Context: an optimization exercise on an open-source flow, tuned for small area. The choices shown serve that exercise and are no tape-out recipe.
At most, simulation tests tie the RTL to the original design; equivalence was not proved.
The series may have gaps, and a smaller design here may also do less where the tests do not look.
For runs 7 and 8, only the layout was checked, not whether the RTL still works.

==> run_1/floorplan.png <==
Scale bar: 200 um. Pins as bars on the die edge. Tap cells in grey.
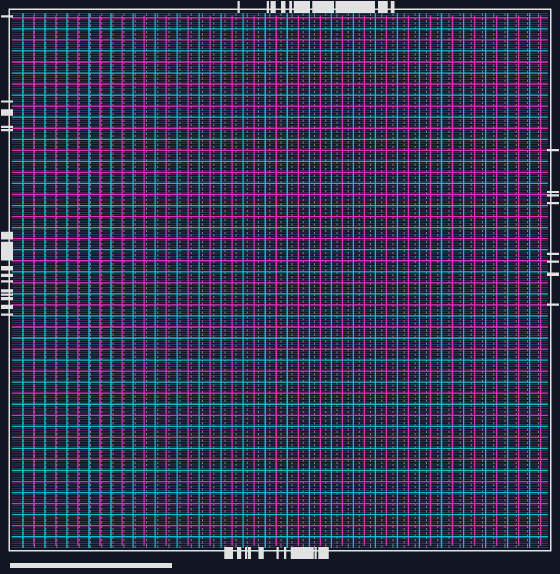
==> run_1/m3.png <==
Scale bar: 200 um.
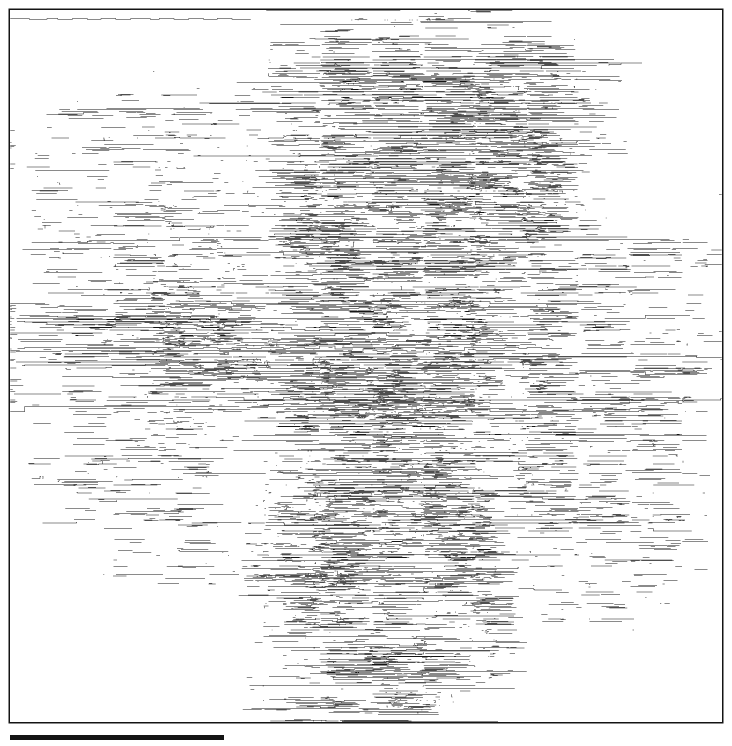
==> run_1/m2.png <==
Cells faint in the background.
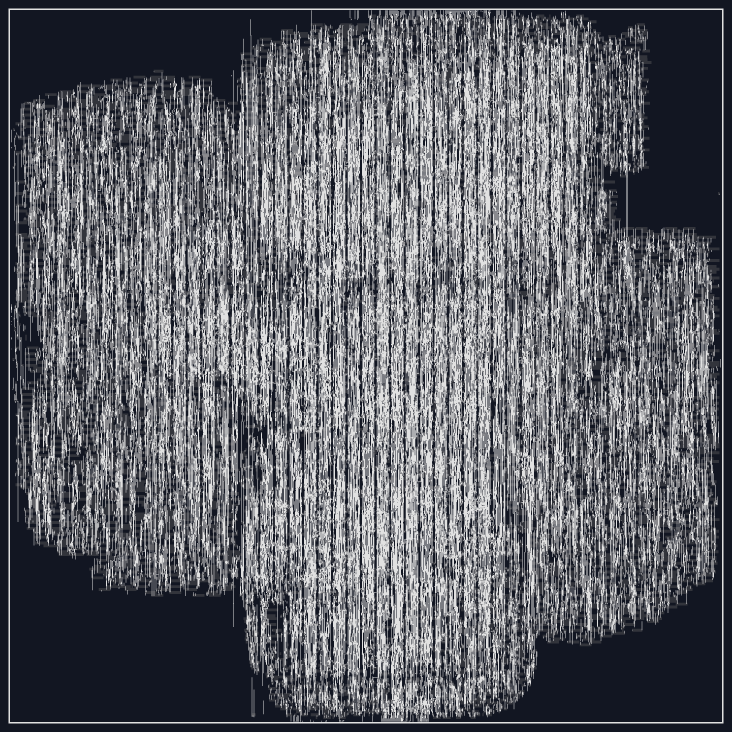
## flow/design.v in outline (module list and top-level ports)
// module mux2: 10 lines
// module mux3: 11 lines
// module mux4: 30 lines
// module mux5: 16 lines
// module mux6: 18 lines
// module dlatch_kianV: 11 lines
// module dff_kianV: 17 lines
// module counter: 15 lines
// module alu: 71 lines
// module alu_decoder: 63 lines
// module extend: 16 lines
// module register_file: 16 lines
// module load_alignment: 37 lines
// module store_alignment: 53 lines
// module load_decoder: 36 lines
// module store_decoder: 33 lines
// module muldiv: 112 lines
// module multiplier_decoder: 30 lines
// module multiplier_extension_decoder: 21 lines
// module mul_step: 1447 lines
// module divider_decoder: 32 lines
// module csr_decoder: 63 lines
// module csr_exception_handler: 310 lines
// module ripple_inc: 17 lines
// module ripple_ge: 17 lines
// module ripple_and: 14 lines
// module main_fsm: 686 lines
// module control_unit: 200 lines
// module datapath_unit: 265 lines
// module tag_ram: 40 lines
// module sv32_table_walk: 168 lines
// module sv32_translate_instruction_to_physical: 80 lines
// module sv32_translate_data_to_physical: 87 lines
// module sv32: 150 lines
// module kianv_harris_mc_edition: 278 lines
module kianv_harris_mc_edition #(
    parameter int RESET_ADDR        = 0,
    parameter int SYSTEM_CLK        = 50_000_000,
    parameter int NUM_ENTRIES_ITLB  = 16,
    parameter int NUM_ENTRIES_DTLB  = 16
) (
    input  logic         clk,
    input  logic         resetn,
    output logic         mem_valid,
    input  logic         mem_ready,
    output logic [3:0]   mem_wstrb,
    output logic [33:0]  mem_addr,
    output logic [31:0]  mem_wdata,
    input  logic [31:0]  mem_rdata,
    output logic [31:0]  PC,
    input  logic         access_fault,
    input  logic         IRQ3,
    input  logic         IRQ7,
    input  logic         IRQ9,
    input  logic         IRQ11,
    output logic [63:0]  timer_counter,
    output logic         is_instruction
);
  // ...
==> flow/flow/run.sh <==
#!/bin/bash
# Layout flow: the standard layout (standard.sh, unchanged synthesis,
# floorplan, power grid and placement) with two changes to how the layout
# is made:
#   - clock tree synthesis without dummy loads (same clustering as
#     config.mk's CTS_CLUSTER_SIZE / CTS_CLUSTER_DIAMETER)
#   - the input/output port buffers use sky130_fd_sc_hd__buf_2
#   - after global routing, gates on paths with positive slack are
#     downsized where timing allows (ORFS's power recovery step)
# Every tool's output goes to a log file in this folder (make's output to
# flow_make.log; ORFS keeps each step's log under orfs/logs/).
set -euo pipefail
export CTS_ARGS="-sink_clustering_enable -repair_clock_nets -sink_clustering_size 24 -sink_clustering_max_diameter 100 -dont_use_dummy_load"
export BUFFER_PORTS_ARGS="-buffer_cell sky130_fd_sc_hd__buf_2"
export RECOVER_POWER=100
bash standard.sh finish > flow_make.log 2>&1
==> flow/standard.sh <==
#!/bin/bash
# synth_recipe.tcl (not shown) runs the flow's synth.tcl, then flattens the netlist and writes it again
# the make line also repeats each setting of config.mk as NAME=value (left out here)
make -C /OpenROAD-flow-scripts/flow DESIGN_CONFIG=/design/flow/config.mk WORK_HOME=/design/flow/orfs CLKGATE_MAP_FILE= SYNTH_SCRIPT=/design/flow/synth_recipe.tcl "${@:-finish}"
==> flow/config.mk <==
export PLATFORM = sky130hd
export DESIGN_NAME = kianv_harris_mc_edition
export DESIGN_NICKNAME = kianv_harris_mc_edition
export VERILOG_FILES = /design/flow/design.v
export SDC_FILE = /design/flow/constraint.sdc
export NUM_CORES = 8
export LEC_CHECK = 0
export ABC_AREA = 1
export CAP_MARGIN = 20
export CORE_MARGIN = 2
export CORE_UTILIZATION = 40
export CTS_CLUSTER_DIAMETER = 100
export CTS_CLUSTER_SIZE = 24
export PLACE_DENSITY = 0.6
export SLEW_MARGIN = 30
==> flow/constraint.sdc <==
create_clock -name core_clock -period 25.0 [get_ports {clk}]
set_input_delay 5.0000 -clock core_clock [delete_from_list [all_inputs] [get_ports {clk}]]
set_output_delay 5.0000 -clock core_clock [all_outputs]
set_load 0.01 [all_outputs]
==> reports/metrics.yaml, run 1 <==
outcome: "complete, but fails checks"
check_fault_list: "capacitance limit, slew limit"
ys_dominant_reg_cell: "edfxtp_1"
post_cts_buffers: 0
final-max-slew-violation-count: 7225
layout.cells.non_filler: 23200
num-nets-final: 18100
drive_gt1_share_pct: 5.01
cp_num_cells: 36
min_period_over_period_pct: 96.5
postCtsResizedCells: 0
ff2ff_setup_slack_ns: 3.69
cp_top_family: "buffers and inverters"
synth.lib_cells_used.distinct: 83
grt_overflow: 0
post_drt_via_cell_ratio: 6.28
unrepaired_setup_endpoints_after_global_routing: "false"
hold-path-cell-count: 2
drt-initial-drc-count: 24900
hold_path.class: "reg -> reg"
final.setup_skew_ns: 0.150
postLayoutCoreUtil_pct: 43.1
synth_sequential_area_ratio_pct: 58.7
synth_xor_xnor_area_share_pct: 0.972
routed_wirelength_um: 823000
use_met2_pct: 51.3
max_cap_violations: 231
synth.top_cell.area_share_pct: 54.1
worst_slew_margin_rel_pct: -486
drtPass1Iterations: 6
cts_num_sinks: 3546
setup-violations-final: 0
synth-edff-count: 3153
-- floorplan.png (at the start) --
Cyan shows VSS. Magenta shows VDD.
208 signal pins sit on the boundary. 243 met1 rails follow the rows. 48 straps on met4. 48 straps on met5. 5734 tap cells.

-- m3.png (at the start) --
The layer holds 13% of the routed length. 2383 nets have wire on it. The layer carries 105 mm of wire.

-- m2.png (at the start) --
13736 nets have wire on it. The longest straight run is 209 um. The wires run mostly vertical. The layer holds 41% of the routed length.

run 1: cells in the mapped netlist, types with 51 or more instances:
library cell	instances
nand2_1	3847
edfxtp_1	3153
inv_1	1515
nand3_1	1425
o21ai_0	1296
nor2_1	1275
a21oi_1	727
clkbuf_1	648
dfxtp_1	385
o22ai_1	376
ha_1	313
fa_1	285
o211ai_1	185
a221oi_1	163
xor2_1	155
buf_2	128
nor3_1	120
buf_1	113
o221ai_1	112
nand4_1	105
a31oi_1	88
o21ai_1	86
nor4_1	71
a211oi_1	65
o2111ai_1	65
a22oi_1	60
buf_4	51
run 1: area by class of cell:
class / count / area [um^2]
fillers: 42200 / 247000
flip-flops and latches: 3546 / 103000
multi-input cells: 11300 / 62600
well taps: 5734 / 7170
inverters: 1603 / 6030
clock buffers: 182 / 4550
repair buffers: 774 / 4250
diodes: 96 / 240
run 1: cell families after synthesis:
group           count (synthesis)
mux                            16
other cells                     1
compound gates               3453
fa+ha+maj                     598
flops                        3546
buf+inv                      2584
simple gates                 7046
xor+xnor                      194
run 1: metrics by stage:
step,instance area [um^2],setup slack [ns]
after floorplan,175000,4.41
after global placement,184000,2.23
after detailed placement,185000,2.19
after CTS,189000,2.21
after global routing,187000,0.725
final,187000,0.868
run 1: cells in the final DEF, fill, tap and decap left out, types with 22 or more instances in the layout:
cell,synthesis,routed
nand2_1,3847,3846
edfxtp_1,3153,3153
inv_1,1515,1508
nand3_1,1425,1426
o21ai_0,1296,1294
nor2_1,1275,1221
a21oi_1,727,733
clkbuf_1,648,415
dfxtp_1,385,383
o22ai_1,376,375
ha_1,313,310
buf_4,51,297
fa_1,285,285
o211ai_1,185,185
clkbuf_16,0,182
a221oi_1,163,163
xor2_1,155,155
nor3_1,120,115
nand4_1,105,105
o221ai_1,112,101
diode_2,0,96
a31oi_1,88,88
nor4_1,71,67
o2111ai_1,65,65
a211oi_1,65,62
a22oi_1,60,60
o21ai_1,86,58
clkinv_1,49,50
nor2_4,15,48
nor2_2,25,48
buf_2,128,48
a22o_1,42,42
nand2_2,42,41
inv_2,38,39
xnor2_1,39,39
or2_2,32,32
nand3b_1,27,27
o21ai_2,5,23
o311ai_0,22,22
run 1: routing by layer:
layer / share of wire [%] / vias to the layer above
li1: - / 60700
met1: 37 / 72000
met2: 41 / 10800
met3: 13 / 2554
met4: 9.4 / 38
met5: 0.037 / -
==> run_1/congestion_map.png <==
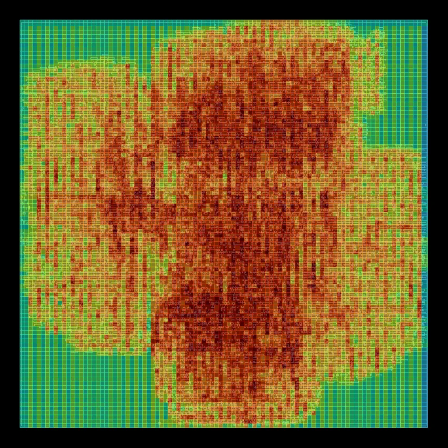

--- run 2 (diff from run 1) ---
==> flow/flow/run.sh (replaced) <==
#!/bin/bash
# Layout flow: the standard layout (standard.sh, unchanged synthesis,
# floorplan, power grid and placement) with two changes to how the layout
# is made:
#   - clock tree synthesis without dummy loads (same clustering as
#     config.mk's CTS_CLUSTER_SIZE / CTS_CLUSTER_DIAMETER)
#   - the input/output port buffers use sky130_fd_sc_hd__buf_2
# Every tool's output goes to a log file in this folder (make's output to
# flow_make.log; ORFS keeps each step's log under orfs/logs/).
set -euo pipefail
export CTS_ARGS="-sink_clustering_enable -repair_clock_nets -sink_clustering_size 24 -sink_clustering_max_diameter 100 -dont_use_dummy_load"
export BUFFER_PORTS_ARGS="-buffer_cell sky130_fd_sc_hd__buf_2"
bash standard.sh finish > flow_make.log 2>&1
--- a/flow/config.mk
+++ b/flow/config.mk
@@ -11,5 +11,5 @@
 export CORE_UTILIZATION = 40
 export CTS_CLUSTER_DIAMETER = 100
 export CTS_CLUSTER_SIZE = 24
-export PLACE_DENSITY = 0.6
+export PLACE_DENSITY = 0.7
 export SLEW_MARGIN = 30
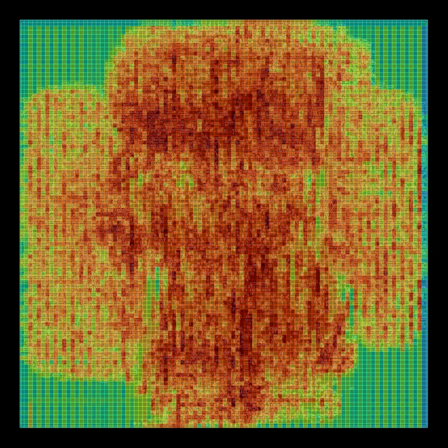
(run_2/congestion_map.png)
busiest layer in global routing: met2
met1 global-route usage: 48.9%
met3 Usage GRT: 9.59%
final core utilization: 43.7%

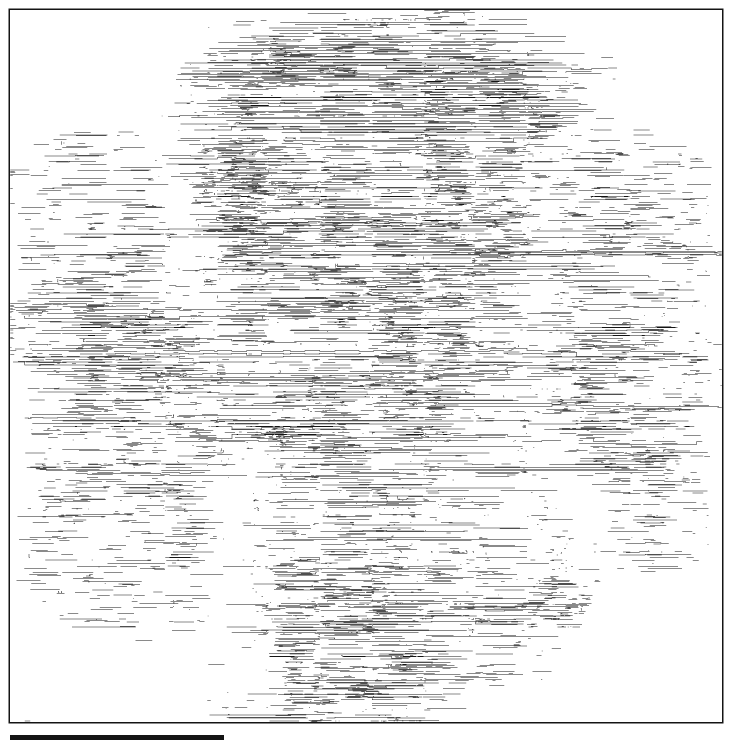
(run_2/m3.png)
Scale bar: 200 um.
The layer holds 12% of the routed length. 2322 nets have wire on it. The wires run mostly horizontal. The longest straight run is 288 um. The layer carries 100 mm of wire.

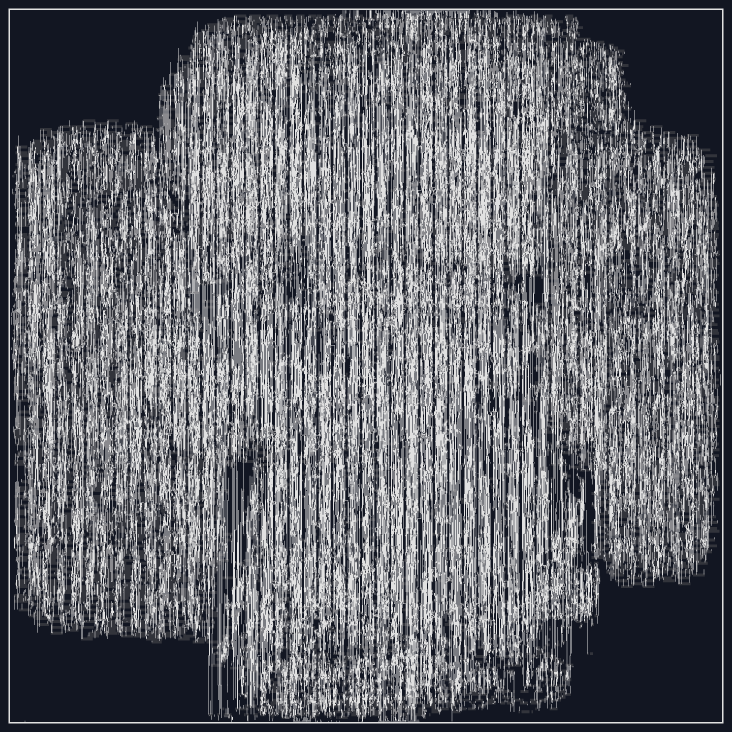
(run_2/m2.png)
Cells faint in the background.
13896 nets have wire on it. The longest straight run is 214 um.

==> run 2 against run 1 <==
Effect of this change: now clean on timing, DRC and antenna; clock-buffer cell count rose by 6; synthesized cell count is the same; worst hold slack is essentially flat; wire length is 4.2% higher; global-route usage rose by 1.5 points; sequential cell count unchanged; largest cell class unchanged; highest routed layer unchanged.
==> reports/metrics.yaml, run 2 <==
outcome: "finished clean"
clk_latency_ns: 0.98
drive_gt1_share_pct: 8.47
ys_top_cells_by_count: "nand2_1, edfxtp_1, inv_1"
drt-initial-drc-count: 23600
hold_path.class: "reg -> reg"
synthAdderAreaFrac_pct: 5.50
post_cts_buffers: 0
num-nets-final: 18100
setup-violations-final: 0
floorplan.initialDensity_pct: 40.2
pre_cts_slack_ns: 1.30
crit_path_start_kind: "input port"
final.setup_skew_ns: 0.110
ys_dominant_reg_cell: "edfxtp_1"
synth_sequential_area_ratio_pct: 58.7
synth_area_leader_cell: "edfxtp_1"
critical_path_rt_ns: 20.00
post_drt_via_cell_ratio: 6.25
synth.lib_cells_used.distinct: 83
synth_xor_xnor_area_share_pct: 0.972
clock_buffers_created_by_tritoncts: 188
drtPass1Iterations: 7
min_period_over_period_pct: 96.0
slowest_delay_ns: 0.79
mostFrequentLayoutCells: "nand2_1, edfxtp_1, inv_1"
share_of_synthesized_cell_area_in_and_or_nand_and_nor_gates_pct: 17.0
grt_pass1_wl_um: 1140000
synthMostInstantiatedCell: "nand2_1"
cts_num_sinks: 3546
final-max-slew-violation-count: 0
synthCells: 17400
unrepaired_setup_endpoints_after_global_routing: "false"
ff2ff_setup_slack_ns: 7.26
synth-edff-count: 3153
worst_slew_margin_rel_pct: 7.81
die_area_um2: 442000
final.setup.worst_slack_ns: 0.996
global_route.usage.total_pct: 37.5
placedCellCount: 23000
grt_overflow: 0
synth-warning-count: 21
cpMostUsedCell: "fa_1"
hold-path-cell-count: 2
largest_buffer_count_on_any_clock_path: 4
routed_wirelength_um: 857000
postCtsResizedCells: 0
max_cap_violations: 0
layout.cells.non_filler: 23200
final_common_cell: "nand2_1"
synth.top_cell.area_share_pct: 54.1
drt.antenna.violating_nets: 0
run 2: cell types whose count changed in the layout (fill, tap and decap cells not counted), sizes merged:
cell,before,now
clkbuf,597,188
buf,359,797
clkinvlp,3,0
clkinv,52,53
inv,1548,1550
diode,96,72
run 2: cell type report:
class	instances	area (um^2)
clock buffers	188	4700
repair buffers	797	5580
well taps	5734	7170
inverters	1603	6050
diodes	72	180
flip-flops and latches	3546	103000
multi-input cells	11300	63700
fillers	41100	245000
run 2: metal layers:
metal / wire length [um] / GRT usage [%]
met2: 364000 / 55.2
met5: 403 / 0
met4: 71100 / 25.3
met1: 322000 / 48.9
met3: 100000 / 9.59
run 2: cells by family after synthesis:
logic type      after synthesis
mux                          16
other cells                   1
fa+ha+maj                   598
flops                      3546
xor+xnor                    194
buf+inv                    2584
compound gates             3453
simple gates               7046
run 2: through the flow:
stage	hold WS [ns]	area (um^2)
after floorplan	0.417	175000
after global placement	0.431	185000
after detailed placement	0.437	185000
after CTS	0.450	190000
after global routing	0.462	190000
final	0.448	190000
run 2: worst max-delay path: cells and delay by family:
kind / cells / cell delay (ns)
fa+ha+maj: 15 / 6.10
simple gates: 36 / 5.01
buf+inv: 8 / 1.74
compound gates: 4 / 1.08
==> run_2/floorplan.png <==
Scale bar: 200 um. Pins as bars on the die edge. Tap cells in grey.
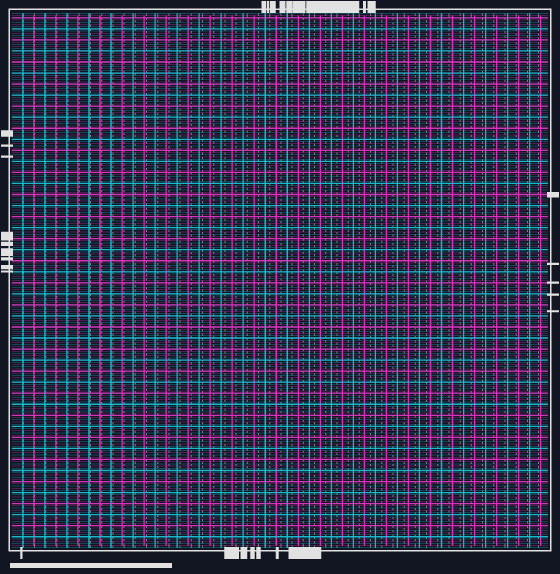

--- run 3 (diff from run 2) ---
--- a/flow/config.mk
+++ b/flow/config.mk
@@ -8,8 +8,8 @@
 export ABC_AREA = 1
 export CAP_MARGIN = 20
 export CORE_MARGIN = 2
-export CORE_UTILIZATION = 40
+export CORE_UTILIZATION = 45
 export CTS_CLUSTER_DIAMETER = 100
 export CTS_CLUSTER_SIZE = 24
-export PLACE_DENSITY = 0.7
+export PLACE_DENSITY = 0.65
 export SLEW_MARGIN = 30
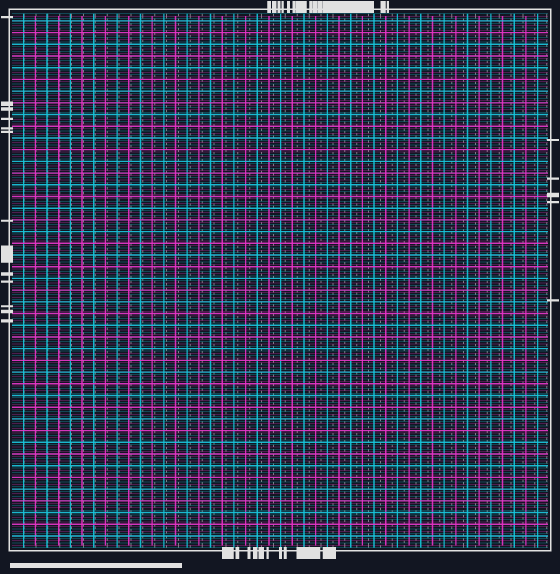
(run_3/floorplan.png)
Scale bar: 200 um. Pins as bars on the die edge. Tap cells in grey.
Cyan shows VSS. Magenta shows VDD.
The core has 228 rows. 208 signal pins sit on the boundary.

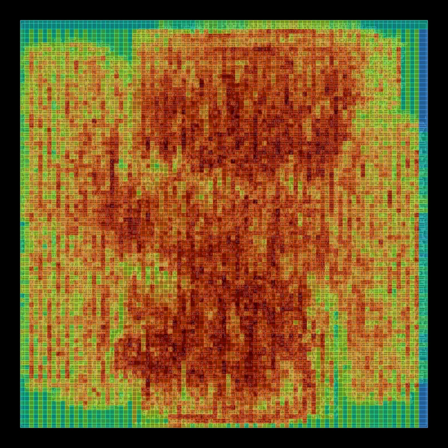
(run_3/congestion_map.png)
met3 Usage GRT: 12.7%
met1 global-route usage: 53.3%
final core utilization: 49.0%
total track usage: 41.6%

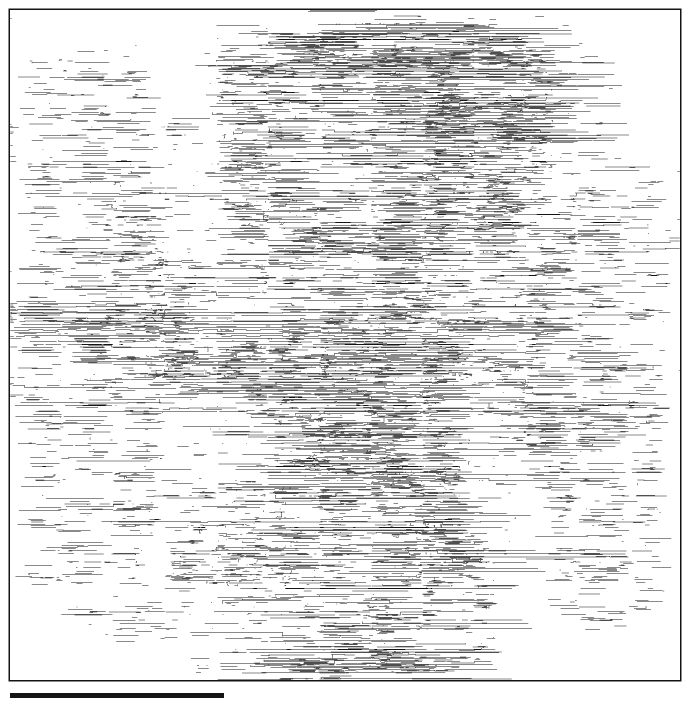
(run_3/m3.png)
Scale bar: 200 um.
The layer holds 13% of the routed length. 2389 nets have wire on it. The wires run mostly horizontal.

==> run 3 against run 2 <==
Effect of this change: global-route usage is 4.1 points higher; critical path type unchanged; highest routed layer unchanged.
==> reports/metrics.yaml, run 3 <==
final-max-slew-violation-count: 0
post_drt_via_cell_ratio: 6.43
crit_path_start_kind: "input port"
cts_num_sinks: 3546
synth.lib_cells_used.distinct: 83
die_area_um2: 394000
synth_area_leader_cell: "edfxtp_1"
largest_buffer_count_on_any_clock_path: 4
num-nets-final: 18100
drt-initial-drc-count: 24700
unrepaired_setup_endpoints_after_global_routing: "false"
outcome: "finished clean"
ys_dominant_reg_cell: "edfxtp_1"
drtPass1Iterations: 8
synth.top_cell.area_share_pct: 54.1
ys_top_cells_by_count: "nand2_1, edfxtp_1, inv_1"
critical_path_rt_ns: 20.00
final.setup.worst_slack_ns: 0.806
grt_overflow: 0
synth-warning-count: 21
max_cap_violations: 0
final.setup_skew_ns: 0.148
final.fill_count: 35800
mostFrequentLayoutCells: "nand2_1, edfxtp_1, inv_1"
share_of_synthesized_cell_area_in_and_or_nand_and_nor_gates_pct: 17.0
worst_slew_margin_rel_pct: 17.7
routed_wirelength_um: 839000
[run 3: tightest hold or removal path, delay by kind of cell (launching register included)]
kind | cells | cell delay (ns)
buf+inv | 1 | 0.04
flops | 1 | 0.32
compound gates | 1 | 0.05
[run 3: cell families after synthesis]
family	Yosys count
AND/OR/NAND/NOR	7046
flip-flops	3546
AO/OA/AOI/OAI	3453
buffers and inverters	2584
adder cells (fa/ha/maj)	598
XOR/XNOR	194
multiplexers	16
other	1
[run 3: cell type report]
cell class / count / area (um^2) / share of cell area [%]
Clock buffer: 188 / 4700 / 2.49
Sequential cell: 3546 / 103000 / 54.2
Multi-Input combinational cell: 11300 / 63700 / 33.6
Inverter: 1603 / 6040 / 3.19
Timing Repair Buffer: 786 / 5550 / 2.93
Antenna cell: 91 / 228 / 0.120
Tap cell: 5175 / 6470 / 3.42
[run 3: stage by stage]
| step | area (um^2) | std cells | hold slack [ns] |
|---|---|---|---|
| global route | 189000 | 22600 | 0.466 |
| detailed placement | 184000 | 22400 | 0.434 |
| CTS | 189000 | 22600 | 0.447 |
| global placement | 184000 | 22400 | 0.431 |
| floorplan | 175000 | 17400 | 0.417 |
| finish | 189000 | 22700 | 0.450 |
[run 3: metal layers]
| layer | track usage [%] | vias up | routed length [um] |
|---|---|---|---|
| li1 | - | 60700 | - |
| met1 | 53.3 | 72300 | 306000 |
| met2 | 60.0 | 10500 | 351000 |
| met3 | 12.7 | 2318 | 108000 |
| met4 | 29.6 | 38 | 73200 |
| met5 | 0 | - | 465 |
==> run_3/m2.png <==
Cells faint in the background.
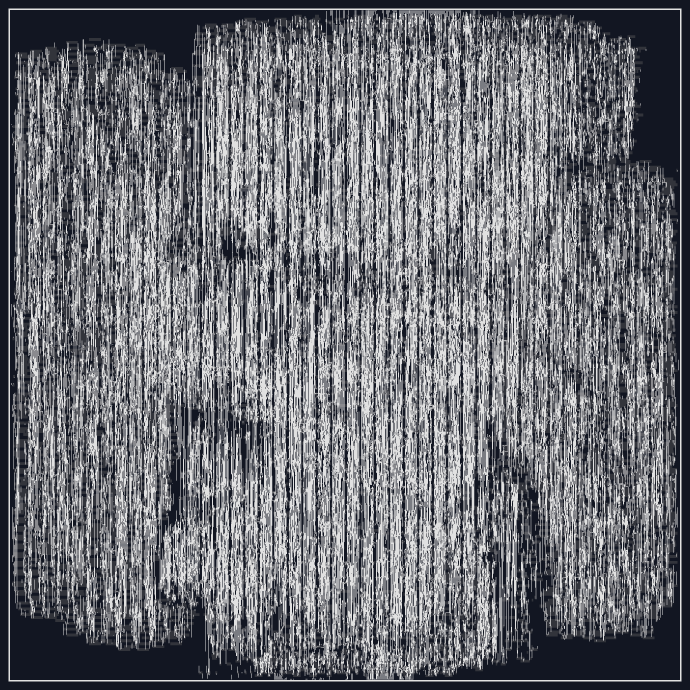

--- run 4 (diff from run 3) ---
--- a/flow/config.mk
+++ b/flow/config.mk
@@ -5,11 +5,11 @@
 export SDC_FILE = /design/flow/constraint.sdc
 export NUM_CORES = 8
 export LEC_CHECK = 0
-export ABC_AREA = 1
+export ABC_AREA = 0
 export CAP_MARGIN = 20
 export CORE_MARGIN = 2
-export CORE_UTILIZATION = 45
+export CORE_UTILIZATION = 40
 export CTS_CLUSTER_DIAMETER = 100
 export CTS_CLUSTER_SIZE = 24
-export PLACE_DENSITY = 0.65
+export PLACE_DENSITY = 0.6
 export SLEW_MARGIN = 30
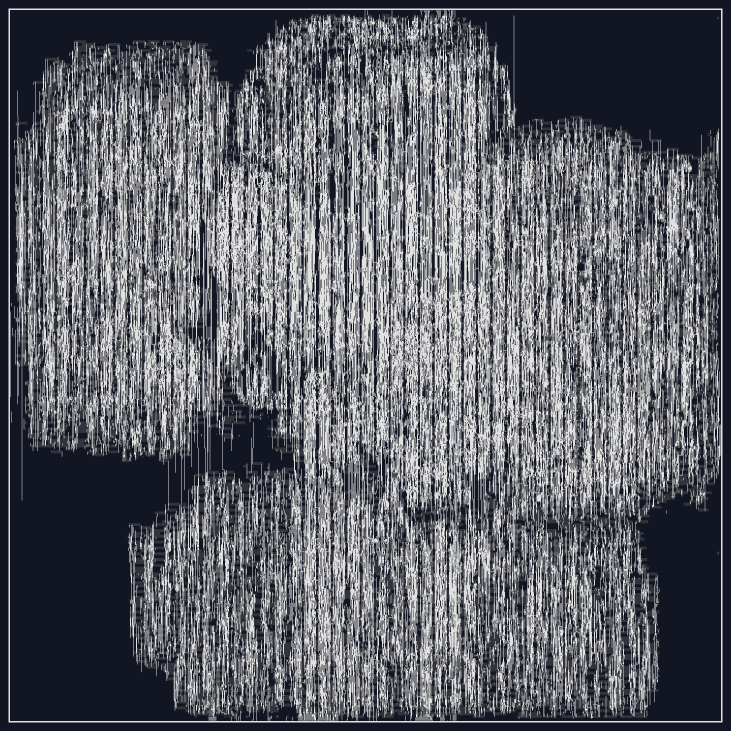
(run_4/m2.png)
Cells faint in the background.
The wires run mostly vertical. The longest straight run is 181 um. The layer holds 42% of the routed length. 12348 nets have wire on it.

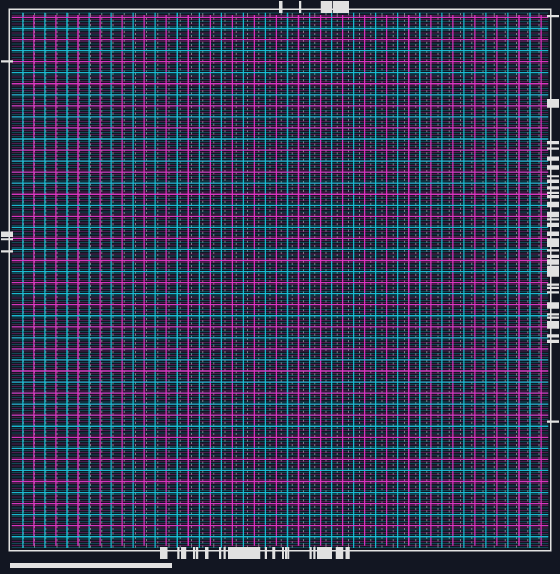
(run_4/floorplan.png)
Scale bar: 200 um. Pins as bars on the die edge. Tap cells in grey.
Cyan shows VSS. Magenta shows VDD.
243 met1 rails follow the rows. The core has 242 rows. 5734 tap cells. 208 signal pins sit on the boundary.

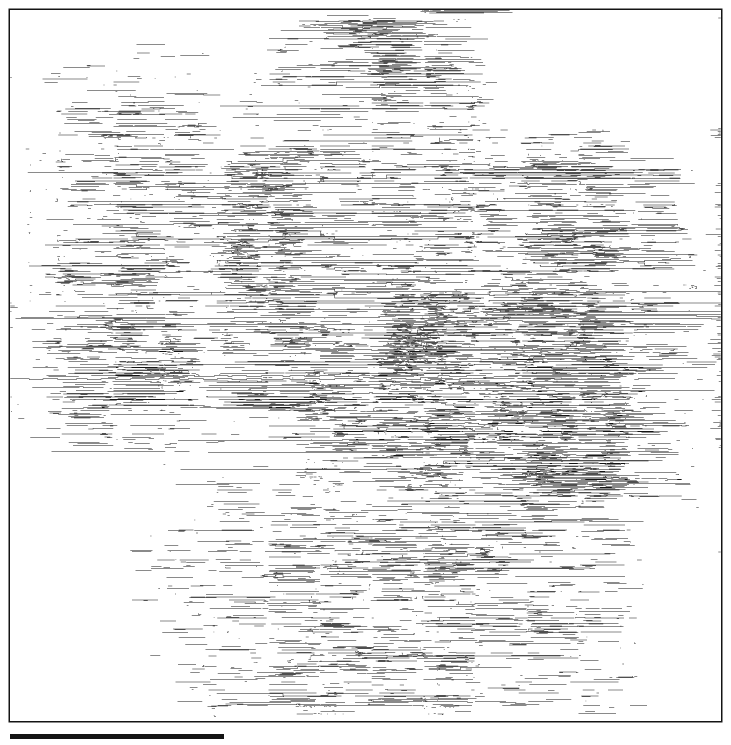
(run_4/m3.png)
Scale bar: 200 um.
The layer holds 13% of the routed length. The layer carries 102 mm of wire. The longest straight run is 241 um.

==> run 4 against run 3 <==
Effect of this change: final cell count down 8.1%; non-clock buffer count grew 80; wire length decreased by 4.7%; critical path depth shrank 10; global-route usage decreased by 6.6 points; sequential share of layout area fell by 0.26 points; cell area increased by 0.48%.
==> reports/metrics.yaml, run 4 <==
outcome: "finished clean"
max_cap_violations: 0
crit_path_start_kind: "input port"
ys_top_cells_by_count: "edfxtp_1, nand2_1, nor2_1"
critical_path_rt_ns: 20.00
synthCells: 15100
floorplan.initialDensity_pct: 40.2
post_cts_buffers: 0
num-nets-final: 15700
final_common_cell: "edfxtp_1"
cp_num_cells: 47
placer_congestion_estimate: 1.10
synthMostInstantiatedCell: "edfxtp_1"
synth_area_leader_cell: "edfxtp_1"
ff2ff_setup_slack_ns: 7.11
final-max-slew-violation-count: 0
largest_buffer_count_on_any_clock_path: 4
cpMostUsedCell: "fa_1"
cts_num_sinks: 3546
ys_dominant_reg_cell: "edfxtp_1"
synth-edff-count: 3153
placedCellCount: 20600
setup-violations-final: 0
mostFrequentLayoutCells: "edfxtp_1, nand2_1, nand3_1"
critPathBufInv: 8
drive_gt1_share_pct: 11.4
hold-path-cell-count: 2
reg2reg_depth: 49
global_route.usage.total_pct: 35.0
unrepaired_setup_endpoints_after_global_routing: "false"
min_period_over_period_pct: 98.2
die_area_um2: 442000
drt-initial-drc-count: 23800
final.setup_skew_ns: 0.191
synth.top_cell.area_share_pct: 54.2
synth.lib_cells_used.distinct: 115
routed_wirelength_um: 800000
hold_path.class: "reg -> reg"
grt_pass1_wl_um: 1080000
slowest_delay_ns: 0.49
synth-warning-count: 21
synth_sequential_area_ratio_pct: 58.8
drc_errors: 0
cp_top_family: "adder cells"
worst_slew_margin_rel_pct: 12.5
clk_latency_ns: 1.03
drt.antenna.violating_nets: 0
post_drt_via_cell_ratio: 6.62
grt_overflow: 0
layout.cells.non_filler: 20900
==> run 4: cells by family after synthesis <==
kind of cell               count (synthesis)  synth area share [%]
other                                      1               0.00215
and+or+nand+nor                         5393                  13.8
buffers and inverters                   1500                  3.40
AOI/OAI and AO/OA                       3229                  13.0
xor gates and xnor gates                 248                  1.24
muxes                                    550                  4.09
DFF                                     3546                  58.8
adders and majority gates                620                  5.64
==> run 4: routing by layer <==
layer | routed length [um] | share of wire (%) | GRT usage, % | vias up
met2 | 334000 | 42 | 50.5 | 10400
li1 | - | - | - | 56300
met3 | 102000 | 13 | 10.0 | 2224
met1 | 296000 | 37 | 45.7 | 69100
met4 | 67400 | 8.4 | 23.7 | 58
met5 | 427 | 0.053 | 0.119 | -
==> run 4: stage by stage <==
step	utilization (%)	worst slack [ns]	area, um^2
floorplan	-	2.31	175000
global placement	42.5	0.355	185000
detailed placement	42.6	0.549	185000
CTS	43.7	0.512	190000
global route	43.7	0.129	190000
finish	43.8	0.441	190000
==> run 4: worst register-to-register path, delay by kind of cell, from the launching register on <==
family | cells | cell delay [ns]
XOR/XNOR | 1 | 0.27
flip-flops | 1 | 0.32
AND/OR/NAND/NOR | 7 | 1.81
multiplexers | 2 | 0.75
AO/OA/AOI/OAI | 15 | 5.06
adder cells (fa/ha/maj) | 15 | 6.39
buffers and inverters | 9 | 3.19
==> run 4: what timing repair did <==
action,4_1_cts,5_1_grt
endpoints found under the setup margin,0,1
hold buffers,0,0
resized for setup,0,1
==> run 4: area by class of cell <==
class	count	area (um^2)	area share (%)
multi-input cells	10000	67700	35.6
inverters	434	1660	0.872
well taps	5734	7170	3.77
clock buffers	184	4600	2.42
diodes	63	158	0.0829
repair buffers	866	6270	3.30
flip-flops and latches	3546	103000	54.0
==> run_4/congestion_map.png <==
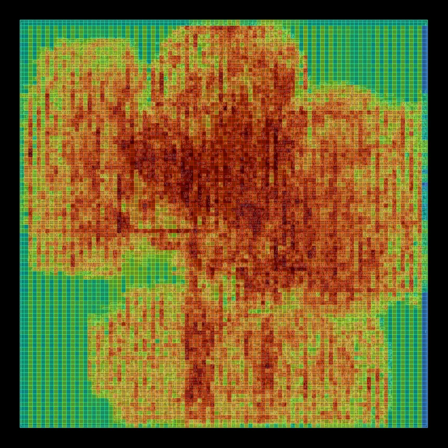

--- run 5 (diff from run 4) ---
--- a/flow/config.mk
+++ b/flow/config.mk
@@ -5,7 +5,7 @@
 export SDC_FILE = /design/flow/constraint.sdc
 export NUM_CORES = 8
 export LEC_CHECK = 0
-export ABC_AREA = 0
+export ABC_AREA = 1
 export CAP_MARGIN = 20
 export CORE_MARGIN = 2
 export CORE_UTILIZATION = 40
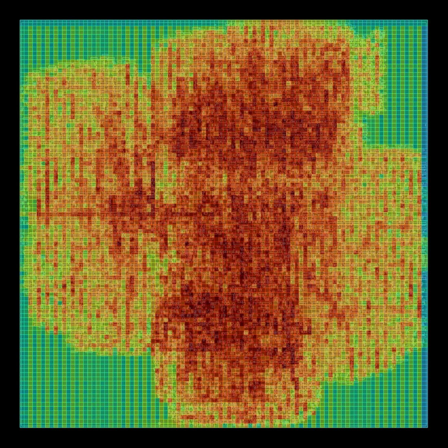
(run_5/congestion_map.png)
met1 global-route usage: 46.6%
final core utilization: 43.6%
total track usage: 36.1%
final routed wire length divided by cell count: 35.4 um

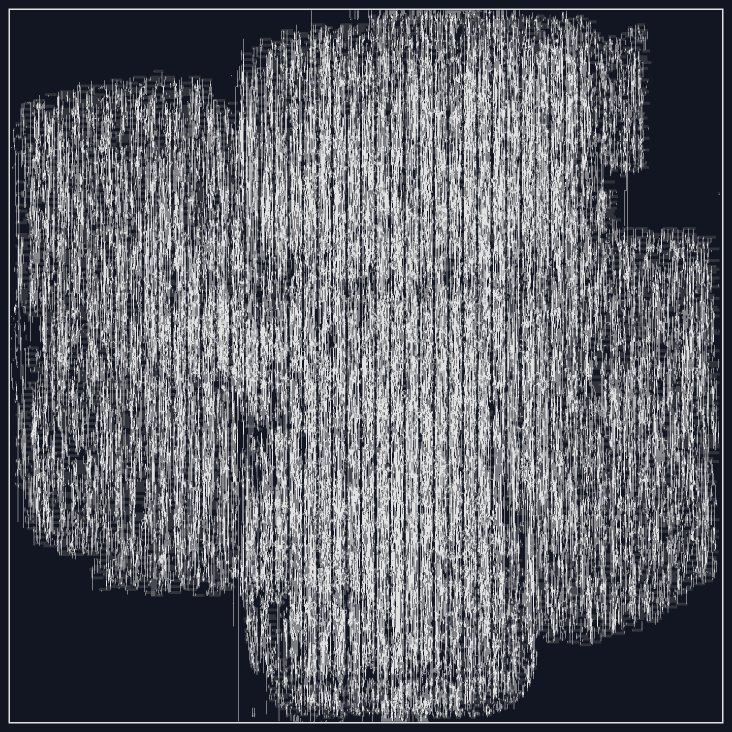
(run_5/m2.png)
Cells faint in the background.
The layer holds 41% of the routed length. The layer carries 339 mm of wire. The longest straight run is 224 um. The wires run mostly vertical. 13784 nets have wire on it.

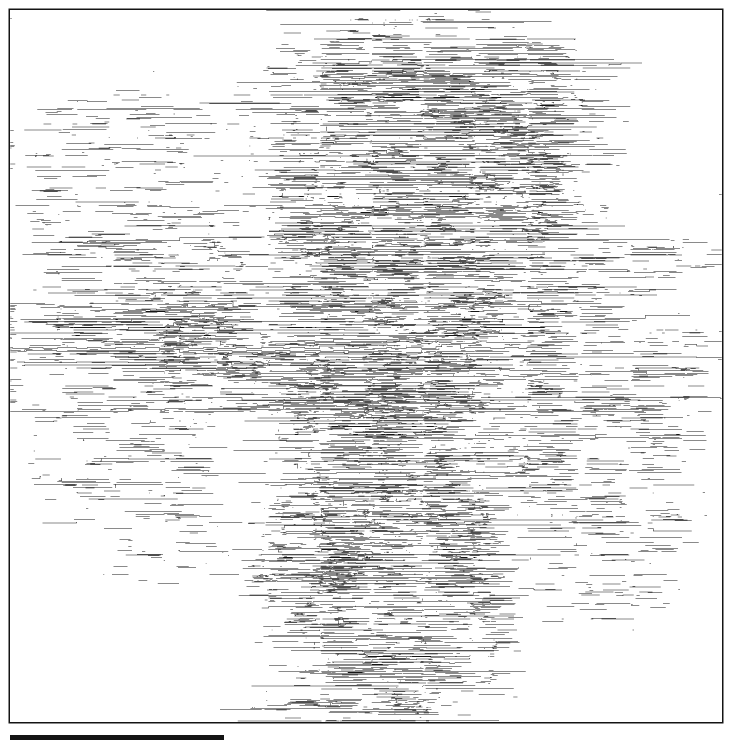
(run_5/m3.png)
Scale bar: 200 um.
The wires run mostly horizontal. The longest straight run is 291 um. The layer holds 13% of the routed length. 2437 nets have wire on it.

==> run 5 against run 4 <==
Effect of this change: sequential cell count did not move; die area rose by 0.15%; still clean; register-to-register slack improved by 0.08 ns; cell area down 0.25%; synthesized area increased by 0.15%.
==> reports/metrics.yaml, run 5 <==
synth-warning-count: 21
mostFrequentLayoutCells: "nand2_1, edfxtp_1, inv_1"
crit_path_start_kind: "input port"
clock_buffers_created_by_tritoncts: 182
largest_buffer_count_on_any_clock_path: 4
drt-initial-drc-count: 25200
drc_errors: 0
critPathBufInv: 8
unrepaired_setup_endpoints_after_global_routing: "false"
ys_dominant_reg_cell: "edfxtp_1"
min_period_over_period_pct: 92.8
synth-edff-count: 3153
ys_top_cells_by_count: "nand2_1, edfxtp_1, inv_1"
cp_top_family: "adder cells"
placedCellCount: 23000
ff2ff_setup_slack_ns: 7.19
layout.cells.non_filler: 23200
post_drt_via_cell_ratio: 6.29
die_area_um2: 442000
cts_num_sinks: 3546
final-max-slew-violation-count: 0
num-nets-final: 18100
final_common_cell: "nand2_1"
grt_overflow: 0
post_cts_buffers: 0
synth.top_cell.area_share_pct: 54.1
reg2reg_depth: 66
hold-path-cell-count: 2
slowest_delay_ns: 0.80
clk_latency_ns: 1.02
grt_pass1_wl_um: 1110000
outcome: "finished clean"
hold_path.class: "reg -> reg"
==> run 5: layer usage <==
layer,track usage (%),wire length [um],up-vias
met2,51.3,339000,10700
met1,46.6,303000,72300
met5,0.0651,380,-
met3,10.5,105000,2449
li1,-,-,60700
met4,26.6,75500,46
==> run 5: kinds of logic after synthesis <==
| kind of cell | after synthesis | synth area share, % |
|---|---|---|
| compound gates | 3453 | 11.9 |
| other cells | 1 | 0.00214 |
| flops | 3546 | 58.7 |
| xor+xnor | 194 | 0.972 |
| fa+ha+maj | 598 | 5.50 |
| mux | 16 | 0.0916 |
| buf+inv | 2584 | 5.92 |
| simple gates | 7046 | 17.0 |
==> run 5: cell type report <==
class	instances	share of cell area, %
tap	5734	3.78
multi-input combinational	11300	33.5
timing repair buffer	774	2.89
antenna	98	0.129
clock buffer	182	2.40
inverter	1603	3.19
sequential	3546	54.1
==> run 5: per-stage QoR <==
step / setup WS [ns] / instance area [um^2] / utilization [%] / hold slack [ns]
2_1_floorplan: 4.41 / 175000 / - / 0.417
3_3_place_gp: 2.23 / 184000 / 42.4 / 0.429
3_5_place_dp: 2.19 / 185000 / 42.5 / 0.433
4_1_cts: 2.21 / 189000 / 43.5 / 0.447
5_1_grt: 1.37 / 190000 / 43.6 / 0.460
6_report: 1.81 / 190000 / 43.6 / 0.448
==> run 5: worst min-delay path: cells and delay by family, from the launching register on <==
kind                   cells  cell delay [ns]
AO/OA/AOI/OAI              1             0.05
flip-flops                 1             0.32
buffers and inverters      1             0.04
--- run 6 (diff from run 5) ---
==> flow/flow/run.sh (replaced) <==
#!/bin/bash
# Layout flow: the standard layout (standard.sh, unchanged synthesis,
# floorplan, power grid and placement) with these changes to how the layout
# is made:
#   - clock tree synthesis without dummy loads (same clustering as
#     config.mk's CTS_CLUSTER_SIZE / CTS_CLUSTER_DIAMETER)
#   - the input/output port buffers use sky130_fd_sc_hd__buf_2
#   - after global routing, gates on paths with positive slack are
#     downsized where timing allows (ORFS's power recovery step), and the
#     slew and capacitance limits are repaired again afterwards
#     (flow/post_grt.tcl)
# Every tool's output goes to a log file in this folder (make's output to
# flow_make.log; ORFS keeps each step's log under orfs/logs/).
set -euo pipefail
export CTS_ARGS="-sink_clustering_enable -repair_clock_nets -sink_clustering_size 24 -sink_clustering_max_diameter 100 -dont_use_dummy_load"
export BUFFER_PORTS_ARGS="-buffer_cell sky130_fd_sc_hd__buf_2"
export RECOVER_POWER=100
export POST_GLOBAL_ROUTE_TCL="$PWD/flow/post_grt.tcl"
bash standard.sh finish > flow_make.log 2>&1
==> flow/flow/post_grt.tcl (new file) <==
# After ORFS's power recovery (downsizing of gates with positive slack) in
# the global-route step: fix the slew and capacitance limits again on the
# global-route parasitics, then re-legalise and re-route the changed nets.
log_cmd estimate_parasitics -global_routing
log_cmd repair_design -slew_margin $::env(SLEW_MARGIN) -cap_margin $::env(CAP_MARGIN)
log_cmd global_route -start_incremental
log_cmd detailed_placement
log_cmd global_route -end_incremental
log_cmd estimate_parasitics -global_routing
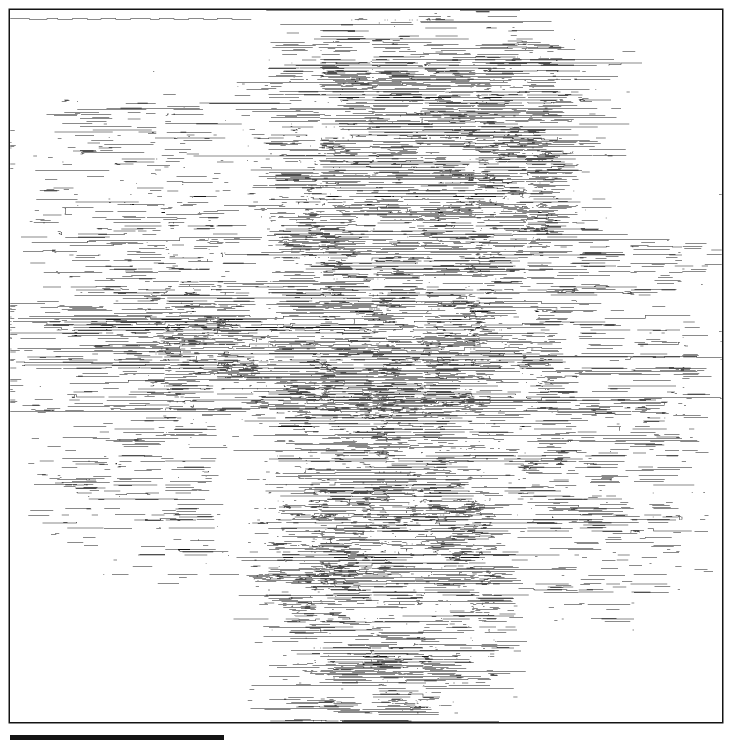
(run_6/m3.png)
Scale bar: 200 um.
The longest straight run is 290 um. The layer carries 106 mm of wire. The wires run mostly horizontal. 2478 nets have wire on it.

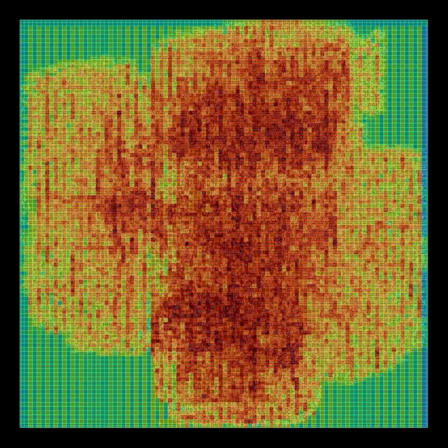
(run_6/congestion_map.png)
met3 Usage GRT: 10.5%
final core utilization: 44.2%

==> run 6 against run 5 <==
Effect of this change: core utilization rose by 0.62 points; clock-buffer cell count stayed put; non-clock buffer count increased by 188; critical endpoint unchanged.
==> reports/metrics.yaml, run 6 <==
min_period_over_period_pct: 93.4
outcome: "finished clean"
final.setup_skew_ns: 0.123
cts_num_sinks: 3546
global_route.usage.total_pct: 36.1
use_met2_pct: 51.3
reg2reg_depth: 67
synth_area_leader_cell: "edfxtp_1"
placer_congestion_estimate: 1.13
drive_gt1_share_pct: 7.62
drt.antenna.violating_nets: 0
synth.top_cell.area_share_pct: 54.1
synth-edff-count: 3153
hold_path.class: "reg -> reg"
num-nets-final: 18200
grt_pass1_wl_um: 1110000
postCtsResizedCells: 0
die_area_um2: 442000
cpMostUsedCell: "fa_1"
placement.cell_area_um2: 185000
synthCells: 17400
synth_compound_area_share_pct: 11.9
cts_hold_buf: 0
post_drt_via_cell_ratio: 6.26
synthAdderAreaFrac_pct: 5.50
grt_overflow: 0
worst_slew_margin_rel_pct: 13.8
final-seq-area_um2: 103000
ys_top_cells_by_count: "nand2_1, edfxtp_1, inv_1"
synth_sequential_area_ratio_pct: 58.7
ff2ff_setup_slack_ns: 6.38
post_cts_buffers: 0
synth.mux.area_fraction_pct: 0.0916
final.fill_count: 41600
largest_family_of_logic_cells_by_synthesized_area: "simple AND/OR/NAND/NOR gates"
clk_latency_ns: 1.02
grt.busiest_layer: "met2"
slowest_delay_ns: 0.61
wl_per_cell_um: 35.2
synth-warning-count: 21
largest_buffer_count_on_any_clock_path: 4
mostFrequentLayoutCells: "nand2_1, edfxtp_1, inv_1"
critical_path_rt_ns: 20.00
floorplan.initialDensity_pct: 40.2
grt_util_met1_pct: 46.6
clock_buffers_created_by_tritoncts: 182
hold-path-cell-count: 2
ys_dominant_reg_cell: "edfxtp_1"
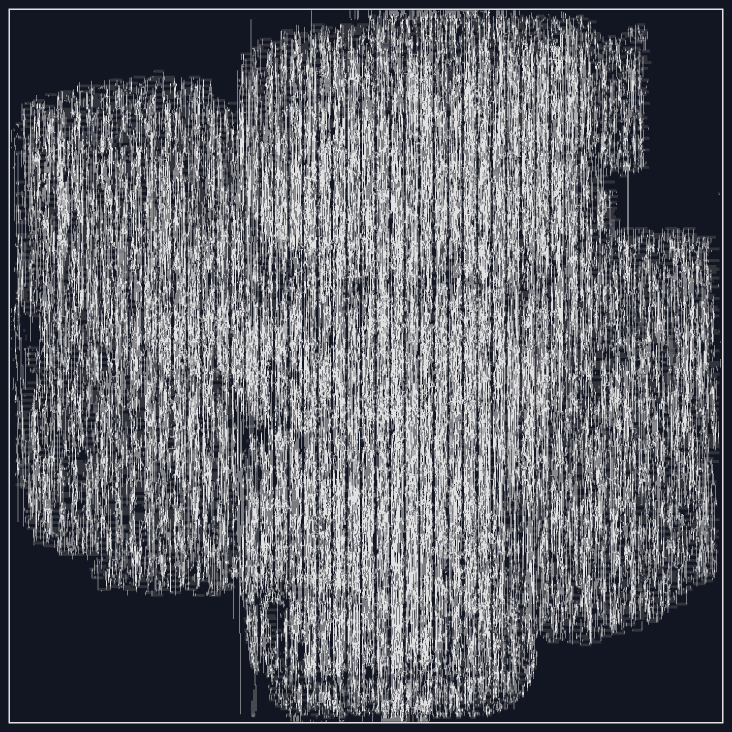
(run_6/m2.png)
Cells faint in the background.
The longest straight run is 215 um. The layer carries 339 mm of wire. The layer holds 41% of the routed length. 13964 nets have wire on it. The wires run mostly vertical.

==> run 6: cell counts after synthesis <==
Identical to the previous run, type by type.
==> run 6: cells by family (layout without fill, tap and decap cells) <==
group	Yosys count	after routing
AOI/OAI and AO/OA	3453	3453
DFF	3546	3546
adders and majority gates	598	598
and+or+nand+nor	7046	7046
xor gates and xnor gates	194	194
buffers and inverters	2584	2747
other	1	93
muxes	16	16
==> run 6: layer usage <==
layer	up-vias	wire length, um	part of all wire (%)
met5	-	253	0.031
met4	32	75600	9.2
met3	2449	106000	13
met2	10500	339000	41
met1	72600	303000	37
li1	61100	-	-
==> run 6: layout make-up <==
type / count / area share, %
tap: 5734 / 3.73
inverter: 1603 / 3.14
timing repair buffer: 962 / 4.60
sequential: 3546 / 53.3
clock buffer: 182 / 2.37
antenna: 91 / 0.118
multi-input combinational: 11300 / 32.7
==> run 6: worst max-delay path, delay by kind of cell <==
family	cells	cell delay [ns]
fa+ha+maj	15	5.86
simple gates	32	4.65
buf+inv	6	1.70
compound gates	7	1.01
==> run 6: stage by stage <==
stage / hold WS [ns] / setup slack, ns / std cells / utilization, %
floorplan: 0.417 / 4.41 / 17400 / -
global placement: 0.429 / 2.23 / 22900 / 42.4
detailed placement: 0.433 / 2.19 / 23000 / 42.5
CTS: 0.447 / 2.21 / 23100 / 43.5
finish: 0.446 / 1.64 / 23400 / 44.2
## Run 7: large edit since run 6, in outline
flow/design.v: 4495 -> 4459 lines; modules unchanged: 29
  muldiv: edited, 112 -> 114 lines
  mul_step: edited, 1447 -> 1400 lines
  main_fsm: edited, 686 -> 688 lines
  control_unit: edited, 200 -> 202 lines
  datapath_unit: edited, 265 -> 267 lines
  kianv_harris_mc_edition: edited, 278 -> 281 lines
==> module datapath_unit as of run 7 <==
module datapath_unit #(
    parameter RESET_ADDR = 0,
    parameter SYSTEM_CLK = 50_000_000
) (
    input  logic                         clk,
    input  logic                         resetn,
    input  logic [$clog2(6)   -1:0]   ResultSrc,
    input  logic [$clog2(22) -1:0]   ALUControl,
    input  logic [$clog2(5)     -1:0]   ALUSrcA,
    input  logic [$clog2(4)     -1:0]   ALUSrcB,
    input  logic [2:0]                   ImmSrc,
    input  logic [$clog2(3) -1:0]   STOREop,
    input  logic [$clog2(5)  -1:0]   LOADop,
    input  logic [$clog2(4)   -1:0]   MULop,
    input  logic [$clog2(4)   -1:0]   DIVop,
    input  logic [$clog2(7)   -1:0]   CSRop,
    input  logic                         CSRwe,
    input  logic                         CSRre,
    output logic                         Zero,
    output logic                         immb10,
    input  logic                         RegWrite,
    input  logic                         PCWrite,
    input  logic                         AdrSrc,
    input  logic                         MemWrite,
    input  logic                         incr_inst_retired,
    input  logic                         store_instr,
    input  logic                         ALUOutWrite,
    input  logic                         amo_temp_write_operation,
    input  logic                         amo_set_reserved_state_load,
    input  logic                         amo_buffered_data,
    input  logic                         amo_buffered_address,
    output logic                         amo_reserved_state_load,
    input  logic                         muxed_Aluout_or_amo_rd_wr,
    input  logic                         select_ALUResult,
    input  logic                         select_amo_temp,
    output logic [31:0]                  Instr,
    output logic [3:0]                   mem_wstrb,
    output logic [31:0]                  mem_addr,
    output logic [31:0]                  mem_wdata,
    input  logic [31:0]                  mem_rdata,
    input  logic                         mul_valid,
    output logic                         mul_ready,
    input  logic                         div_valid,
    output logic                         div_ready,
    output logic [31:0]                  ProgCounter,
    input  logic                         exception_event,
    input  logic [31:0]                  cause,
    input  logic [31:0]                  badaddr,
    input  logic                         mret,
    input  logic                         sret,
    input  logic                         wfi_event,
    output logic                         csr_access_fault,
    output logic [1:0]                   privilege_mode,
    output logic [31:0]                  satp,
    output logic                         tlb_flush,
    output logic [31:0]                  mstatus,
    output logic [63:0]                  timer_counter,
    input  logic                         page_fault,
    input  logic                         selectPC,
    input  logic                         IRQ3,
    input  logic                         IRQ7,
    input  logic                         IRQ9,
    input  logic                         IRQ11,
    output logic                         IRQ_TO_CPU_CTRL1,
    output logic                         IRQ_TO_CPU_CTRL3,
    output logic                         IRQ_TO_CPU_CTRL5,
    output logic                         IRQ_TO_CPU_CTRL7,
    output logic                         IRQ_TO_CPU_CTRL9,
    output logic                         IRQ_TO_CPU_CTRL11,
    input  logic                         in_fetch,
    input  logic                         in_decode,
    input  logic                         lr_we,
    input  logic [1:0]                   lr_src,
    input  logic                         bad_alu,
    input  logic                         bad_fetch
);
  wire [4:0] Rs1 = Instr[19:15];
  wire [4:0] Rs2 = Instr[24:20];
  wire [4:0] Rd  = Instr[11:7];
  logic [31:0] RdData;
  logic [31:0] WD3;
  register_file register_file_I (
      .clk(clk),
      .we (RegWrite),
      .A1 (in_fetch ? mem_rdata[24:20] : Rs1),
      .A3 (Rd),
      .wd (WD3),
      .rd1(RdData)
  );
  logic [31:0] ImmExt;
  logic [31:0] PC, OldPC;
  logic [31:0] A2;
  logic [31:0] SrcA, SrcB;
  logic [31:0] ALUResult;
  logic [31:0] MULExtResult;
  logic [31:0] ALUOut;
  logic [31:0] Result;
  logic [3:0]  wmask;
  logic [31:0] Data;
  logic [31:0] LR;           
  logic [31:0] CSRData;
  logic [1:0]  mem_addr_align_latch;
  assign immb10      = ImmExt[10];
  assign ProgCounter = OldPC;
  assign mem_wstrb   = wmask & {4{MemWrite}};
  assign WD3         = Result;
  logic [11:0] CSRAddr;
  assign CSRAddr = Instr[31:20];
  logic [31:0] exception_next_pc;
  logic        exception_select;
  assign mem_addr = AdrSrc ? ALUOut : PC;
  always_comb begin
    case (ResultSrc)
      1, 3, 4: Result = LR;
      2: Result = ALUResult;
      0: Result = muxed_Aluout_or_amo_rd_wr ? {31'b0, amo_buffered_data} : ALUOut;
      default: Result = ALUOut;
    endcase
  end
  always_ff @(posedge clk) begin
    if (!resetn)
      PC <= RESET_ADDR;
    else if (PCWrite)
      PC <= exception_select ? exception_next_pc : Result;
  end
  always_ff @(posedge clk) begin
    if (store_instr) Instr <= mem_rdata;
    if (!resetn)
      OldPC <= RESET_ADDR;
    else if (store_instr)
      OldPC <= PC;
  end
  always_ff @(posedge clk) begin
    if (!resetn)
      amo_reserved_state_load <= 1'b0;
    else if (amo_set_reserved_state_load)
      amo_reserved_state_load <= amo_buffered_data;
  end
  always_ff @(posedge clk) begin
    if (ALUOutWrite)
      ALUOut <= ALUResult;
  end
  always_ff @(posedge clk) begin
    mem_addr_align_latch <= mem_addr[1:0];
    if (store_instr) A2 <= RdData;
  end
  logic fetch_hs;
  always_ff @(posedge clk) begin
    if (in_fetch) fetch_hs <= store_instr;
  end
  wire [31:0] trap_value = ({32{bad_alu}} & ALUOut) |
                           ({32{bad_fetch & fetch_hs}} & OldPC) |
                           ({32{bad_fetch & ~fetch_hs}} & PC) |
                           badaddr;    
  logic [31:0] lr_d;
  always_comb begin
    case (lr_src)
      2'd0:    lr_d = Data;
      2'd2:    lr_d = CSRData;
      default: lr_d = ALUResult;
    endcase
  end
  extend extend_I (
      .instr(Instr[31:7]),
      .immsrc(ImmSrc),
      .immext(ImmExt)
  );
  store_alignment store_alignment_I (
      .addr(mem_addr[1:0]),
      .STOREop(STOREop),
      .data(select_amo_temp ? LR : A2),
      .result(mem_wdata),
      .wmask(wmask)
  );
  load_alignment load_alignment_I (
      .addr(mem_addr_align_latch),
      .LOADop(LOADop),
      .data(mem_rdata),
      .result(Data)
  );
  always_comb begin
    case (ALUSrcA)
      0:            SrcA = PC;
      1:        SrcA = OldPC;
      2:       SrcA = RdData;    
      3: SrcA = LR;
      default:             SrcA = 32'd0;
    endcase
  end
  always_comb begin
    case (ALUSrcB)
      0: SrcB = A2;
      1: SrcB = ImmExt;
      2: SrcB = 32'd4;
      default:       SrcB = 32'd0;
    endcase
  end
  alu alu_I (
      .a(SrcA),
      .b(SrcB),
      .alucontrol(ALUControl),
      .result(ALUResult),
      .zero(Zero)
  );
  logic muldiv_ready;
  muldiv muldiv_I (
      .clk   (clk),
      .resetn(resetn),
      .a     (RdData),    
      .b     (A2),        
      .funct3(Instr[14:12]),
      .valid (mul_valid | div_valid),
      .pre   (in_decode && (Instr[6:0] == 7'b0110011) && Instr[25] && !Instr[14]),
      .ext_we(lr_we && lr_src != 2'd1),
      .ext_d (lr_d),
      .result(LR),
      .ready (muldiv_ready)
  );
  assign mul_ready = muldiv_ready;
  assign div_ready = 1'b0;
  logic [31:0] pc_on_exception;
  mux2 #(32) mux_select_pc_on_exception_I (
      .d0(OldPC),
      .d1(PC),
      .sel(selectPC),
      .y(pc_on_exception)
  );
  csr_exception_handler #(
      .SYSTEM_CLK(SYSTEM_CLK)
  ) csr_exception_handler_I (
      .clk              (clk),
      .resetn           (resetn),
      .incr_inst_retired(incr_inst_retired),
      .CSRAddr          (CSRAddr),
      .CSRop            (CSRop),
      .Rd1              (SrcA),
      .uimm             (Rs1),
      .we               (CSRwe),
      .re               (CSRre),
      .exception_event  (exception_event),
      .mret             (mret),
      .sret             (sret),
      .wfi_event        (wfi_event),
      .cause            (cause),
      .pc               (pc_on_exception),
      .badaddr          (trap_value),
      .privilege_mode   (privilege_mode),
      .rdata            (CSRData),
      .exception_next_pc(exception_next_pc),
      .exception_select (exception_select),
      .csr_access_fault (csr_access_fault),
      .satp             (satp),
      .tlb_flush        (tlb_flush),
      .mstatus          (mstatus),
      .timer_counter    (timer_counter),
      .IRQ3             (IRQ3),
      .IRQ7             (IRQ7),
      .IRQ9             (IRQ9),
      .IRQ11            (IRQ11),
      .IRQ_TO_CPU_CTRL1 (IRQ_TO_CPU_CTRL1),    
      .IRQ_TO_CPU_CTRL3 (IRQ_TO_CPU_CTRL3),    
      .IRQ_TO_CPU_CTRL5 (IRQ_TO_CPU_CTRL5),    
      .IRQ_TO_CPU_CTRL7 (IRQ_TO_CPU_CTRL7),    
      .IRQ_TO_CPU_CTRL9 (IRQ_TO_CPU_CTRL9),    
      .IRQ_TO_CPU_CTRL11(IRQ_TO_CPU_CTRL11)    
  );
endmodule
==> module control_unit as of run 7 <==
module control_unit (
    input  wire                       clk,
    input  wire                       resetn,
    input  wire [6:0]                 op,
    input  wire [2:0]                 funct3,
    input  wire [6:0]                 funct7,
    input  wire                       immb10,
    input  wire                       Zero,
    input  wire [4:0]                 Rs1,
    input  wire [4:0]                 Rs2,
    input  wire [4:0]                 Rd,
    output logic [$clog2(6)-1:0]   ResultSrc,
    output logic [$clog2(22)-1:0] ALUControl,
    output logic [$clog2(5)-1:0]     ALUSrcA,
    output logic [$clog2(4)-1:0]     ALUSrcB,
    output logic [2:0]                 ImmSrc,
    output logic [$clog2(3)-1:0] STOREop,
    output logic [$clog2(5)-1:0]  LOADop,
    output logic [$clog2(4)-1:0]   MULop,
    output logic [$clog2(4)-1:0]   DIVop,
    output logic [$clog2(7)-1:0]   CSRop,
    output logic                       CSRwe,
    output logic                       CSRre,
    output logic                       RegWrite,
    output logic                       PCWrite,
    output logic                       AdrSrc,
    output logic                       MemWrite,
    input  wire                       access_fault,
    input  wire                       page_fault,
    output logic                       store_instr,
    output logic                       incr_inst_retired,
    output logic                       ALUOutWrite,
    output logic                       amo_temp_write_operation,
    output logic                       muxed_Aluout_or_amo_rd_wr,
    output logic                       amo_set_reserved_state_load,
    output logic                       amo_buffered_data,
    output logic                       amo_buffered_address,
    input  wire                       amo_reserved_state_load,
    output logic                       select_ALUResult,
    output logic                       select_amo_temp,
    output logic                       exception_event,
    output logic [31:0]                cause,
    output logic [31:0]                badaddr,
    output logic                       mret,
    output logic                       sret,
    output logic                       wfi_event,
    input  wire [1:0]                 privilege_mode,
    input  wire                       csr_access_fault,
    input  wire [31:0]                fault_address,
    output logic                       selectPC,
    output logic                       tlb_flush,
    input  wire                       IRQ_TO_CPU_CTRL1,   
    input  wire                       IRQ_TO_CPU_CTRL3,   
    input  wire                       IRQ_TO_CPU_CTRL5,   
    input  wire                       IRQ_TO_CPU_CTRL7,   
    input  wire                       IRQ_TO_CPU_CTRL9,   
    input  wire                       IRQ_TO_CPU_CTRL11,  
    output logic                       is_instruction,
    input  wire                       stall,
    output logic                       mem_valid,
    input  wire                       mem_ready,
    input  wire [31:0]                cpu_mem_addr,
    output logic                       mul_valid,
    input  wire                       mul_ready,
    output logic                       div_valid,
    input  wire                       div_ready,
    output logic                       in_fetch,
    output logic                       in_decode,
    output logic                       lr_we,
    output logic [1:0]                 lr_src,
    output logic                       bad_alu,
    output logic                       bad_fetch
);
  logic [$clog2(7)-1:0] ALUOp;
  logic [$clog2(11)-1:0] AMOop;
  logic PCUpdate;
  logic Branch;
  logic mul_ext_ready;
  logic mul_ext_valid;
  logic taken_branch;
  assign taken_branch = !Zero;
  assign PCWrite = Branch & taken_branch | PCUpdate;
  assign mul_ext_ready = mul_ready | div_ready;
  logic amo_data_load;
  logic amo_operation_store;
  logic is_load_unaligned;
  logic is_store_unaligned;
  logic is_instruction_unaligned;
  assign is_instruction_unaligned = |cpu_mem_addr[1:0];
  logic CSRvalid;
  main_fsm main_fsm_I (
      .clk              (clk),
      .resetn           (resetn),
      .op               (op),
      .funct7           (funct7),
      .funct3           (funct3),
      .Rs1              (Rs1),
      .Rs2              (Rs2),
      .Rd               (Rd),
      .Zero             (Zero),
      .AdrSrc           (AdrSrc),
      .is_instruction   (is_instruction),
      .stall            (stall),
      .store_instr      (store_instr),
      .incr_inst_retired(incr_inst_retired),
      .ALUSrcA          (ALUSrcA),
      .ALUSrcB          (ALUSrcB),
      .ALUOp            (ALUOp),
      .AMOop            (AMOop),
      .ResultSrc        (ResultSrc),
      .ImmSrc           (ImmSrc),
      .CSRvalid         (CSRvalid),
      .PCUpdate         (PCUpdate),
      .Branch           (Branch),
      .RegWrite         (RegWrite),
      .ALUOutWrite      (ALUOutWrite),
      .fault_address    (fault_address),
      .cpu_mem_addr     (cpu_mem_addr),
      .amo_temp_write_operation   (amo_temp_write_operation),
      .amo_data_load              (amo_data_load),
      .amo_operation_store        (amo_operation_store),
      .muxed_Aluout_or_amo_rd_wr  (muxed_Aluout_or_amo_rd_wr),
      .amo_set_reserved_state_load(amo_set_reserved_state_load),
      .amo_buffered_data          (amo_buffered_data),
      .amo_buffered_address       (amo_buffered_address),
      .amo_reserved_state_load    (amo_reserved_state_load),
      .select_ALUResult           (select_ALUResult),
      .select_amo_temp            (select_amo_temp),
      .MemWrite                   (MemWrite),
      .is_instruction_unaligned   (is_instruction_unaligned),
      .is_load_unaligned          (is_load_unaligned),
      .is_store_unaligned         (is_store_unaligned),
      .access_fault               (access_fault),
      .page_fault                 (page_fault),
      .selectPC                   (selectPC),
      .tlb_flush                  (tlb_flush),
      .exception_event            (exception_event),
      .cause                      (cause),
      .badaddr                    (badaddr),
      .mret                       (mret),
      .sret                       (sret),
      .wfi_event                  (wfi_event),
      .privilege_mode             (privilege_mode),
      .csr_access_fault           (csr_access_fault),
      .IRQ_TO_CPU_CTRL1           (IRQ_TO_CPU_CTRL1),
      .IRQ_TO_CPU_CTRL3           (IRQ_TO_CPU_CTRL3),
      .IRQ_TO_CPU_CTRL5           (IRQ_TO_CPU_CTRL5),
      .IRQ_TO_CPU_CTRL7           (IRQ_TO_CPU_CTRL7),
      .IRQ_TO_CPU_CTRL9           (IRQ_TO_CPU_CTRL9),
      .IRQ_TO_CPU_CTRL11          (IRQ_TO_CPU_CTRL11),
      .mem_valid                  (mem_valid),
      .mem_ready                  (mem_ready),
      .mul_ext_valid              (mul_ext_valid),
      .mul_ext_ready              (mul_ext_ready),
      .in_fetch                   (in_fetch),
      .in_decode                  (in_decode),
      .lr_we                      (lr_we),
      .lr_src                     (lr_src),
      .bad_alu                    (bad_alu),
      .bad_fetch                  (bad_fetch)
  );
  load_decoder load_decoder_I (
      .funct3           (funct3),
      .amo_data_load    (amo_data_load),
      .LOADop           (LOADop),
      .addr_align_bits  (cpu_mem_addr[1:0]),
      .is_load_unaligned(is_load_unaligned)
  );
  store_decoder store_decoder_I (
      .funct3             (funct3),
      .amo_operation_store(amo_operation_store),
      .STOREop            (STOREop),
      .addr_align_bits    (cpu_mem_addr[1:0]),
      .is_store_unaligned (is_store_unaligned)
  );
  csr_decoder csr_decoder_I (
      .funct3(funct3),
      .Rs1Uimm(Rs1),
      .Rd(Rd),
      .valid(CSRvalid),
      .CSRwe(CSRwe),
      .CSRre(CSRre),
      .CSRop(CSRop)
  );
  alu_decoder alu_decoder_I (
      .imm_bit10 (immb10),
      .op_bit5   (op[5]),
      .funct3    (funct3),
      .funct7b5  (funct7[5]),
      .ALUOp     (ALUOp),
      .AMOop     (AMOop),
      .ALUControl(ALUControl)
  );
  multiplier_extension_decoder multiplier_extension_decoder_I (
      .funct3       (funct3),
      .MULop        (MULop),
      .DIVop        (DIVop),
      .mul_ext_valid(mul_ext_valid),
      .mul_valid    (mul_valid),
      .div_valid    (div_valid)
  );
endmodule
==> flow/flow/run.sh (replaced) <==
#!/bin/bash
# Layout flow: the standard layout (standard.sh, unchanged synthesis,
# floorplan, power grid and placement) with two changes to how the layout
# is made:
#   - clock tree synthesis without dummy loads (same clustering as
#     config.mk's CTS_CLUSTER_SIZE / CTS_CLUSTER_DIAMETER)
#   - the input/output port buffers use sky130_fd_sc_hd__buf_2
# Every tool's output goes to a log file in this folder (make's output to
# flow_make.log; ORFS keeps each step's log under orfs/logs/).
set -euo pipefail
export CTS_ARGS="-sink_clustering_enable -repair_clock_nets -sink_clustering_size 24 -sink_clustering_max_diameter 100 -dont_use_dummy_load"
export BUFFER_PORTS_ARGS="-buffer_cell sky130_fd_sc_hd__buf_2"
bash standard.sh finish > flow_make.log 2>&1
removed: flow/flow/post_grt.tcl
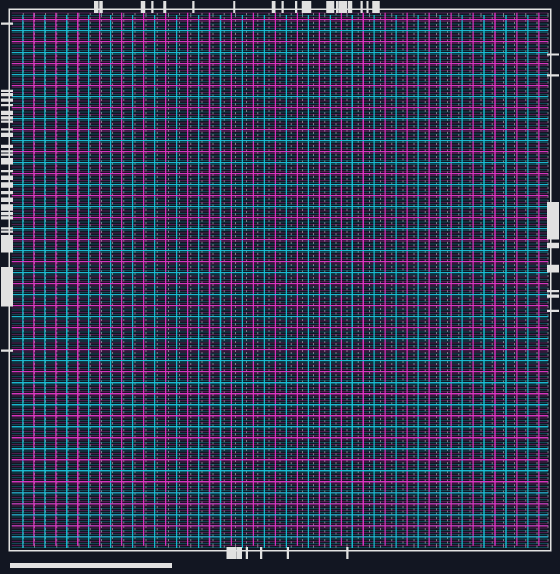
(run_7/floorplan.png)
Scale bar: 200 um. Pins as bars on the die edge. Tap cells in grey.
Magenta shows VDD. Cyan shows VSS.
208 signal pins sit on the boundary. 5880 tap cells. The core has 243 rows.

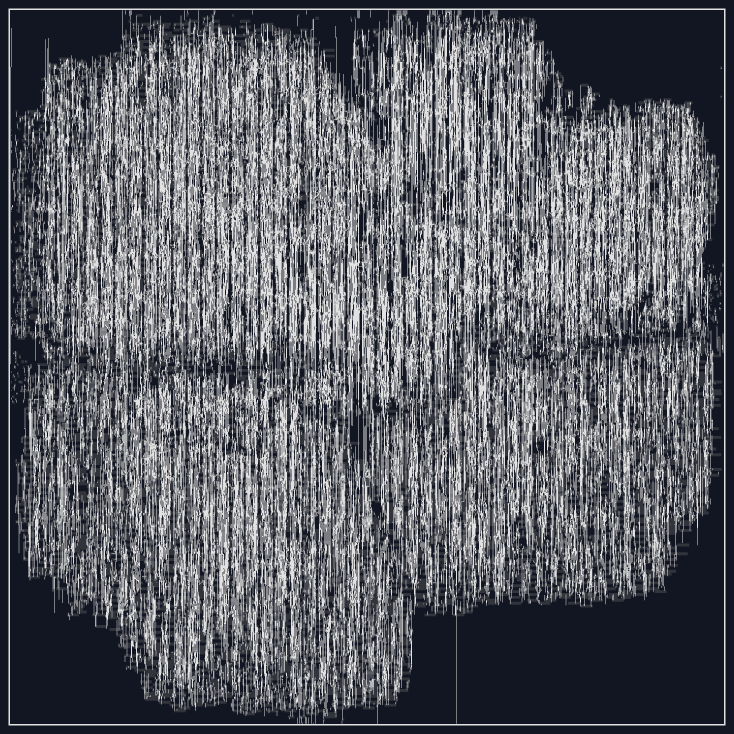
(run_7/m2.png)
Cells faint in the background.
13785 nets have wire on it. The longest straight run is 278 um. The layer carries 322 mm of wire.

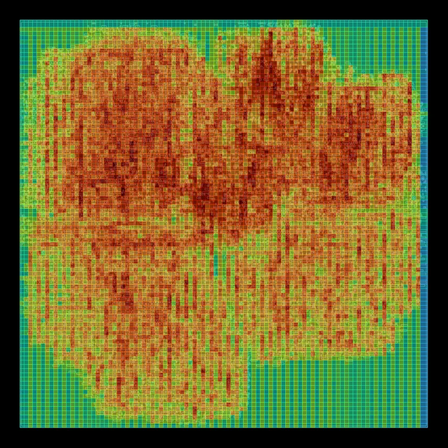
(run_7/congestion_map.png)
final routed wire length divided by cell count: 32.9 um
met3 Usage GRT: 9.81%
met2 Resource Use GR: 48.9%
final core utilization: 43.4%
total track usage: 33.9%

==> run 7 against run 6 <==
Effect of this change: register-to-register slack improved by 1.3 ns; synthesized area increased by 0.65%; maximum frequency decreased by 2.9%; clock-buffer cell count increased by 4; core utilization decreased by 0.86 points; critical path type unchanged; clock skew increased by 0.043 ns; via count decreased by 1.9%; first-iteration DRC count decreased by 6.3%.
==> reports/metrics.yaml, run 7 <==
outcome: "finished clean"
post_cts_buffers: 0
cpMostUsedCell: "fa_1"
share_of_synthesized_cell_area_in_and_or_nand_and_nor_gates_pct: 17.6
floorplan.initialDensity_pct: 40.2
unrepaired_setup_endpoints_after_global_routing: "false"
final-seq-area_um2: 103000
synth_area_leader_cell: "edfxtp_1"
cts_num_sinks: 3546
crit_path_start_kind: "input port"
synthAdderAreaFrac_pct: 5.27
multi_input_area_um2: 63700
final.setup_skew_ns: 0.166
min_period_over_period_pct: 96.2
post_drt_via_cell_ratio: 6.09
mostFrequentLayoutCells: "nand2_1, edfxtp_1, inv_1"
max_cap_violations: 0
largest_family_of_logic_cells_by_synthesized_area: "simple AND/OR/NAND/NOR gates"
grt_util_met1_pct: 46.4
placement.cell_area_um2: 185000
synth.mux.area_fraction_pct: 0.0569
final.setup.worst_slack_ns: 0.950
pre_cts_slack_ns: 1.25
drc_errors: 0
critical_path_rt_ns: 20.00
synthMostInstantiatedCell: "nand2_1"
synth_xor_xnor_area_share_pct: 0.751
drtPass1Iterations: 7
synth_compound_area_share_pct: 11.6
final-max-slew-violation-count: 0
cts_hold_buf: 0
placer_congestion_estimate: 1.05
drive_gt1_share_pct: 7.96
design_area_um2: 190000
reg2reg_depth: 68
synth-edff-count: 3153
grt_pass1_wl_um: 1060000
grt_overflow: 0
synth.lib_cells_used.distinct: 87
## run 7: metrics by stage
step                      cells  hold slack (ns)
after floorplan           17800            0.410
after global placement    23400            0.430
after detailed placement  23400            0.430
after CTS                 23600            0.448
after global routing      23600            0.465
final                     23600            0.452
## run 7: worst max-delay path: cells and delay by family
family,cells,cell delay [ns]
simple gates,35,5.05
fa+ha+maj,15,5.85
buf+inv,10,2.08
compound gates,5,0.92
## run 7: routing by layer
layer	up-vias	wire, um
met4	38	47800
li1	61500	-
met3	1719	102000
met2	9705	322000
met5	-	254
met1	70900	306000
## run 7: layout make-up
type / count / share of cell area (%)
repair buffers: 683 / 2.52
clock buffers: 186 / 2.45
flip-flops and latches: 3546 / 54.0
well taps: 5880 / 3.87
diodes: 45 / 0.0592
multi-input cells: 11500 / 33.5
inverters: 1818 / 3.61
## run 7: logic make-up (layout without fill, tap and decap cells)
group / count (synthesis) / count (layout)
other: 1 / 47
XOR/XNOR: 151 / 151
buffers and inverters: 2802 / 2687
AO/OA/AOI/OAI: 3421 / 3421
AND/OR/NAND/NOR: 7301 / 7301
flip-flops: 3546 / 3546
multiplexers: 10 / 10
adder cells (fa/ha/maj): 588 / 588
==> run_7/m3.png <==
Scale bar: 200 um.
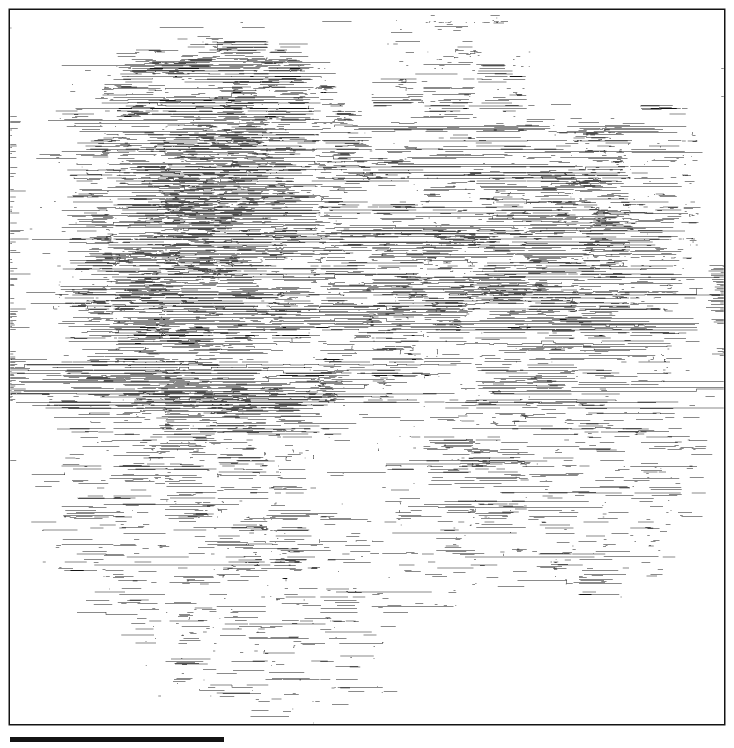

--- run 8 (diff from run 7) ---
==> flow/flow/run.sh (replaced) <==
#!/bin/bash
# Layout flow: the standard layout (standard.sh, unchanged synthesis,
# floorplan, power grid and placement) with two changes to how the layout
# is made:
#   - clock tree synthesis without dummy loads (same clustering as
#     config.mk's CTS_CLUSTER_SIZE / CTS_CLUSTER_DIAMETER)
#   - the clock tree's inner (H-tree) buffers are sky130_fd_sc_hd__clkbuf_8
#   - the input/output port buffers use sky130_fd_sc_hd__buf_2
# Every tool's output goes to a log file in this folder (make's output to
# flow_make.log; ORFS keeps each step's log under orfs/logs/).
set -euo pipefail
export CTS_ARGS="-sink_clustering_enable -repair_clock_nets -sink_clustering_size 24 -sink_clustering_max_diameter 100 -dont_use_dummy_load -tree_buf sky130_fd_sc_hd__clkbuf_8"
export BUFFER_PORTS_ARGS="-buffer_cell sky130_fd_sc_hd__buf_2"
bash standard.sh finish > flow_make.log 2>&1
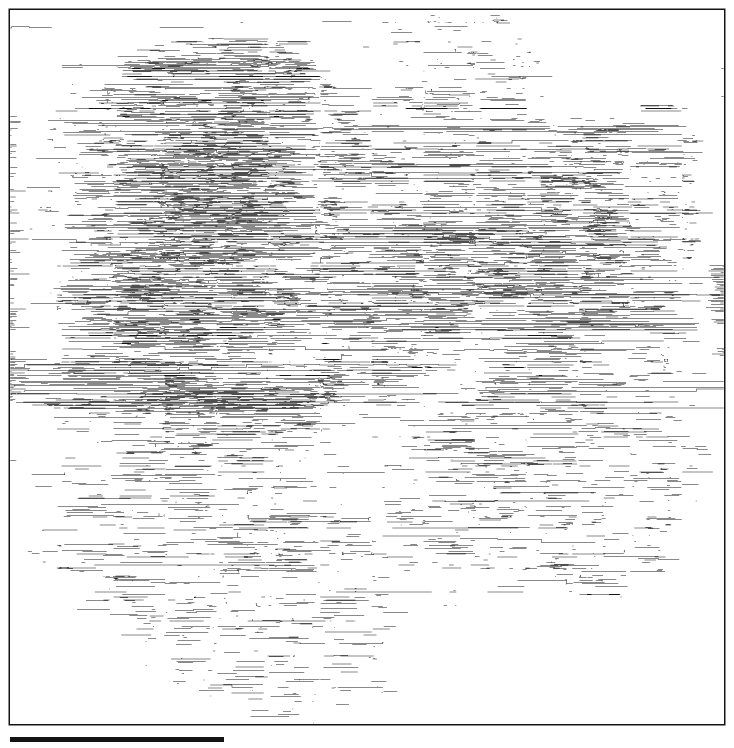
(run_8/m3.png)
Scale bar: 200 um.
The longest straight run is 278 um. The layer carries 101 mm of wire. 2306 nets have wire on it. The layer holds 13% of the routed length. The wires run mostly horizontal.

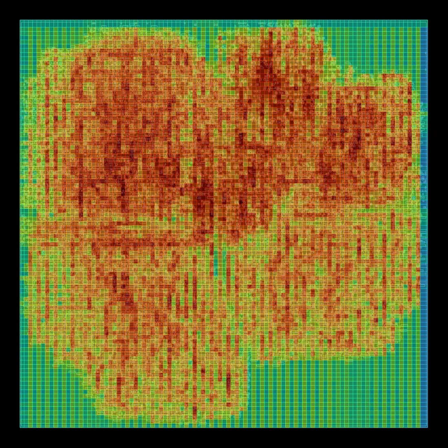
(run_8/congestion_map.png)
met2 Resource Use GR: 48.9%
total track usage: 33.9%

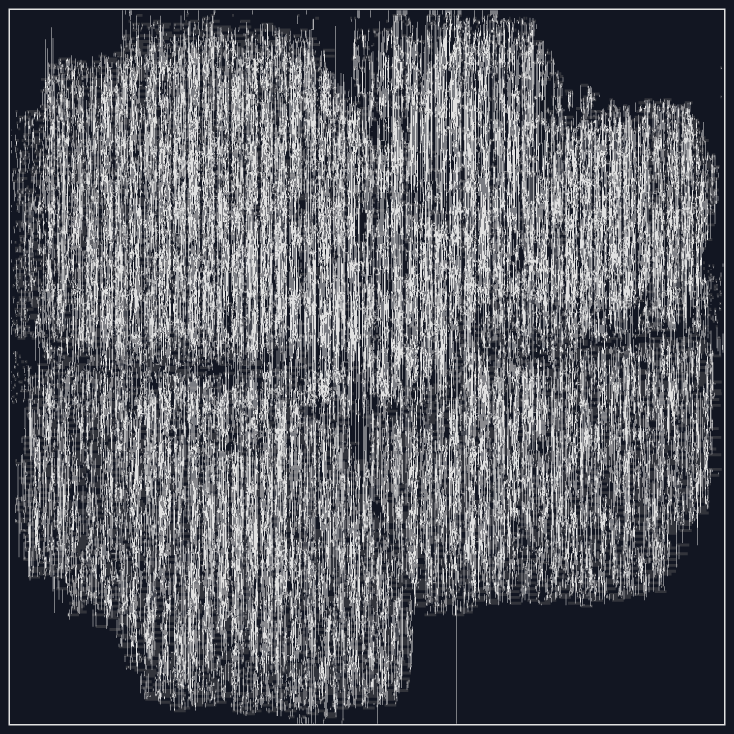
(run_8/m2.png)
Cells faint in the background.
The layer carries 323 mm of wire. The layer holds 42% of the routed length. 13766 nets have wire on it.

==> run 8 against run 7 <==
Effect of this change: via count about the same; wire length about the same; synthesized area unchanged; worst setup slack better by 0.014 ns; global-route usage about the same; still clean on timing, DRC and antenna; critical endpoint unchanged; highest routed layer unchanged; worst hold slack worse by 0.0023 ns.
==> reports/metrics.yaml, run 8 <==
num-nets-final: 18300
final.setup_skew_ns: 0.159
postCtsResizedCells: 0
die_area_um2: 445000
unrepaired_setup_endpoints_after_global_routing: "false"
ff2ff_setup_slack_ns: 7.68
grt_overflow: 0
cpMostUsedCell: "fa_1"
cts_num_sinks: 3546
post_cts_buffers: 0
synthCells: 17800
final-max-slew-violation-count: 0
slowest_delay_ns: 0.74
setup-violations-final: 0
reg2reg_depth: 68
final.hold.worst_slack_ns: 0.449
synth-warning-count: 21
cts_hold_buf: 0
synth_sequential_area_ratio_pct: 58.3
arrival_ns: 19.04
ys_dominant_reg_cell: "edfxtp_1"
routed_wirelength_um: 777000
synth.top_cell.area_share_pct: 53.8
post_drt_via_cell_ratio: 6.09
max_cap_violations: 0
placer_congestion_estimate: 1.05
clock.fmax_mhz: 41.6
floorplan.initialDensity_pct: 40.2
drtPass1Iterations: 9
synth-edff-count: 3153
largest_buffer_count_on_any_clock_path: 4
synth.lib_cells_used.distinct: 87
synthMostInstantiatedCell: "nand2_1"
synth_async_sr_flop_share_pct: 0.226
dieWidth_um: 667
drive_gt1_share_pct: 7.96
critical_path_rt_ns: 20.00
drc_errors: 0
worst_slew_margin_rel_pct: 11.5
mostFrequentLayoutCells: "nand2_1, edfxtp_1, inv_1"
min_period_over_period_pct: 96.1
clock_buffers_created_by_tritoncts: 186
final_common_cell: "nand2_1"
hold-path-cell-count: 2
hold_path.class: "reg -> reg"
outcome: "finished clean"
grt_pass1_wl_um: 1060000
clk_latency_ns: 1.13
drt-initial-drc-count: 23400
wl_per_cell_um: 32.9
synth_area_leader_cell: "edfxtp_1"
[run 8: cell counts after synthesis]
No cell type changed its count.
[run 8: worst max-delay path, delay by kind of cell]
kind | cells | cell delay (ns)
AOI/OAI and AO/OA | 5 | 0.92
adders and majority gates | 15 | 5.88
buffers and inverters | 10 | 2.07
and+or+nand+nor | 35 | 4.98
[run 8: kinds of logic (layout without fill, tap and decap cells)]
group | count (synthesis) | after routing | synth area share (%)
simple gates | 7301 | 7301 | 17.6
flops | 3546 | 3546 | 58.3
compound gates | 3421 | 3421 | 11.6
buf+inv | 2802 | 2687 | 6.44
fa+ha+maj | 588 | 588 | 5.27
xor+xnor | 151 | 151 | 0.751
mux | 10 | 10 | 0.0569
other cells | 1 | 48 | 0.00213
[run 8: stage by stage]
stage               setup WS (ns)  instances  area (um^2)  utilization, %
floorplan                    4.92      17800       176000               -
global placement             1.24      23400       185000            42.2
detailed placement           1.25      23400       185000            42.3
CTS                          1.19      23600       190000            43.3
global route                0.496      23600       190000            43.4
finish                      0.964      23600       190000            43.4
[run 8: routing by layer]
metal	part of all wire (%)	GRT usage, %
met5	0.024	0
met4	6.1	16.8
met3	13	9.83
met2	42	48.9
met1	39	46.4
[run 8: layout make-up]
| cell class | instances | area [um^2] |
|---|---|---|
| diodes | 46 | 115 |
| well taps | 5880 | 7360 |
| clock buffers | 186 | 4610 |
| repair buffers | 683 | 4790 |
| inverters | 1818 | 6860 |
| multi-input cells | 11500 | 63700 |
| flip-flops and latches | 3546 | 103000 |
| fillers | 41900 | 248000 |
--- run 9 (diff from run 8) ---
--- a/flow/design.v
+++ b/flow/design.v
@@ -485,36 +485,46 @@
   wire m_sa     = (funct3[1:0] == 2'b01) | (funct3[1:0] == 2'b10);
   wire m_sb     = (funct3[1:0] == 2'b01);
   wire start = (state == IDLE) & valid & ~ready;
+  wire        d_neg   = d_signed & b[31];
+  wire [31:0] rem_nxt = {R[62:32], R[31]};
+  wire        div_busy = is_div && (state == BUSY);
+  logic [31:0] m_x;
+  logic        m_s;
   logic [6:0]  m_d;
   logic        m_d8;
   logic [33:0] m_h;
   wire         m_top = m_sb & b[31];
   always_comb begin
-    case (state)
-      BUSY:    m_d = b[20:14];
-      FIN:     m_d = b[27:21];
-      default: m_d = ready ? {m_top, m_top, m_top, b[31:28]} : (pre ? b[6:0] : b[13:7]);
-    endcase
-    m_d8 = ready & m_top;
-    m_h  = pre ? 34'd0 : R[61:28];
+    if (is_div) begin
+      m_x  = (state == BUSY) ? b : ((state == FIN) ? (is_rem ? R[63:32] : R[31:0]) : a);
+      m_s  = 1'b0;
+      m_d  = (div_busy && d_neg) ? 7'd1 : 7'h7f;
+      m_d8 = !(div_busy && d_neg);
+      m_h  = div_busy ? {2'b00, rem_nxt} : 34'd0;
+    end else begin
+      m_x  = a;
+      m_s  = m_sa & a[31];
+      case (state)
+        BUSY:    m_d = b[20:14];
+        FIN:     m_d = b[27:21];
+        default: m_d = ready ? {m_top, m_top, m_top, b[31:28]} : (pre ? b[6:0] : b[13:7]);
+      endcase
+      m_d8 = ready & m_top;
+      m_h  = pre ? 34'd0 : R[61:28];
+    end
   end
   wire [40:0] m_y;
   mul_step mul_step_I (
-      .a (a),
-      .s (m_sa & a[31]),
+      .a (m_x),
+      .s (m_s),
       .d (m_d),
       .d8(m_d8),
       .h (m_h),
       .y (m_y)
   );
-  wire        d_neg   = d_signed & b[31];
-  wire [31:0] rem_nxt = {R[62:32], R[31]};
-  wire [31:0] d_op    = b ^ {32{~d_neg}};
-  wire [31:0] d_s;
-  wire q;
-  assign {q, d_s} = {1'b0, rem_nxt} + {1'b0, d_op} + {32'b0, ~d_neg};    
-  wire [31:0] neg_in  = (state == IDLE) ? a : (is_rem ? R[63:32] : R[31:0]);
-  wire [31:0] neg_out = ~neg_in + 32'd1;
+  wire        q       = d_neg ? m_y[32] : !m_y[40];
+  wire [31:0] d_s     = m_y[31:0];
+  wire [31:0] neg_out = m_y[31:0];    
   wire neg_fix = d_signed & (is_rem ? a[31] : ((a[31] ^ b[31]) & (|b)));
   always_ff @(posedge clk) begin
     if (!resetn) begin
==> flow/flow/run.sh (replaced) <==
#!/bin/bash
# Layout flow: the standard layout (standard.sh, unchanged synthesis,
# floorplan, power grid and placement) with two changes to how the layout
# is made:
#   - clock tree synthesis without dummy loads (same clustering as
#     config.mk's CTS_CLUSTER_SIZE / CTS_CLUSTER_DIAMETER)
#   - the input/output port buffers use sky130_fd_sc_hd__buf_2
# Every tool's output goes to a log file in this folder (make's output to
# flow_make.log; ORFS keeps each step's log under orfs/logs/).
set -euo pipefail
export CTS_ARGS="-sink_clustering_enable -repair_clock_nets -sink_clustering_size 24 -sink_clustering_max_diameter 100 -dont_use_dummy_load"
export BUFFER_PORTS_ARGS="-buffer_cell sky130_fd_sc_hd__buf_2"
bash standard.sh finish > flow_make.log 2>&1
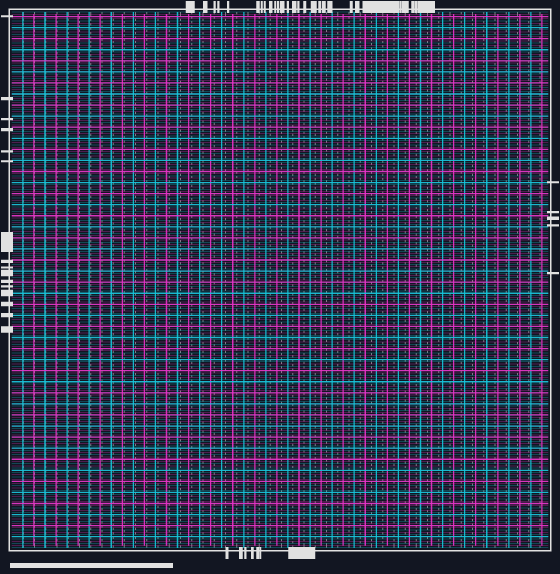
(run_9/floorplan.png)
Scale bar: 200 um. Pins as bars on the die edge. Tap cells in grey.
Cyan shows VSS. Magenta shows VDD.
243 met1 rails follow the rows. 208 signal pins sit on the boundary. The core has 242 rows. 5734 tap cells. 48 straps on met5.

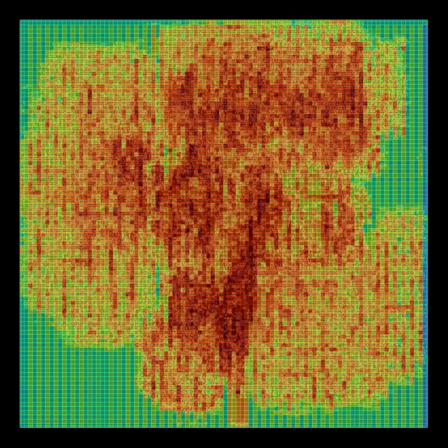
(run_9/congestion_map.png)
met2 Resource Use GR: 50.7%
final routed wire length divided by cell count: 33.7 um
met1 global-route usage: 45.9%
met3 Usage GRT: 8.36%
final core utilization: 43.4%

==> run 9 against run 8 <==
Effect of this change: synthesized area down 1.1%; critical path type unchanged.
==> reports/metrics.yaml, run 9 <==
clock.fmax_mhz: 41.7
critPathBufInv: 9
synth_sequential_area_ratio_pct: 59.0
drc_errors: 0
worst_slew_margin_rel_pct: 17.0
ff2ff_setup_slack_ns: 6.72
synth.lib_cells_used.distinct: 85
grt_overflow: 0
synthCells: 17500
synth.top_cell.area_share_pct: 54.4
cpMostUsedCell: "nand2_2"
final_common_cell: "nand2_1"
hold-path-cell-count: 1
clock_buffers_created_by_tritoncts: 182
final-max-slew-violation-count: 0
drtPass1Iterations: 9
die_area_um2: 440000
placer_congestion_estimate: 1.09
post_cts_buffers: 0
floorplan.initialDensity_pct: 40.1
outcome: "finished clean"
crit_path_start_kind: "input port"
final.setup_skew_ns: 0.145
synth_async_sr_flop_share_pct: 0.226
synth_area_leader_cell: "edfxtp_1"
num-nets-final: 18100
max_cap_violations: 0
drive_gt1_share_pct: 8.03
unrepaired_setup_endpoints_after_global_routing: "false"
ys_dominant_reg_cell: "edfxtp_1"
synth-warning-count: 21
post_drt_via_cell_ratio: 6.14
ys_top_cells_by_count: "nand2_1, edfxtp_1, inv_1"
synthMostInstantiatedCell: "nand2_1"
drt.antenna.violating_nets: 0
multi_input_area_um2: 61700
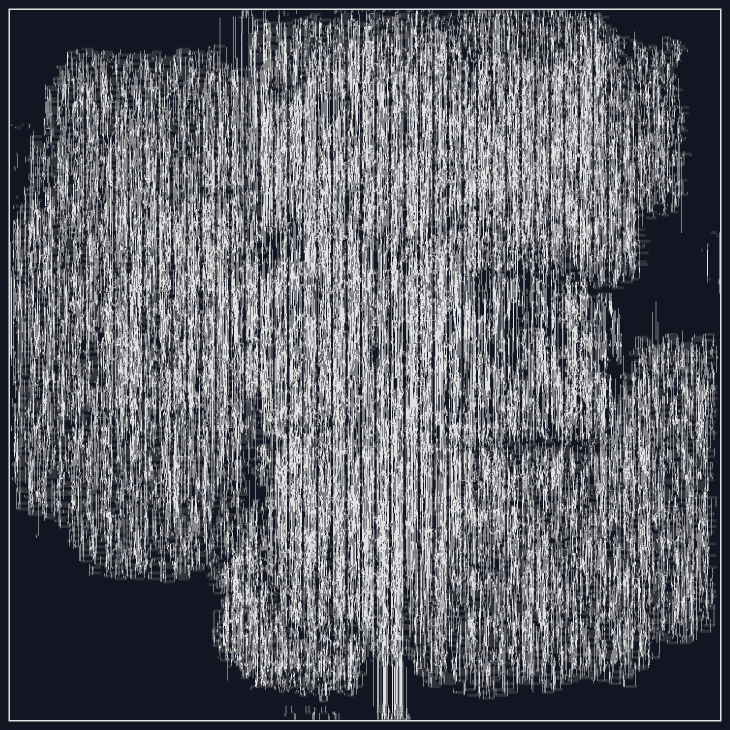
(run_9/m2.png)
Cells faint in the background.
The layer holds 43% of the routed length. The wires run mostly vertical.

==> run 9: per-stage QoR <==
step / area (um^2) / utilization [%] / hold WS (ns) / std cells / setup WS [ns]
floorplan: 174000 / - / 0.400 / 17500 / 4.05
global placement: 183000 / 42.3 / 0.414 / 23000 / 1.49
global route: 188000 / 43.4 / 0.450 / 23200 / 0.705
detailed placement: 184000 / 42.3 / 0.417 / 23000 / 1.43
finish: 188000 / 43.4 / 0.426 / 23300 / 1.05
CTS: 188000 / 43.4 / 0.430 / 23200 / 1.40
==> run 9: cells by family after synthesis <==
group	count (synthesis)	synth area share, %
flops	3546	59.0
simple gates	6962	16.7
mux	16	0.0920
buf+inv	2779	6.34
other cells	1	0.00216
xor+xnor	125	0.629
compound gates	3535	12.1
fa+ha+maj	555	5.09
==> run 9: worst reg2reg max path, delay by kind of cell (launching register included) <==
| family | cells | cell delay, ns |
|---|---|---|
| and+or+nand+nor | 45 | 7.33 |
| adders and majority gates | 16 | 6.49 |
| buffers and inverters | 12 | 2.92 |
| AOI/OAI and AO/OA | 2 | 0.81 |
| DFF | 1 | 0.34 |
==> run 9: routing by layer <==
layer  wire length [um]  track usage, %  part of all wire (%)  vias to the layer above
met5                341               0                 0.044                        -
met4              58600            21.2                   7.5                       52
met1             298000            45.9                    38                    71200
met3              91900            8.36                    12                     1821
met2             334000            50.7                    43                     9250
li1                   -               -                     -                    60600
==> run 9: area by class of cell <==
class                      count  share of cell area, %
multi-input combinational  11200                   32.8
tap                         5734                   3.81
sequential                  3546                   54.4
timing repair buffer         767                   2.95
inverter                    1792                   3.58
clock buffer                 182                   2.42
antenna                       37                 0.0491
==> run_9/m3.png <==
Scale bar: 200 um.
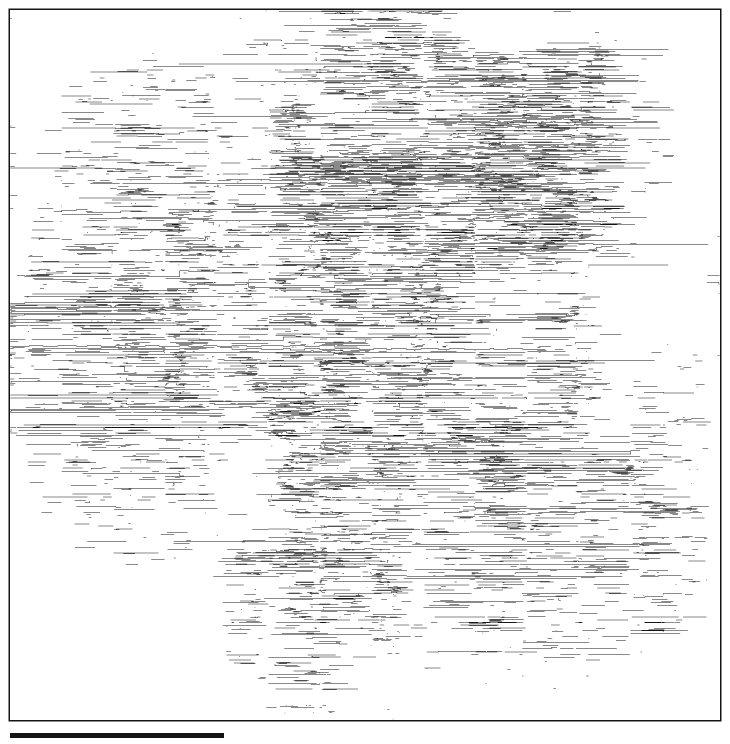

--- run 10 (diff from run 9) ---
--- a/flow/design.v
+++ b/flow/design.v
@@ -552,30 +552,23 @@
       endcase
     end
   end
-  logic [31:0] fin_result;
-  always_comb begin
-    if (is_div)
-      fin_result = is_rem ? R[63:32] : R[31:0];
-    else if (funct3[1:0] == 2'b00)
-      fin_result = {m_y[3:0], R[27:0]};
-    else
-      fin_result = m_y[35:4];
-  end
+  wire [31:0] mul_result = (funct3[1:0] == 2'b00) ? {m_y[3:0], R[27:0]} : m_y[35:4];
+  wire div_neg = (state == FIN) ? neg_fix : (d_signed & a[31]);
   always_ff @(posedge clk) begin
-    if (ready) begin
-      R[31:0] <= fin_result;
+    if (ready && !is_div) begin
+      R[31:0] <= mul_result;
     end else if (ext_we) begin
       R[31:0] <= ext_d;
     end else if (is_div) begin
+      if (start || state == FIN) begin
+        R[31:0] <= div_neg ? m_y[31:0] : m_x;
+      end else if (state == BUSY) begin
+        R[31:0] <= {R[30:0], q};
+      end
       if (start) begin
-        R[31:0]  <= (d_signed & a[31]) ? neg_out : a;
         R[63:32] <= 32'd0;
       end else if (state == BUSY) begin
-        R[31:0]  <= {R[30:0], q};
         R[63:32] <= q ? d_s : rem_nxt;
-      end else if (state == FIN && neg_fix) begin
-        if (is_rem) R[63:32] <= neg_out;
-        else        R[31:0]  <= neg_out;
       end
     end else begin
       if (pre || start || state == BUSY || state == FIN) begin
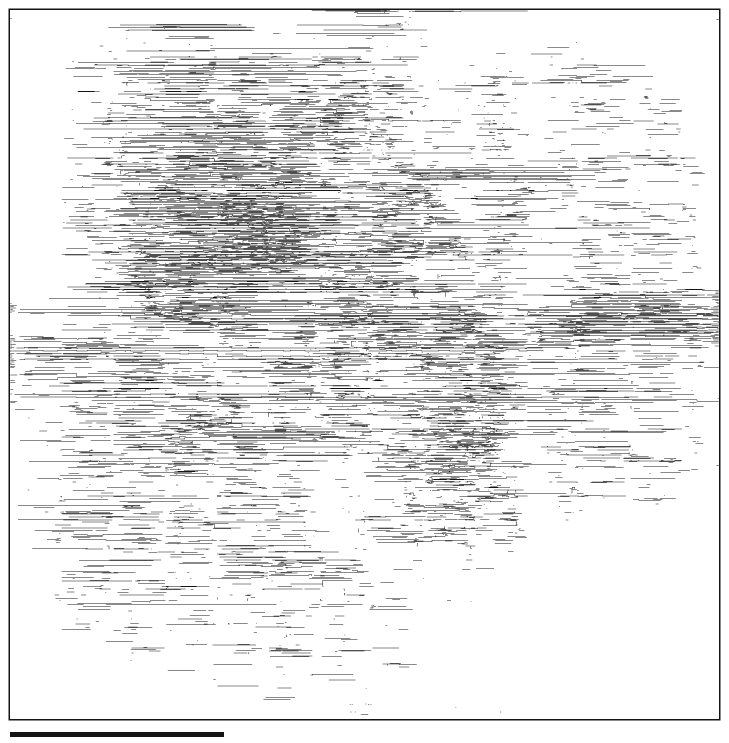
(run_10/m3.png)
Scale bar: 200 um.
The wires run mostly horizontal. The longest straight run is 232 um. The layer holds 13% of the routed length. The layer carries 97.2 mm of wire.

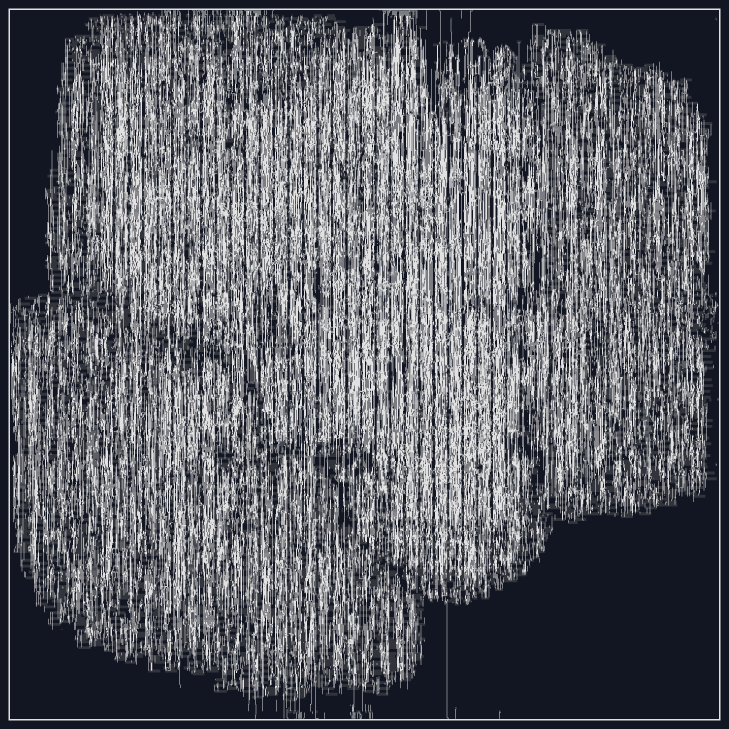
(run_10/m2.png)
Cells faint in the background.
The layer holds 42% of the routed length. The wires run mostly vertical. The layer carries 320 mm of wire.

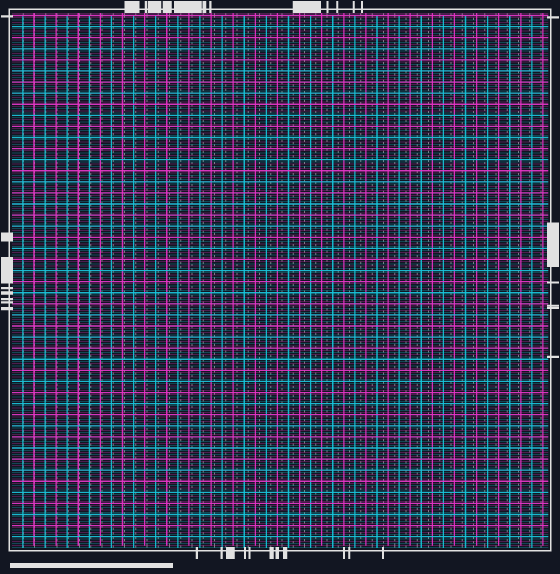
(run_10/floorplan.png)
Scale bar: 200 um. Pins as bars on the die edge. Tap cells in grey.
Magenta shows VDD. Cyan shows VSS.
48 straps on met4. 48 straps on met5. 208 signal pins sit on the boundary.

==> run 10 against run 9 <==
Effect of this change: global-route usage decreased by 0.59 points; cell area shrank 0.44%; via count shrank 1.3%; synthesized cell count down 0.37%; largest cell class unchanged; sequential cell count did not move; register-to-register slack worse by 0.71 ns; still clean on timing, DRC and antenna; first-iteration DRC count down 4.2%; die area down 0.38%; non-clock buffer count fell by 9; clock skew is 0.0040 ns higher.
==> reports/metrics.yaml, run 10 <==
outcome: "finished clean"
hold-path-cell-count: 1
synth.lib_cells_used.distinct: 85
synthMostInstantiatedCell: "nand2_1"
grt.busiest_layer: "met2"
synth_area_leader_cell: "edfxtp_1"
unrepaired_setup_endpoints_after_global_routing: "false"
ys_top_cells_by_count: "nand2_1, edfxtp_1, inv_1"
grt_overflow: 0
slowest_delay_ns: 0.79
use_met2_pct: 49.1
num-nets-final: 18000
synthCells: 17500
synth_async_sr_flop_share_pct: 0.226
synth.top_cell.area_share_pct: 54.6
crit_path_start_kind: "input port"
critical_path_rt_ns: 20.00
cpMostUsedCell: "nand2_2"
drc_errors: 0
layout.cells.non_filler: 23200
post_drt_via_cell_ratio: 6.08
cts_hold_buf: 0
max_cap_violations: 0
grt_pass1_wl_um: 1040000
grt.met3_usage_pct: 10.8
synth-edff-count: 3153
wl_per_cell_um: 32.9
final.hold.worst_slack_ns: 0.448
die_area_um2: 439000
worst_slew_margin_rel_pct: 13.1
final.setup_skew_ns: 0.149
ff2ff_setup_slack_ns: 6.01
routed_wirelength_um: 763000
post_cts_buffers: 0
largest_buffer_count_on_any_clock_path: 4
reg2reg_depth: 65
drt-initial-drc-count: 21800
mostFrequentLayoutCells: "nand2_1, edfxtp_1, inv_1"
drive_gt1_share_pct: 7.80
==> run 10: logic make-up after synthesis <==
group	count (synthesis)	synth area share (%)
AO/OA/AOI/OAI	3389	11.6
XOR/XNOR	129	0.652
adder cells (fa/ha/maj)	555	5.11
buffers and inverters	2726	6.32
flip-flops	3546	59.2
multiplexers	12	0.0693
other	1	0.00216
AND/OR/NAND/NOR	7097	17.1
==> run 10: cell type report <==
class | instances | area, um^2
antenna | 47 | 118
clock buffer | 180 | 4500
fill | 41300 | 244000
inverter | 1760 | 6630
multi-input combinational | 11200 | 61300
sequential | 3546 | 103000
tap | 5710 | 7140
timing repair buffer | 758 | 5310
==> run 10: routing by layer <==
metal | wire (um) | up-vias
met1 | 284000 | 69300
met4 | 61300 | 20
li1 | - | 60200
met5 | 133 | -
met2 | 320000 | 9367
met3 | 97200 | 2121
==> run 10: per-stage QoR <==
| stage | instance area [um^2] | setup slack [ns] | util, % |
|---|---|---|---|
| 5_1_grt | 188000 | 0.299 | 43.5 |
| 2_1_floorplan | 173000 | 4.11 | - |
| 4_1_cts | 187000 | 0.999 | 43.4 |
| 3_3_place_gp | 183000 | 0.827 | 42.3 |
| 6_report | 188000 | 0.776 | 43.5 |
| 3_5_place_dp | 183000 | 1.02 | 42.4 |
==> run 10: critical path, delay by kind of cell <==
family / cells / cell delay, ns
buffers and inverters: 8 / 1.42
and+or+nand+nor: 40 / 5.98
adders and majority gates: 15 / 6.28
AOI/OAI and AO/OA: 1 / 0.41
==> run_10/congestion_map.png <==
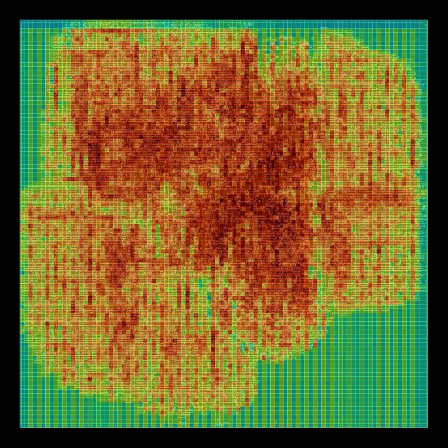

--- run 11 (diff from run 10) ---
--- a/flow/config.mk
+++ b/flow/config.mk
@@ -5,11 +5,12 @@
 export SDC_FILE = /design/flow/constraint.sdc
 export NUM_CORES = 8
 export LEC_CHECK = 0
-export ABC_AREA = 1
+export ABC_AREA = 0
 export CAP_MARGIN = 20
 export CORE_MARGIN = 2
 export CORE_UTILIZATION = 40
 export CTS_CLUSTER_DIAMETER = 100
 export CTS_CLUSTER_SIZE = 24
 export PLACE_DENSITY = 0.6
+export SETUP_SLACK_MARGIN = 0.3
 export SLEW_MARGIN = 30
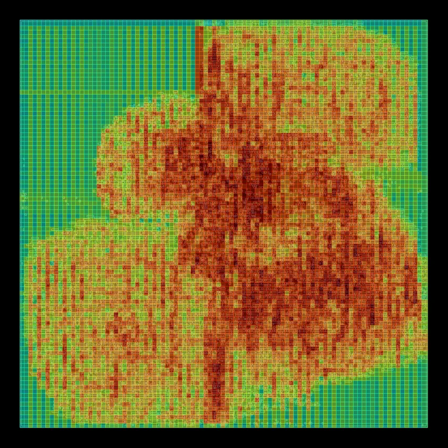
(run_11/congestion_map.png)
final routed wire length divided by cell count: 35.2 um
final core utilization: 43.7%

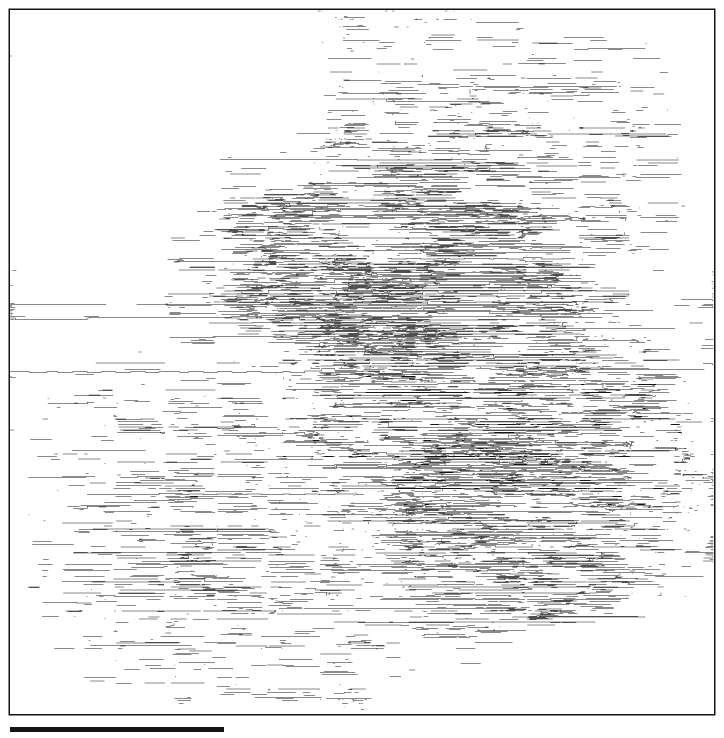
(run_11/m3.png)
Scale bar: 200 um.
The wires run mostly horizontal. The longest straight run is 224 um.

==> run 11 against run 10 <==
Effect of this change: worst setup slack worse by 0.40 ns; highest routed layer unchanged; non-clock buffer count grew 34; cell area down 0.73%; critical path type unchanged.
==> reports/metrics.yaml, run 11 <==
outcome: "finished clean"
synth-edff-count: 3153
use_met2_pct: 46.4
clk_latency_ns: 1.00
floorplan.initialDensity_pct: 40.1
cpMostUsedCell: "fa_1"
drc_errors: 0
final_common_cell: "edfxtp_1"
cts_num_sinks: 3546
synthMostInstantiatedCell: "edfxtp_1"
unrepaired_setup_endpoints_after_global_routing: "false"
grt_util_met1_pct: 41.9
drt.antenna.violating_nets: 0
drtPass1Iterations: 9
synth_area_leader_cell: "edfxtp_1"
drt-initial-drc-count: 21500
final-max-slew-violation-count: 0
max_cap_violations: 0
grt.busiest_layer: "met2"
ys_top_cells_by_count: "edfxtp_1, nand2_1, nor2_1"
hold-path-cell-count: 2
largest_buffer_count_on_any_clock_path: 4
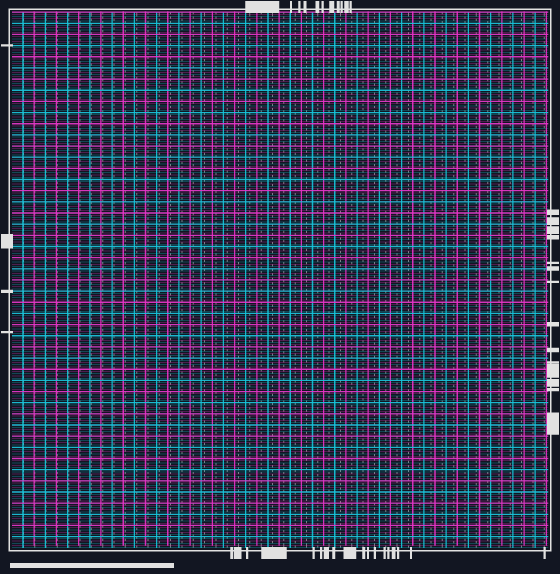
(run_11/floorplan.png)
Scale bar: 200 um. Pins as bars on the die edge. Tap cells in grey.
Magenta shows VDD. Cyan shows VSS.
208 signal pins sit on the boundary. 5687 tap cells. 48 straps on met5. 241 met1 rails follow the rows. 48 straps on met4.

[run 11: cell count changes in the layout (fill, tap and decap cells not counted), moves of 248 or more]
cell      previous run  this run
a22oi_1             30       278
a311oi_1             0       256
inv_1             1698       503
mux2i_1             12       528
nand2_1           3919      2203
nand3_1           1288       609
nor2_1            1297       783
o21ai_0           1260       369
[run 11: per-stage QoR]
stage | hold slack (ns) | area [um^2] | std cells
CTS | 0.457 | 186000 | 20100
global route | 0.480 | 186000 | 20100
floorplan | 0.418 | 171000 | 14400
finish | 0.453 | 186000 | 20100
detailed placement | 0.440 | 181000 | 19900
global placement | 0.435 | 181000 | 19900
[run 11: area by class of cell]
class | instances | area, um^2
well taps | 5687 | 7120
diodes | 49 | 123
multi-input cells | 9329 | 64300
repair buffers | 792 | 5570
clock buffers | 183 | 4580
fillers | 39400 | 240000
inverters | 525 | 2000
flip-flops and latches | 3546 | 103000
[run 11: kinds of logic after synthesis]
kind of cell,synth area share [%]
other cells,0.00219
xor+xnor,0.727
flops,59.9
compound gates,12.5
mux,5.35
buf+inv,3.45
simple gates,12.7
fa+ha+maj,5.29
[run 11: what timing repair did]
action	in CTS	in global routing
buffers inserted	0	8
gates resized for setup	1	7
setup endpoints to repair	1	1
pin swaps	0	3
cloned	0	2
[run 11: critical path, delay by kind of cell]
family,cells,cell delay [ns]
adder cells (fa/ha/maj),14,5.89
AO/OA/AOI/OAI,16,4.67
multiplexers,3,0.94
buffers and inverters,4,1.05
AND/OR/NAND/NOR,6,1.96
[run 11: routing by layer]
layer	share of wire (%)	up-vias
met1	38	65100
met4	7.2	36
li1	-	53700
met2	43	8888
met3	12	1827
met5	0.068	-

separate check: timing with driven ports:
How much do the figures lean on ideal ports? The routed layouts below were timed once more, with nothing changed but the port constraints.
Step 1, drivers: a clkbuf_16 drives clk and a buf_2 each remaining input, both assumed.
Step 2 adds t to the input delays and takes it off the output delays; t is the mean of the earliest and latest rising clock arrival at the registers after step 1. Input paths then give back, and output paths get back, about the clock's delay inside the block.
Three values: ideal, step 1, step 2; two values: the first two.
run | t (ns) | setup slack, ns | hold WS [ns] | worst slew at a driven data input, ns | cell pins on the clock port's net
run 1 | 1.069 | 0.868 / 0.844 / 0.644 | 0.449 / 0.449 / 0.449 | 0.32 | 1
run 2 | 1.071 | 0.996 / 0.960 / 0.960 | 0.448 / 0.448 / 0.448 | 0.30 | 1
run 3 | 1.049 | 0.806 / 0.783 / 0.783 | 0.450 / 0.450 / 0.450 | 0.42 | 1
run 4 | 1.055 | 0.441 / 0.422 / 0.422 | 0.422 / 0.422 / 0.422 | 0.19 | 1
run 5 | 1.067 | 1.809 / 1.789 / 1.789 | 0.448 / 0.448 / 0.448 | 0.32 | 1
run 6 | 1.070 | 1.639 / 1.614 / 1.614 | 0.446 / 0.446 / 0.446 | 0.32 | 1
run 7 | 1.083 | 0.950 / 0.884 / 0.884 | 0.452 / 0.452 / 0.452 | 0.32 | 1
run 8 | 1.153 | 0.964 / 0.901 / 0.901 | 0.449 / 0.449 / 0.449 | 0.36 | 1
run 9 | 1.046 | 1.046 / 0.976 / 0.976 | 0.426 / 0.426 / 0.426 | 0.24 | 1
run 10 | 1.071 | 0.776 / 0.650 / 0.650 | 0.448 / 0.448 / 0.448 | 0.47 | 1
run 11 | 1.035 | 0.379 / 0.210 / 0.210 | 0.453 / 0.453 / 0.453 | 0.28 | 1
The setup slack of run 1, which loses most, moves by -0.024 ns with the drivers and by -0.224 ns with both steps.
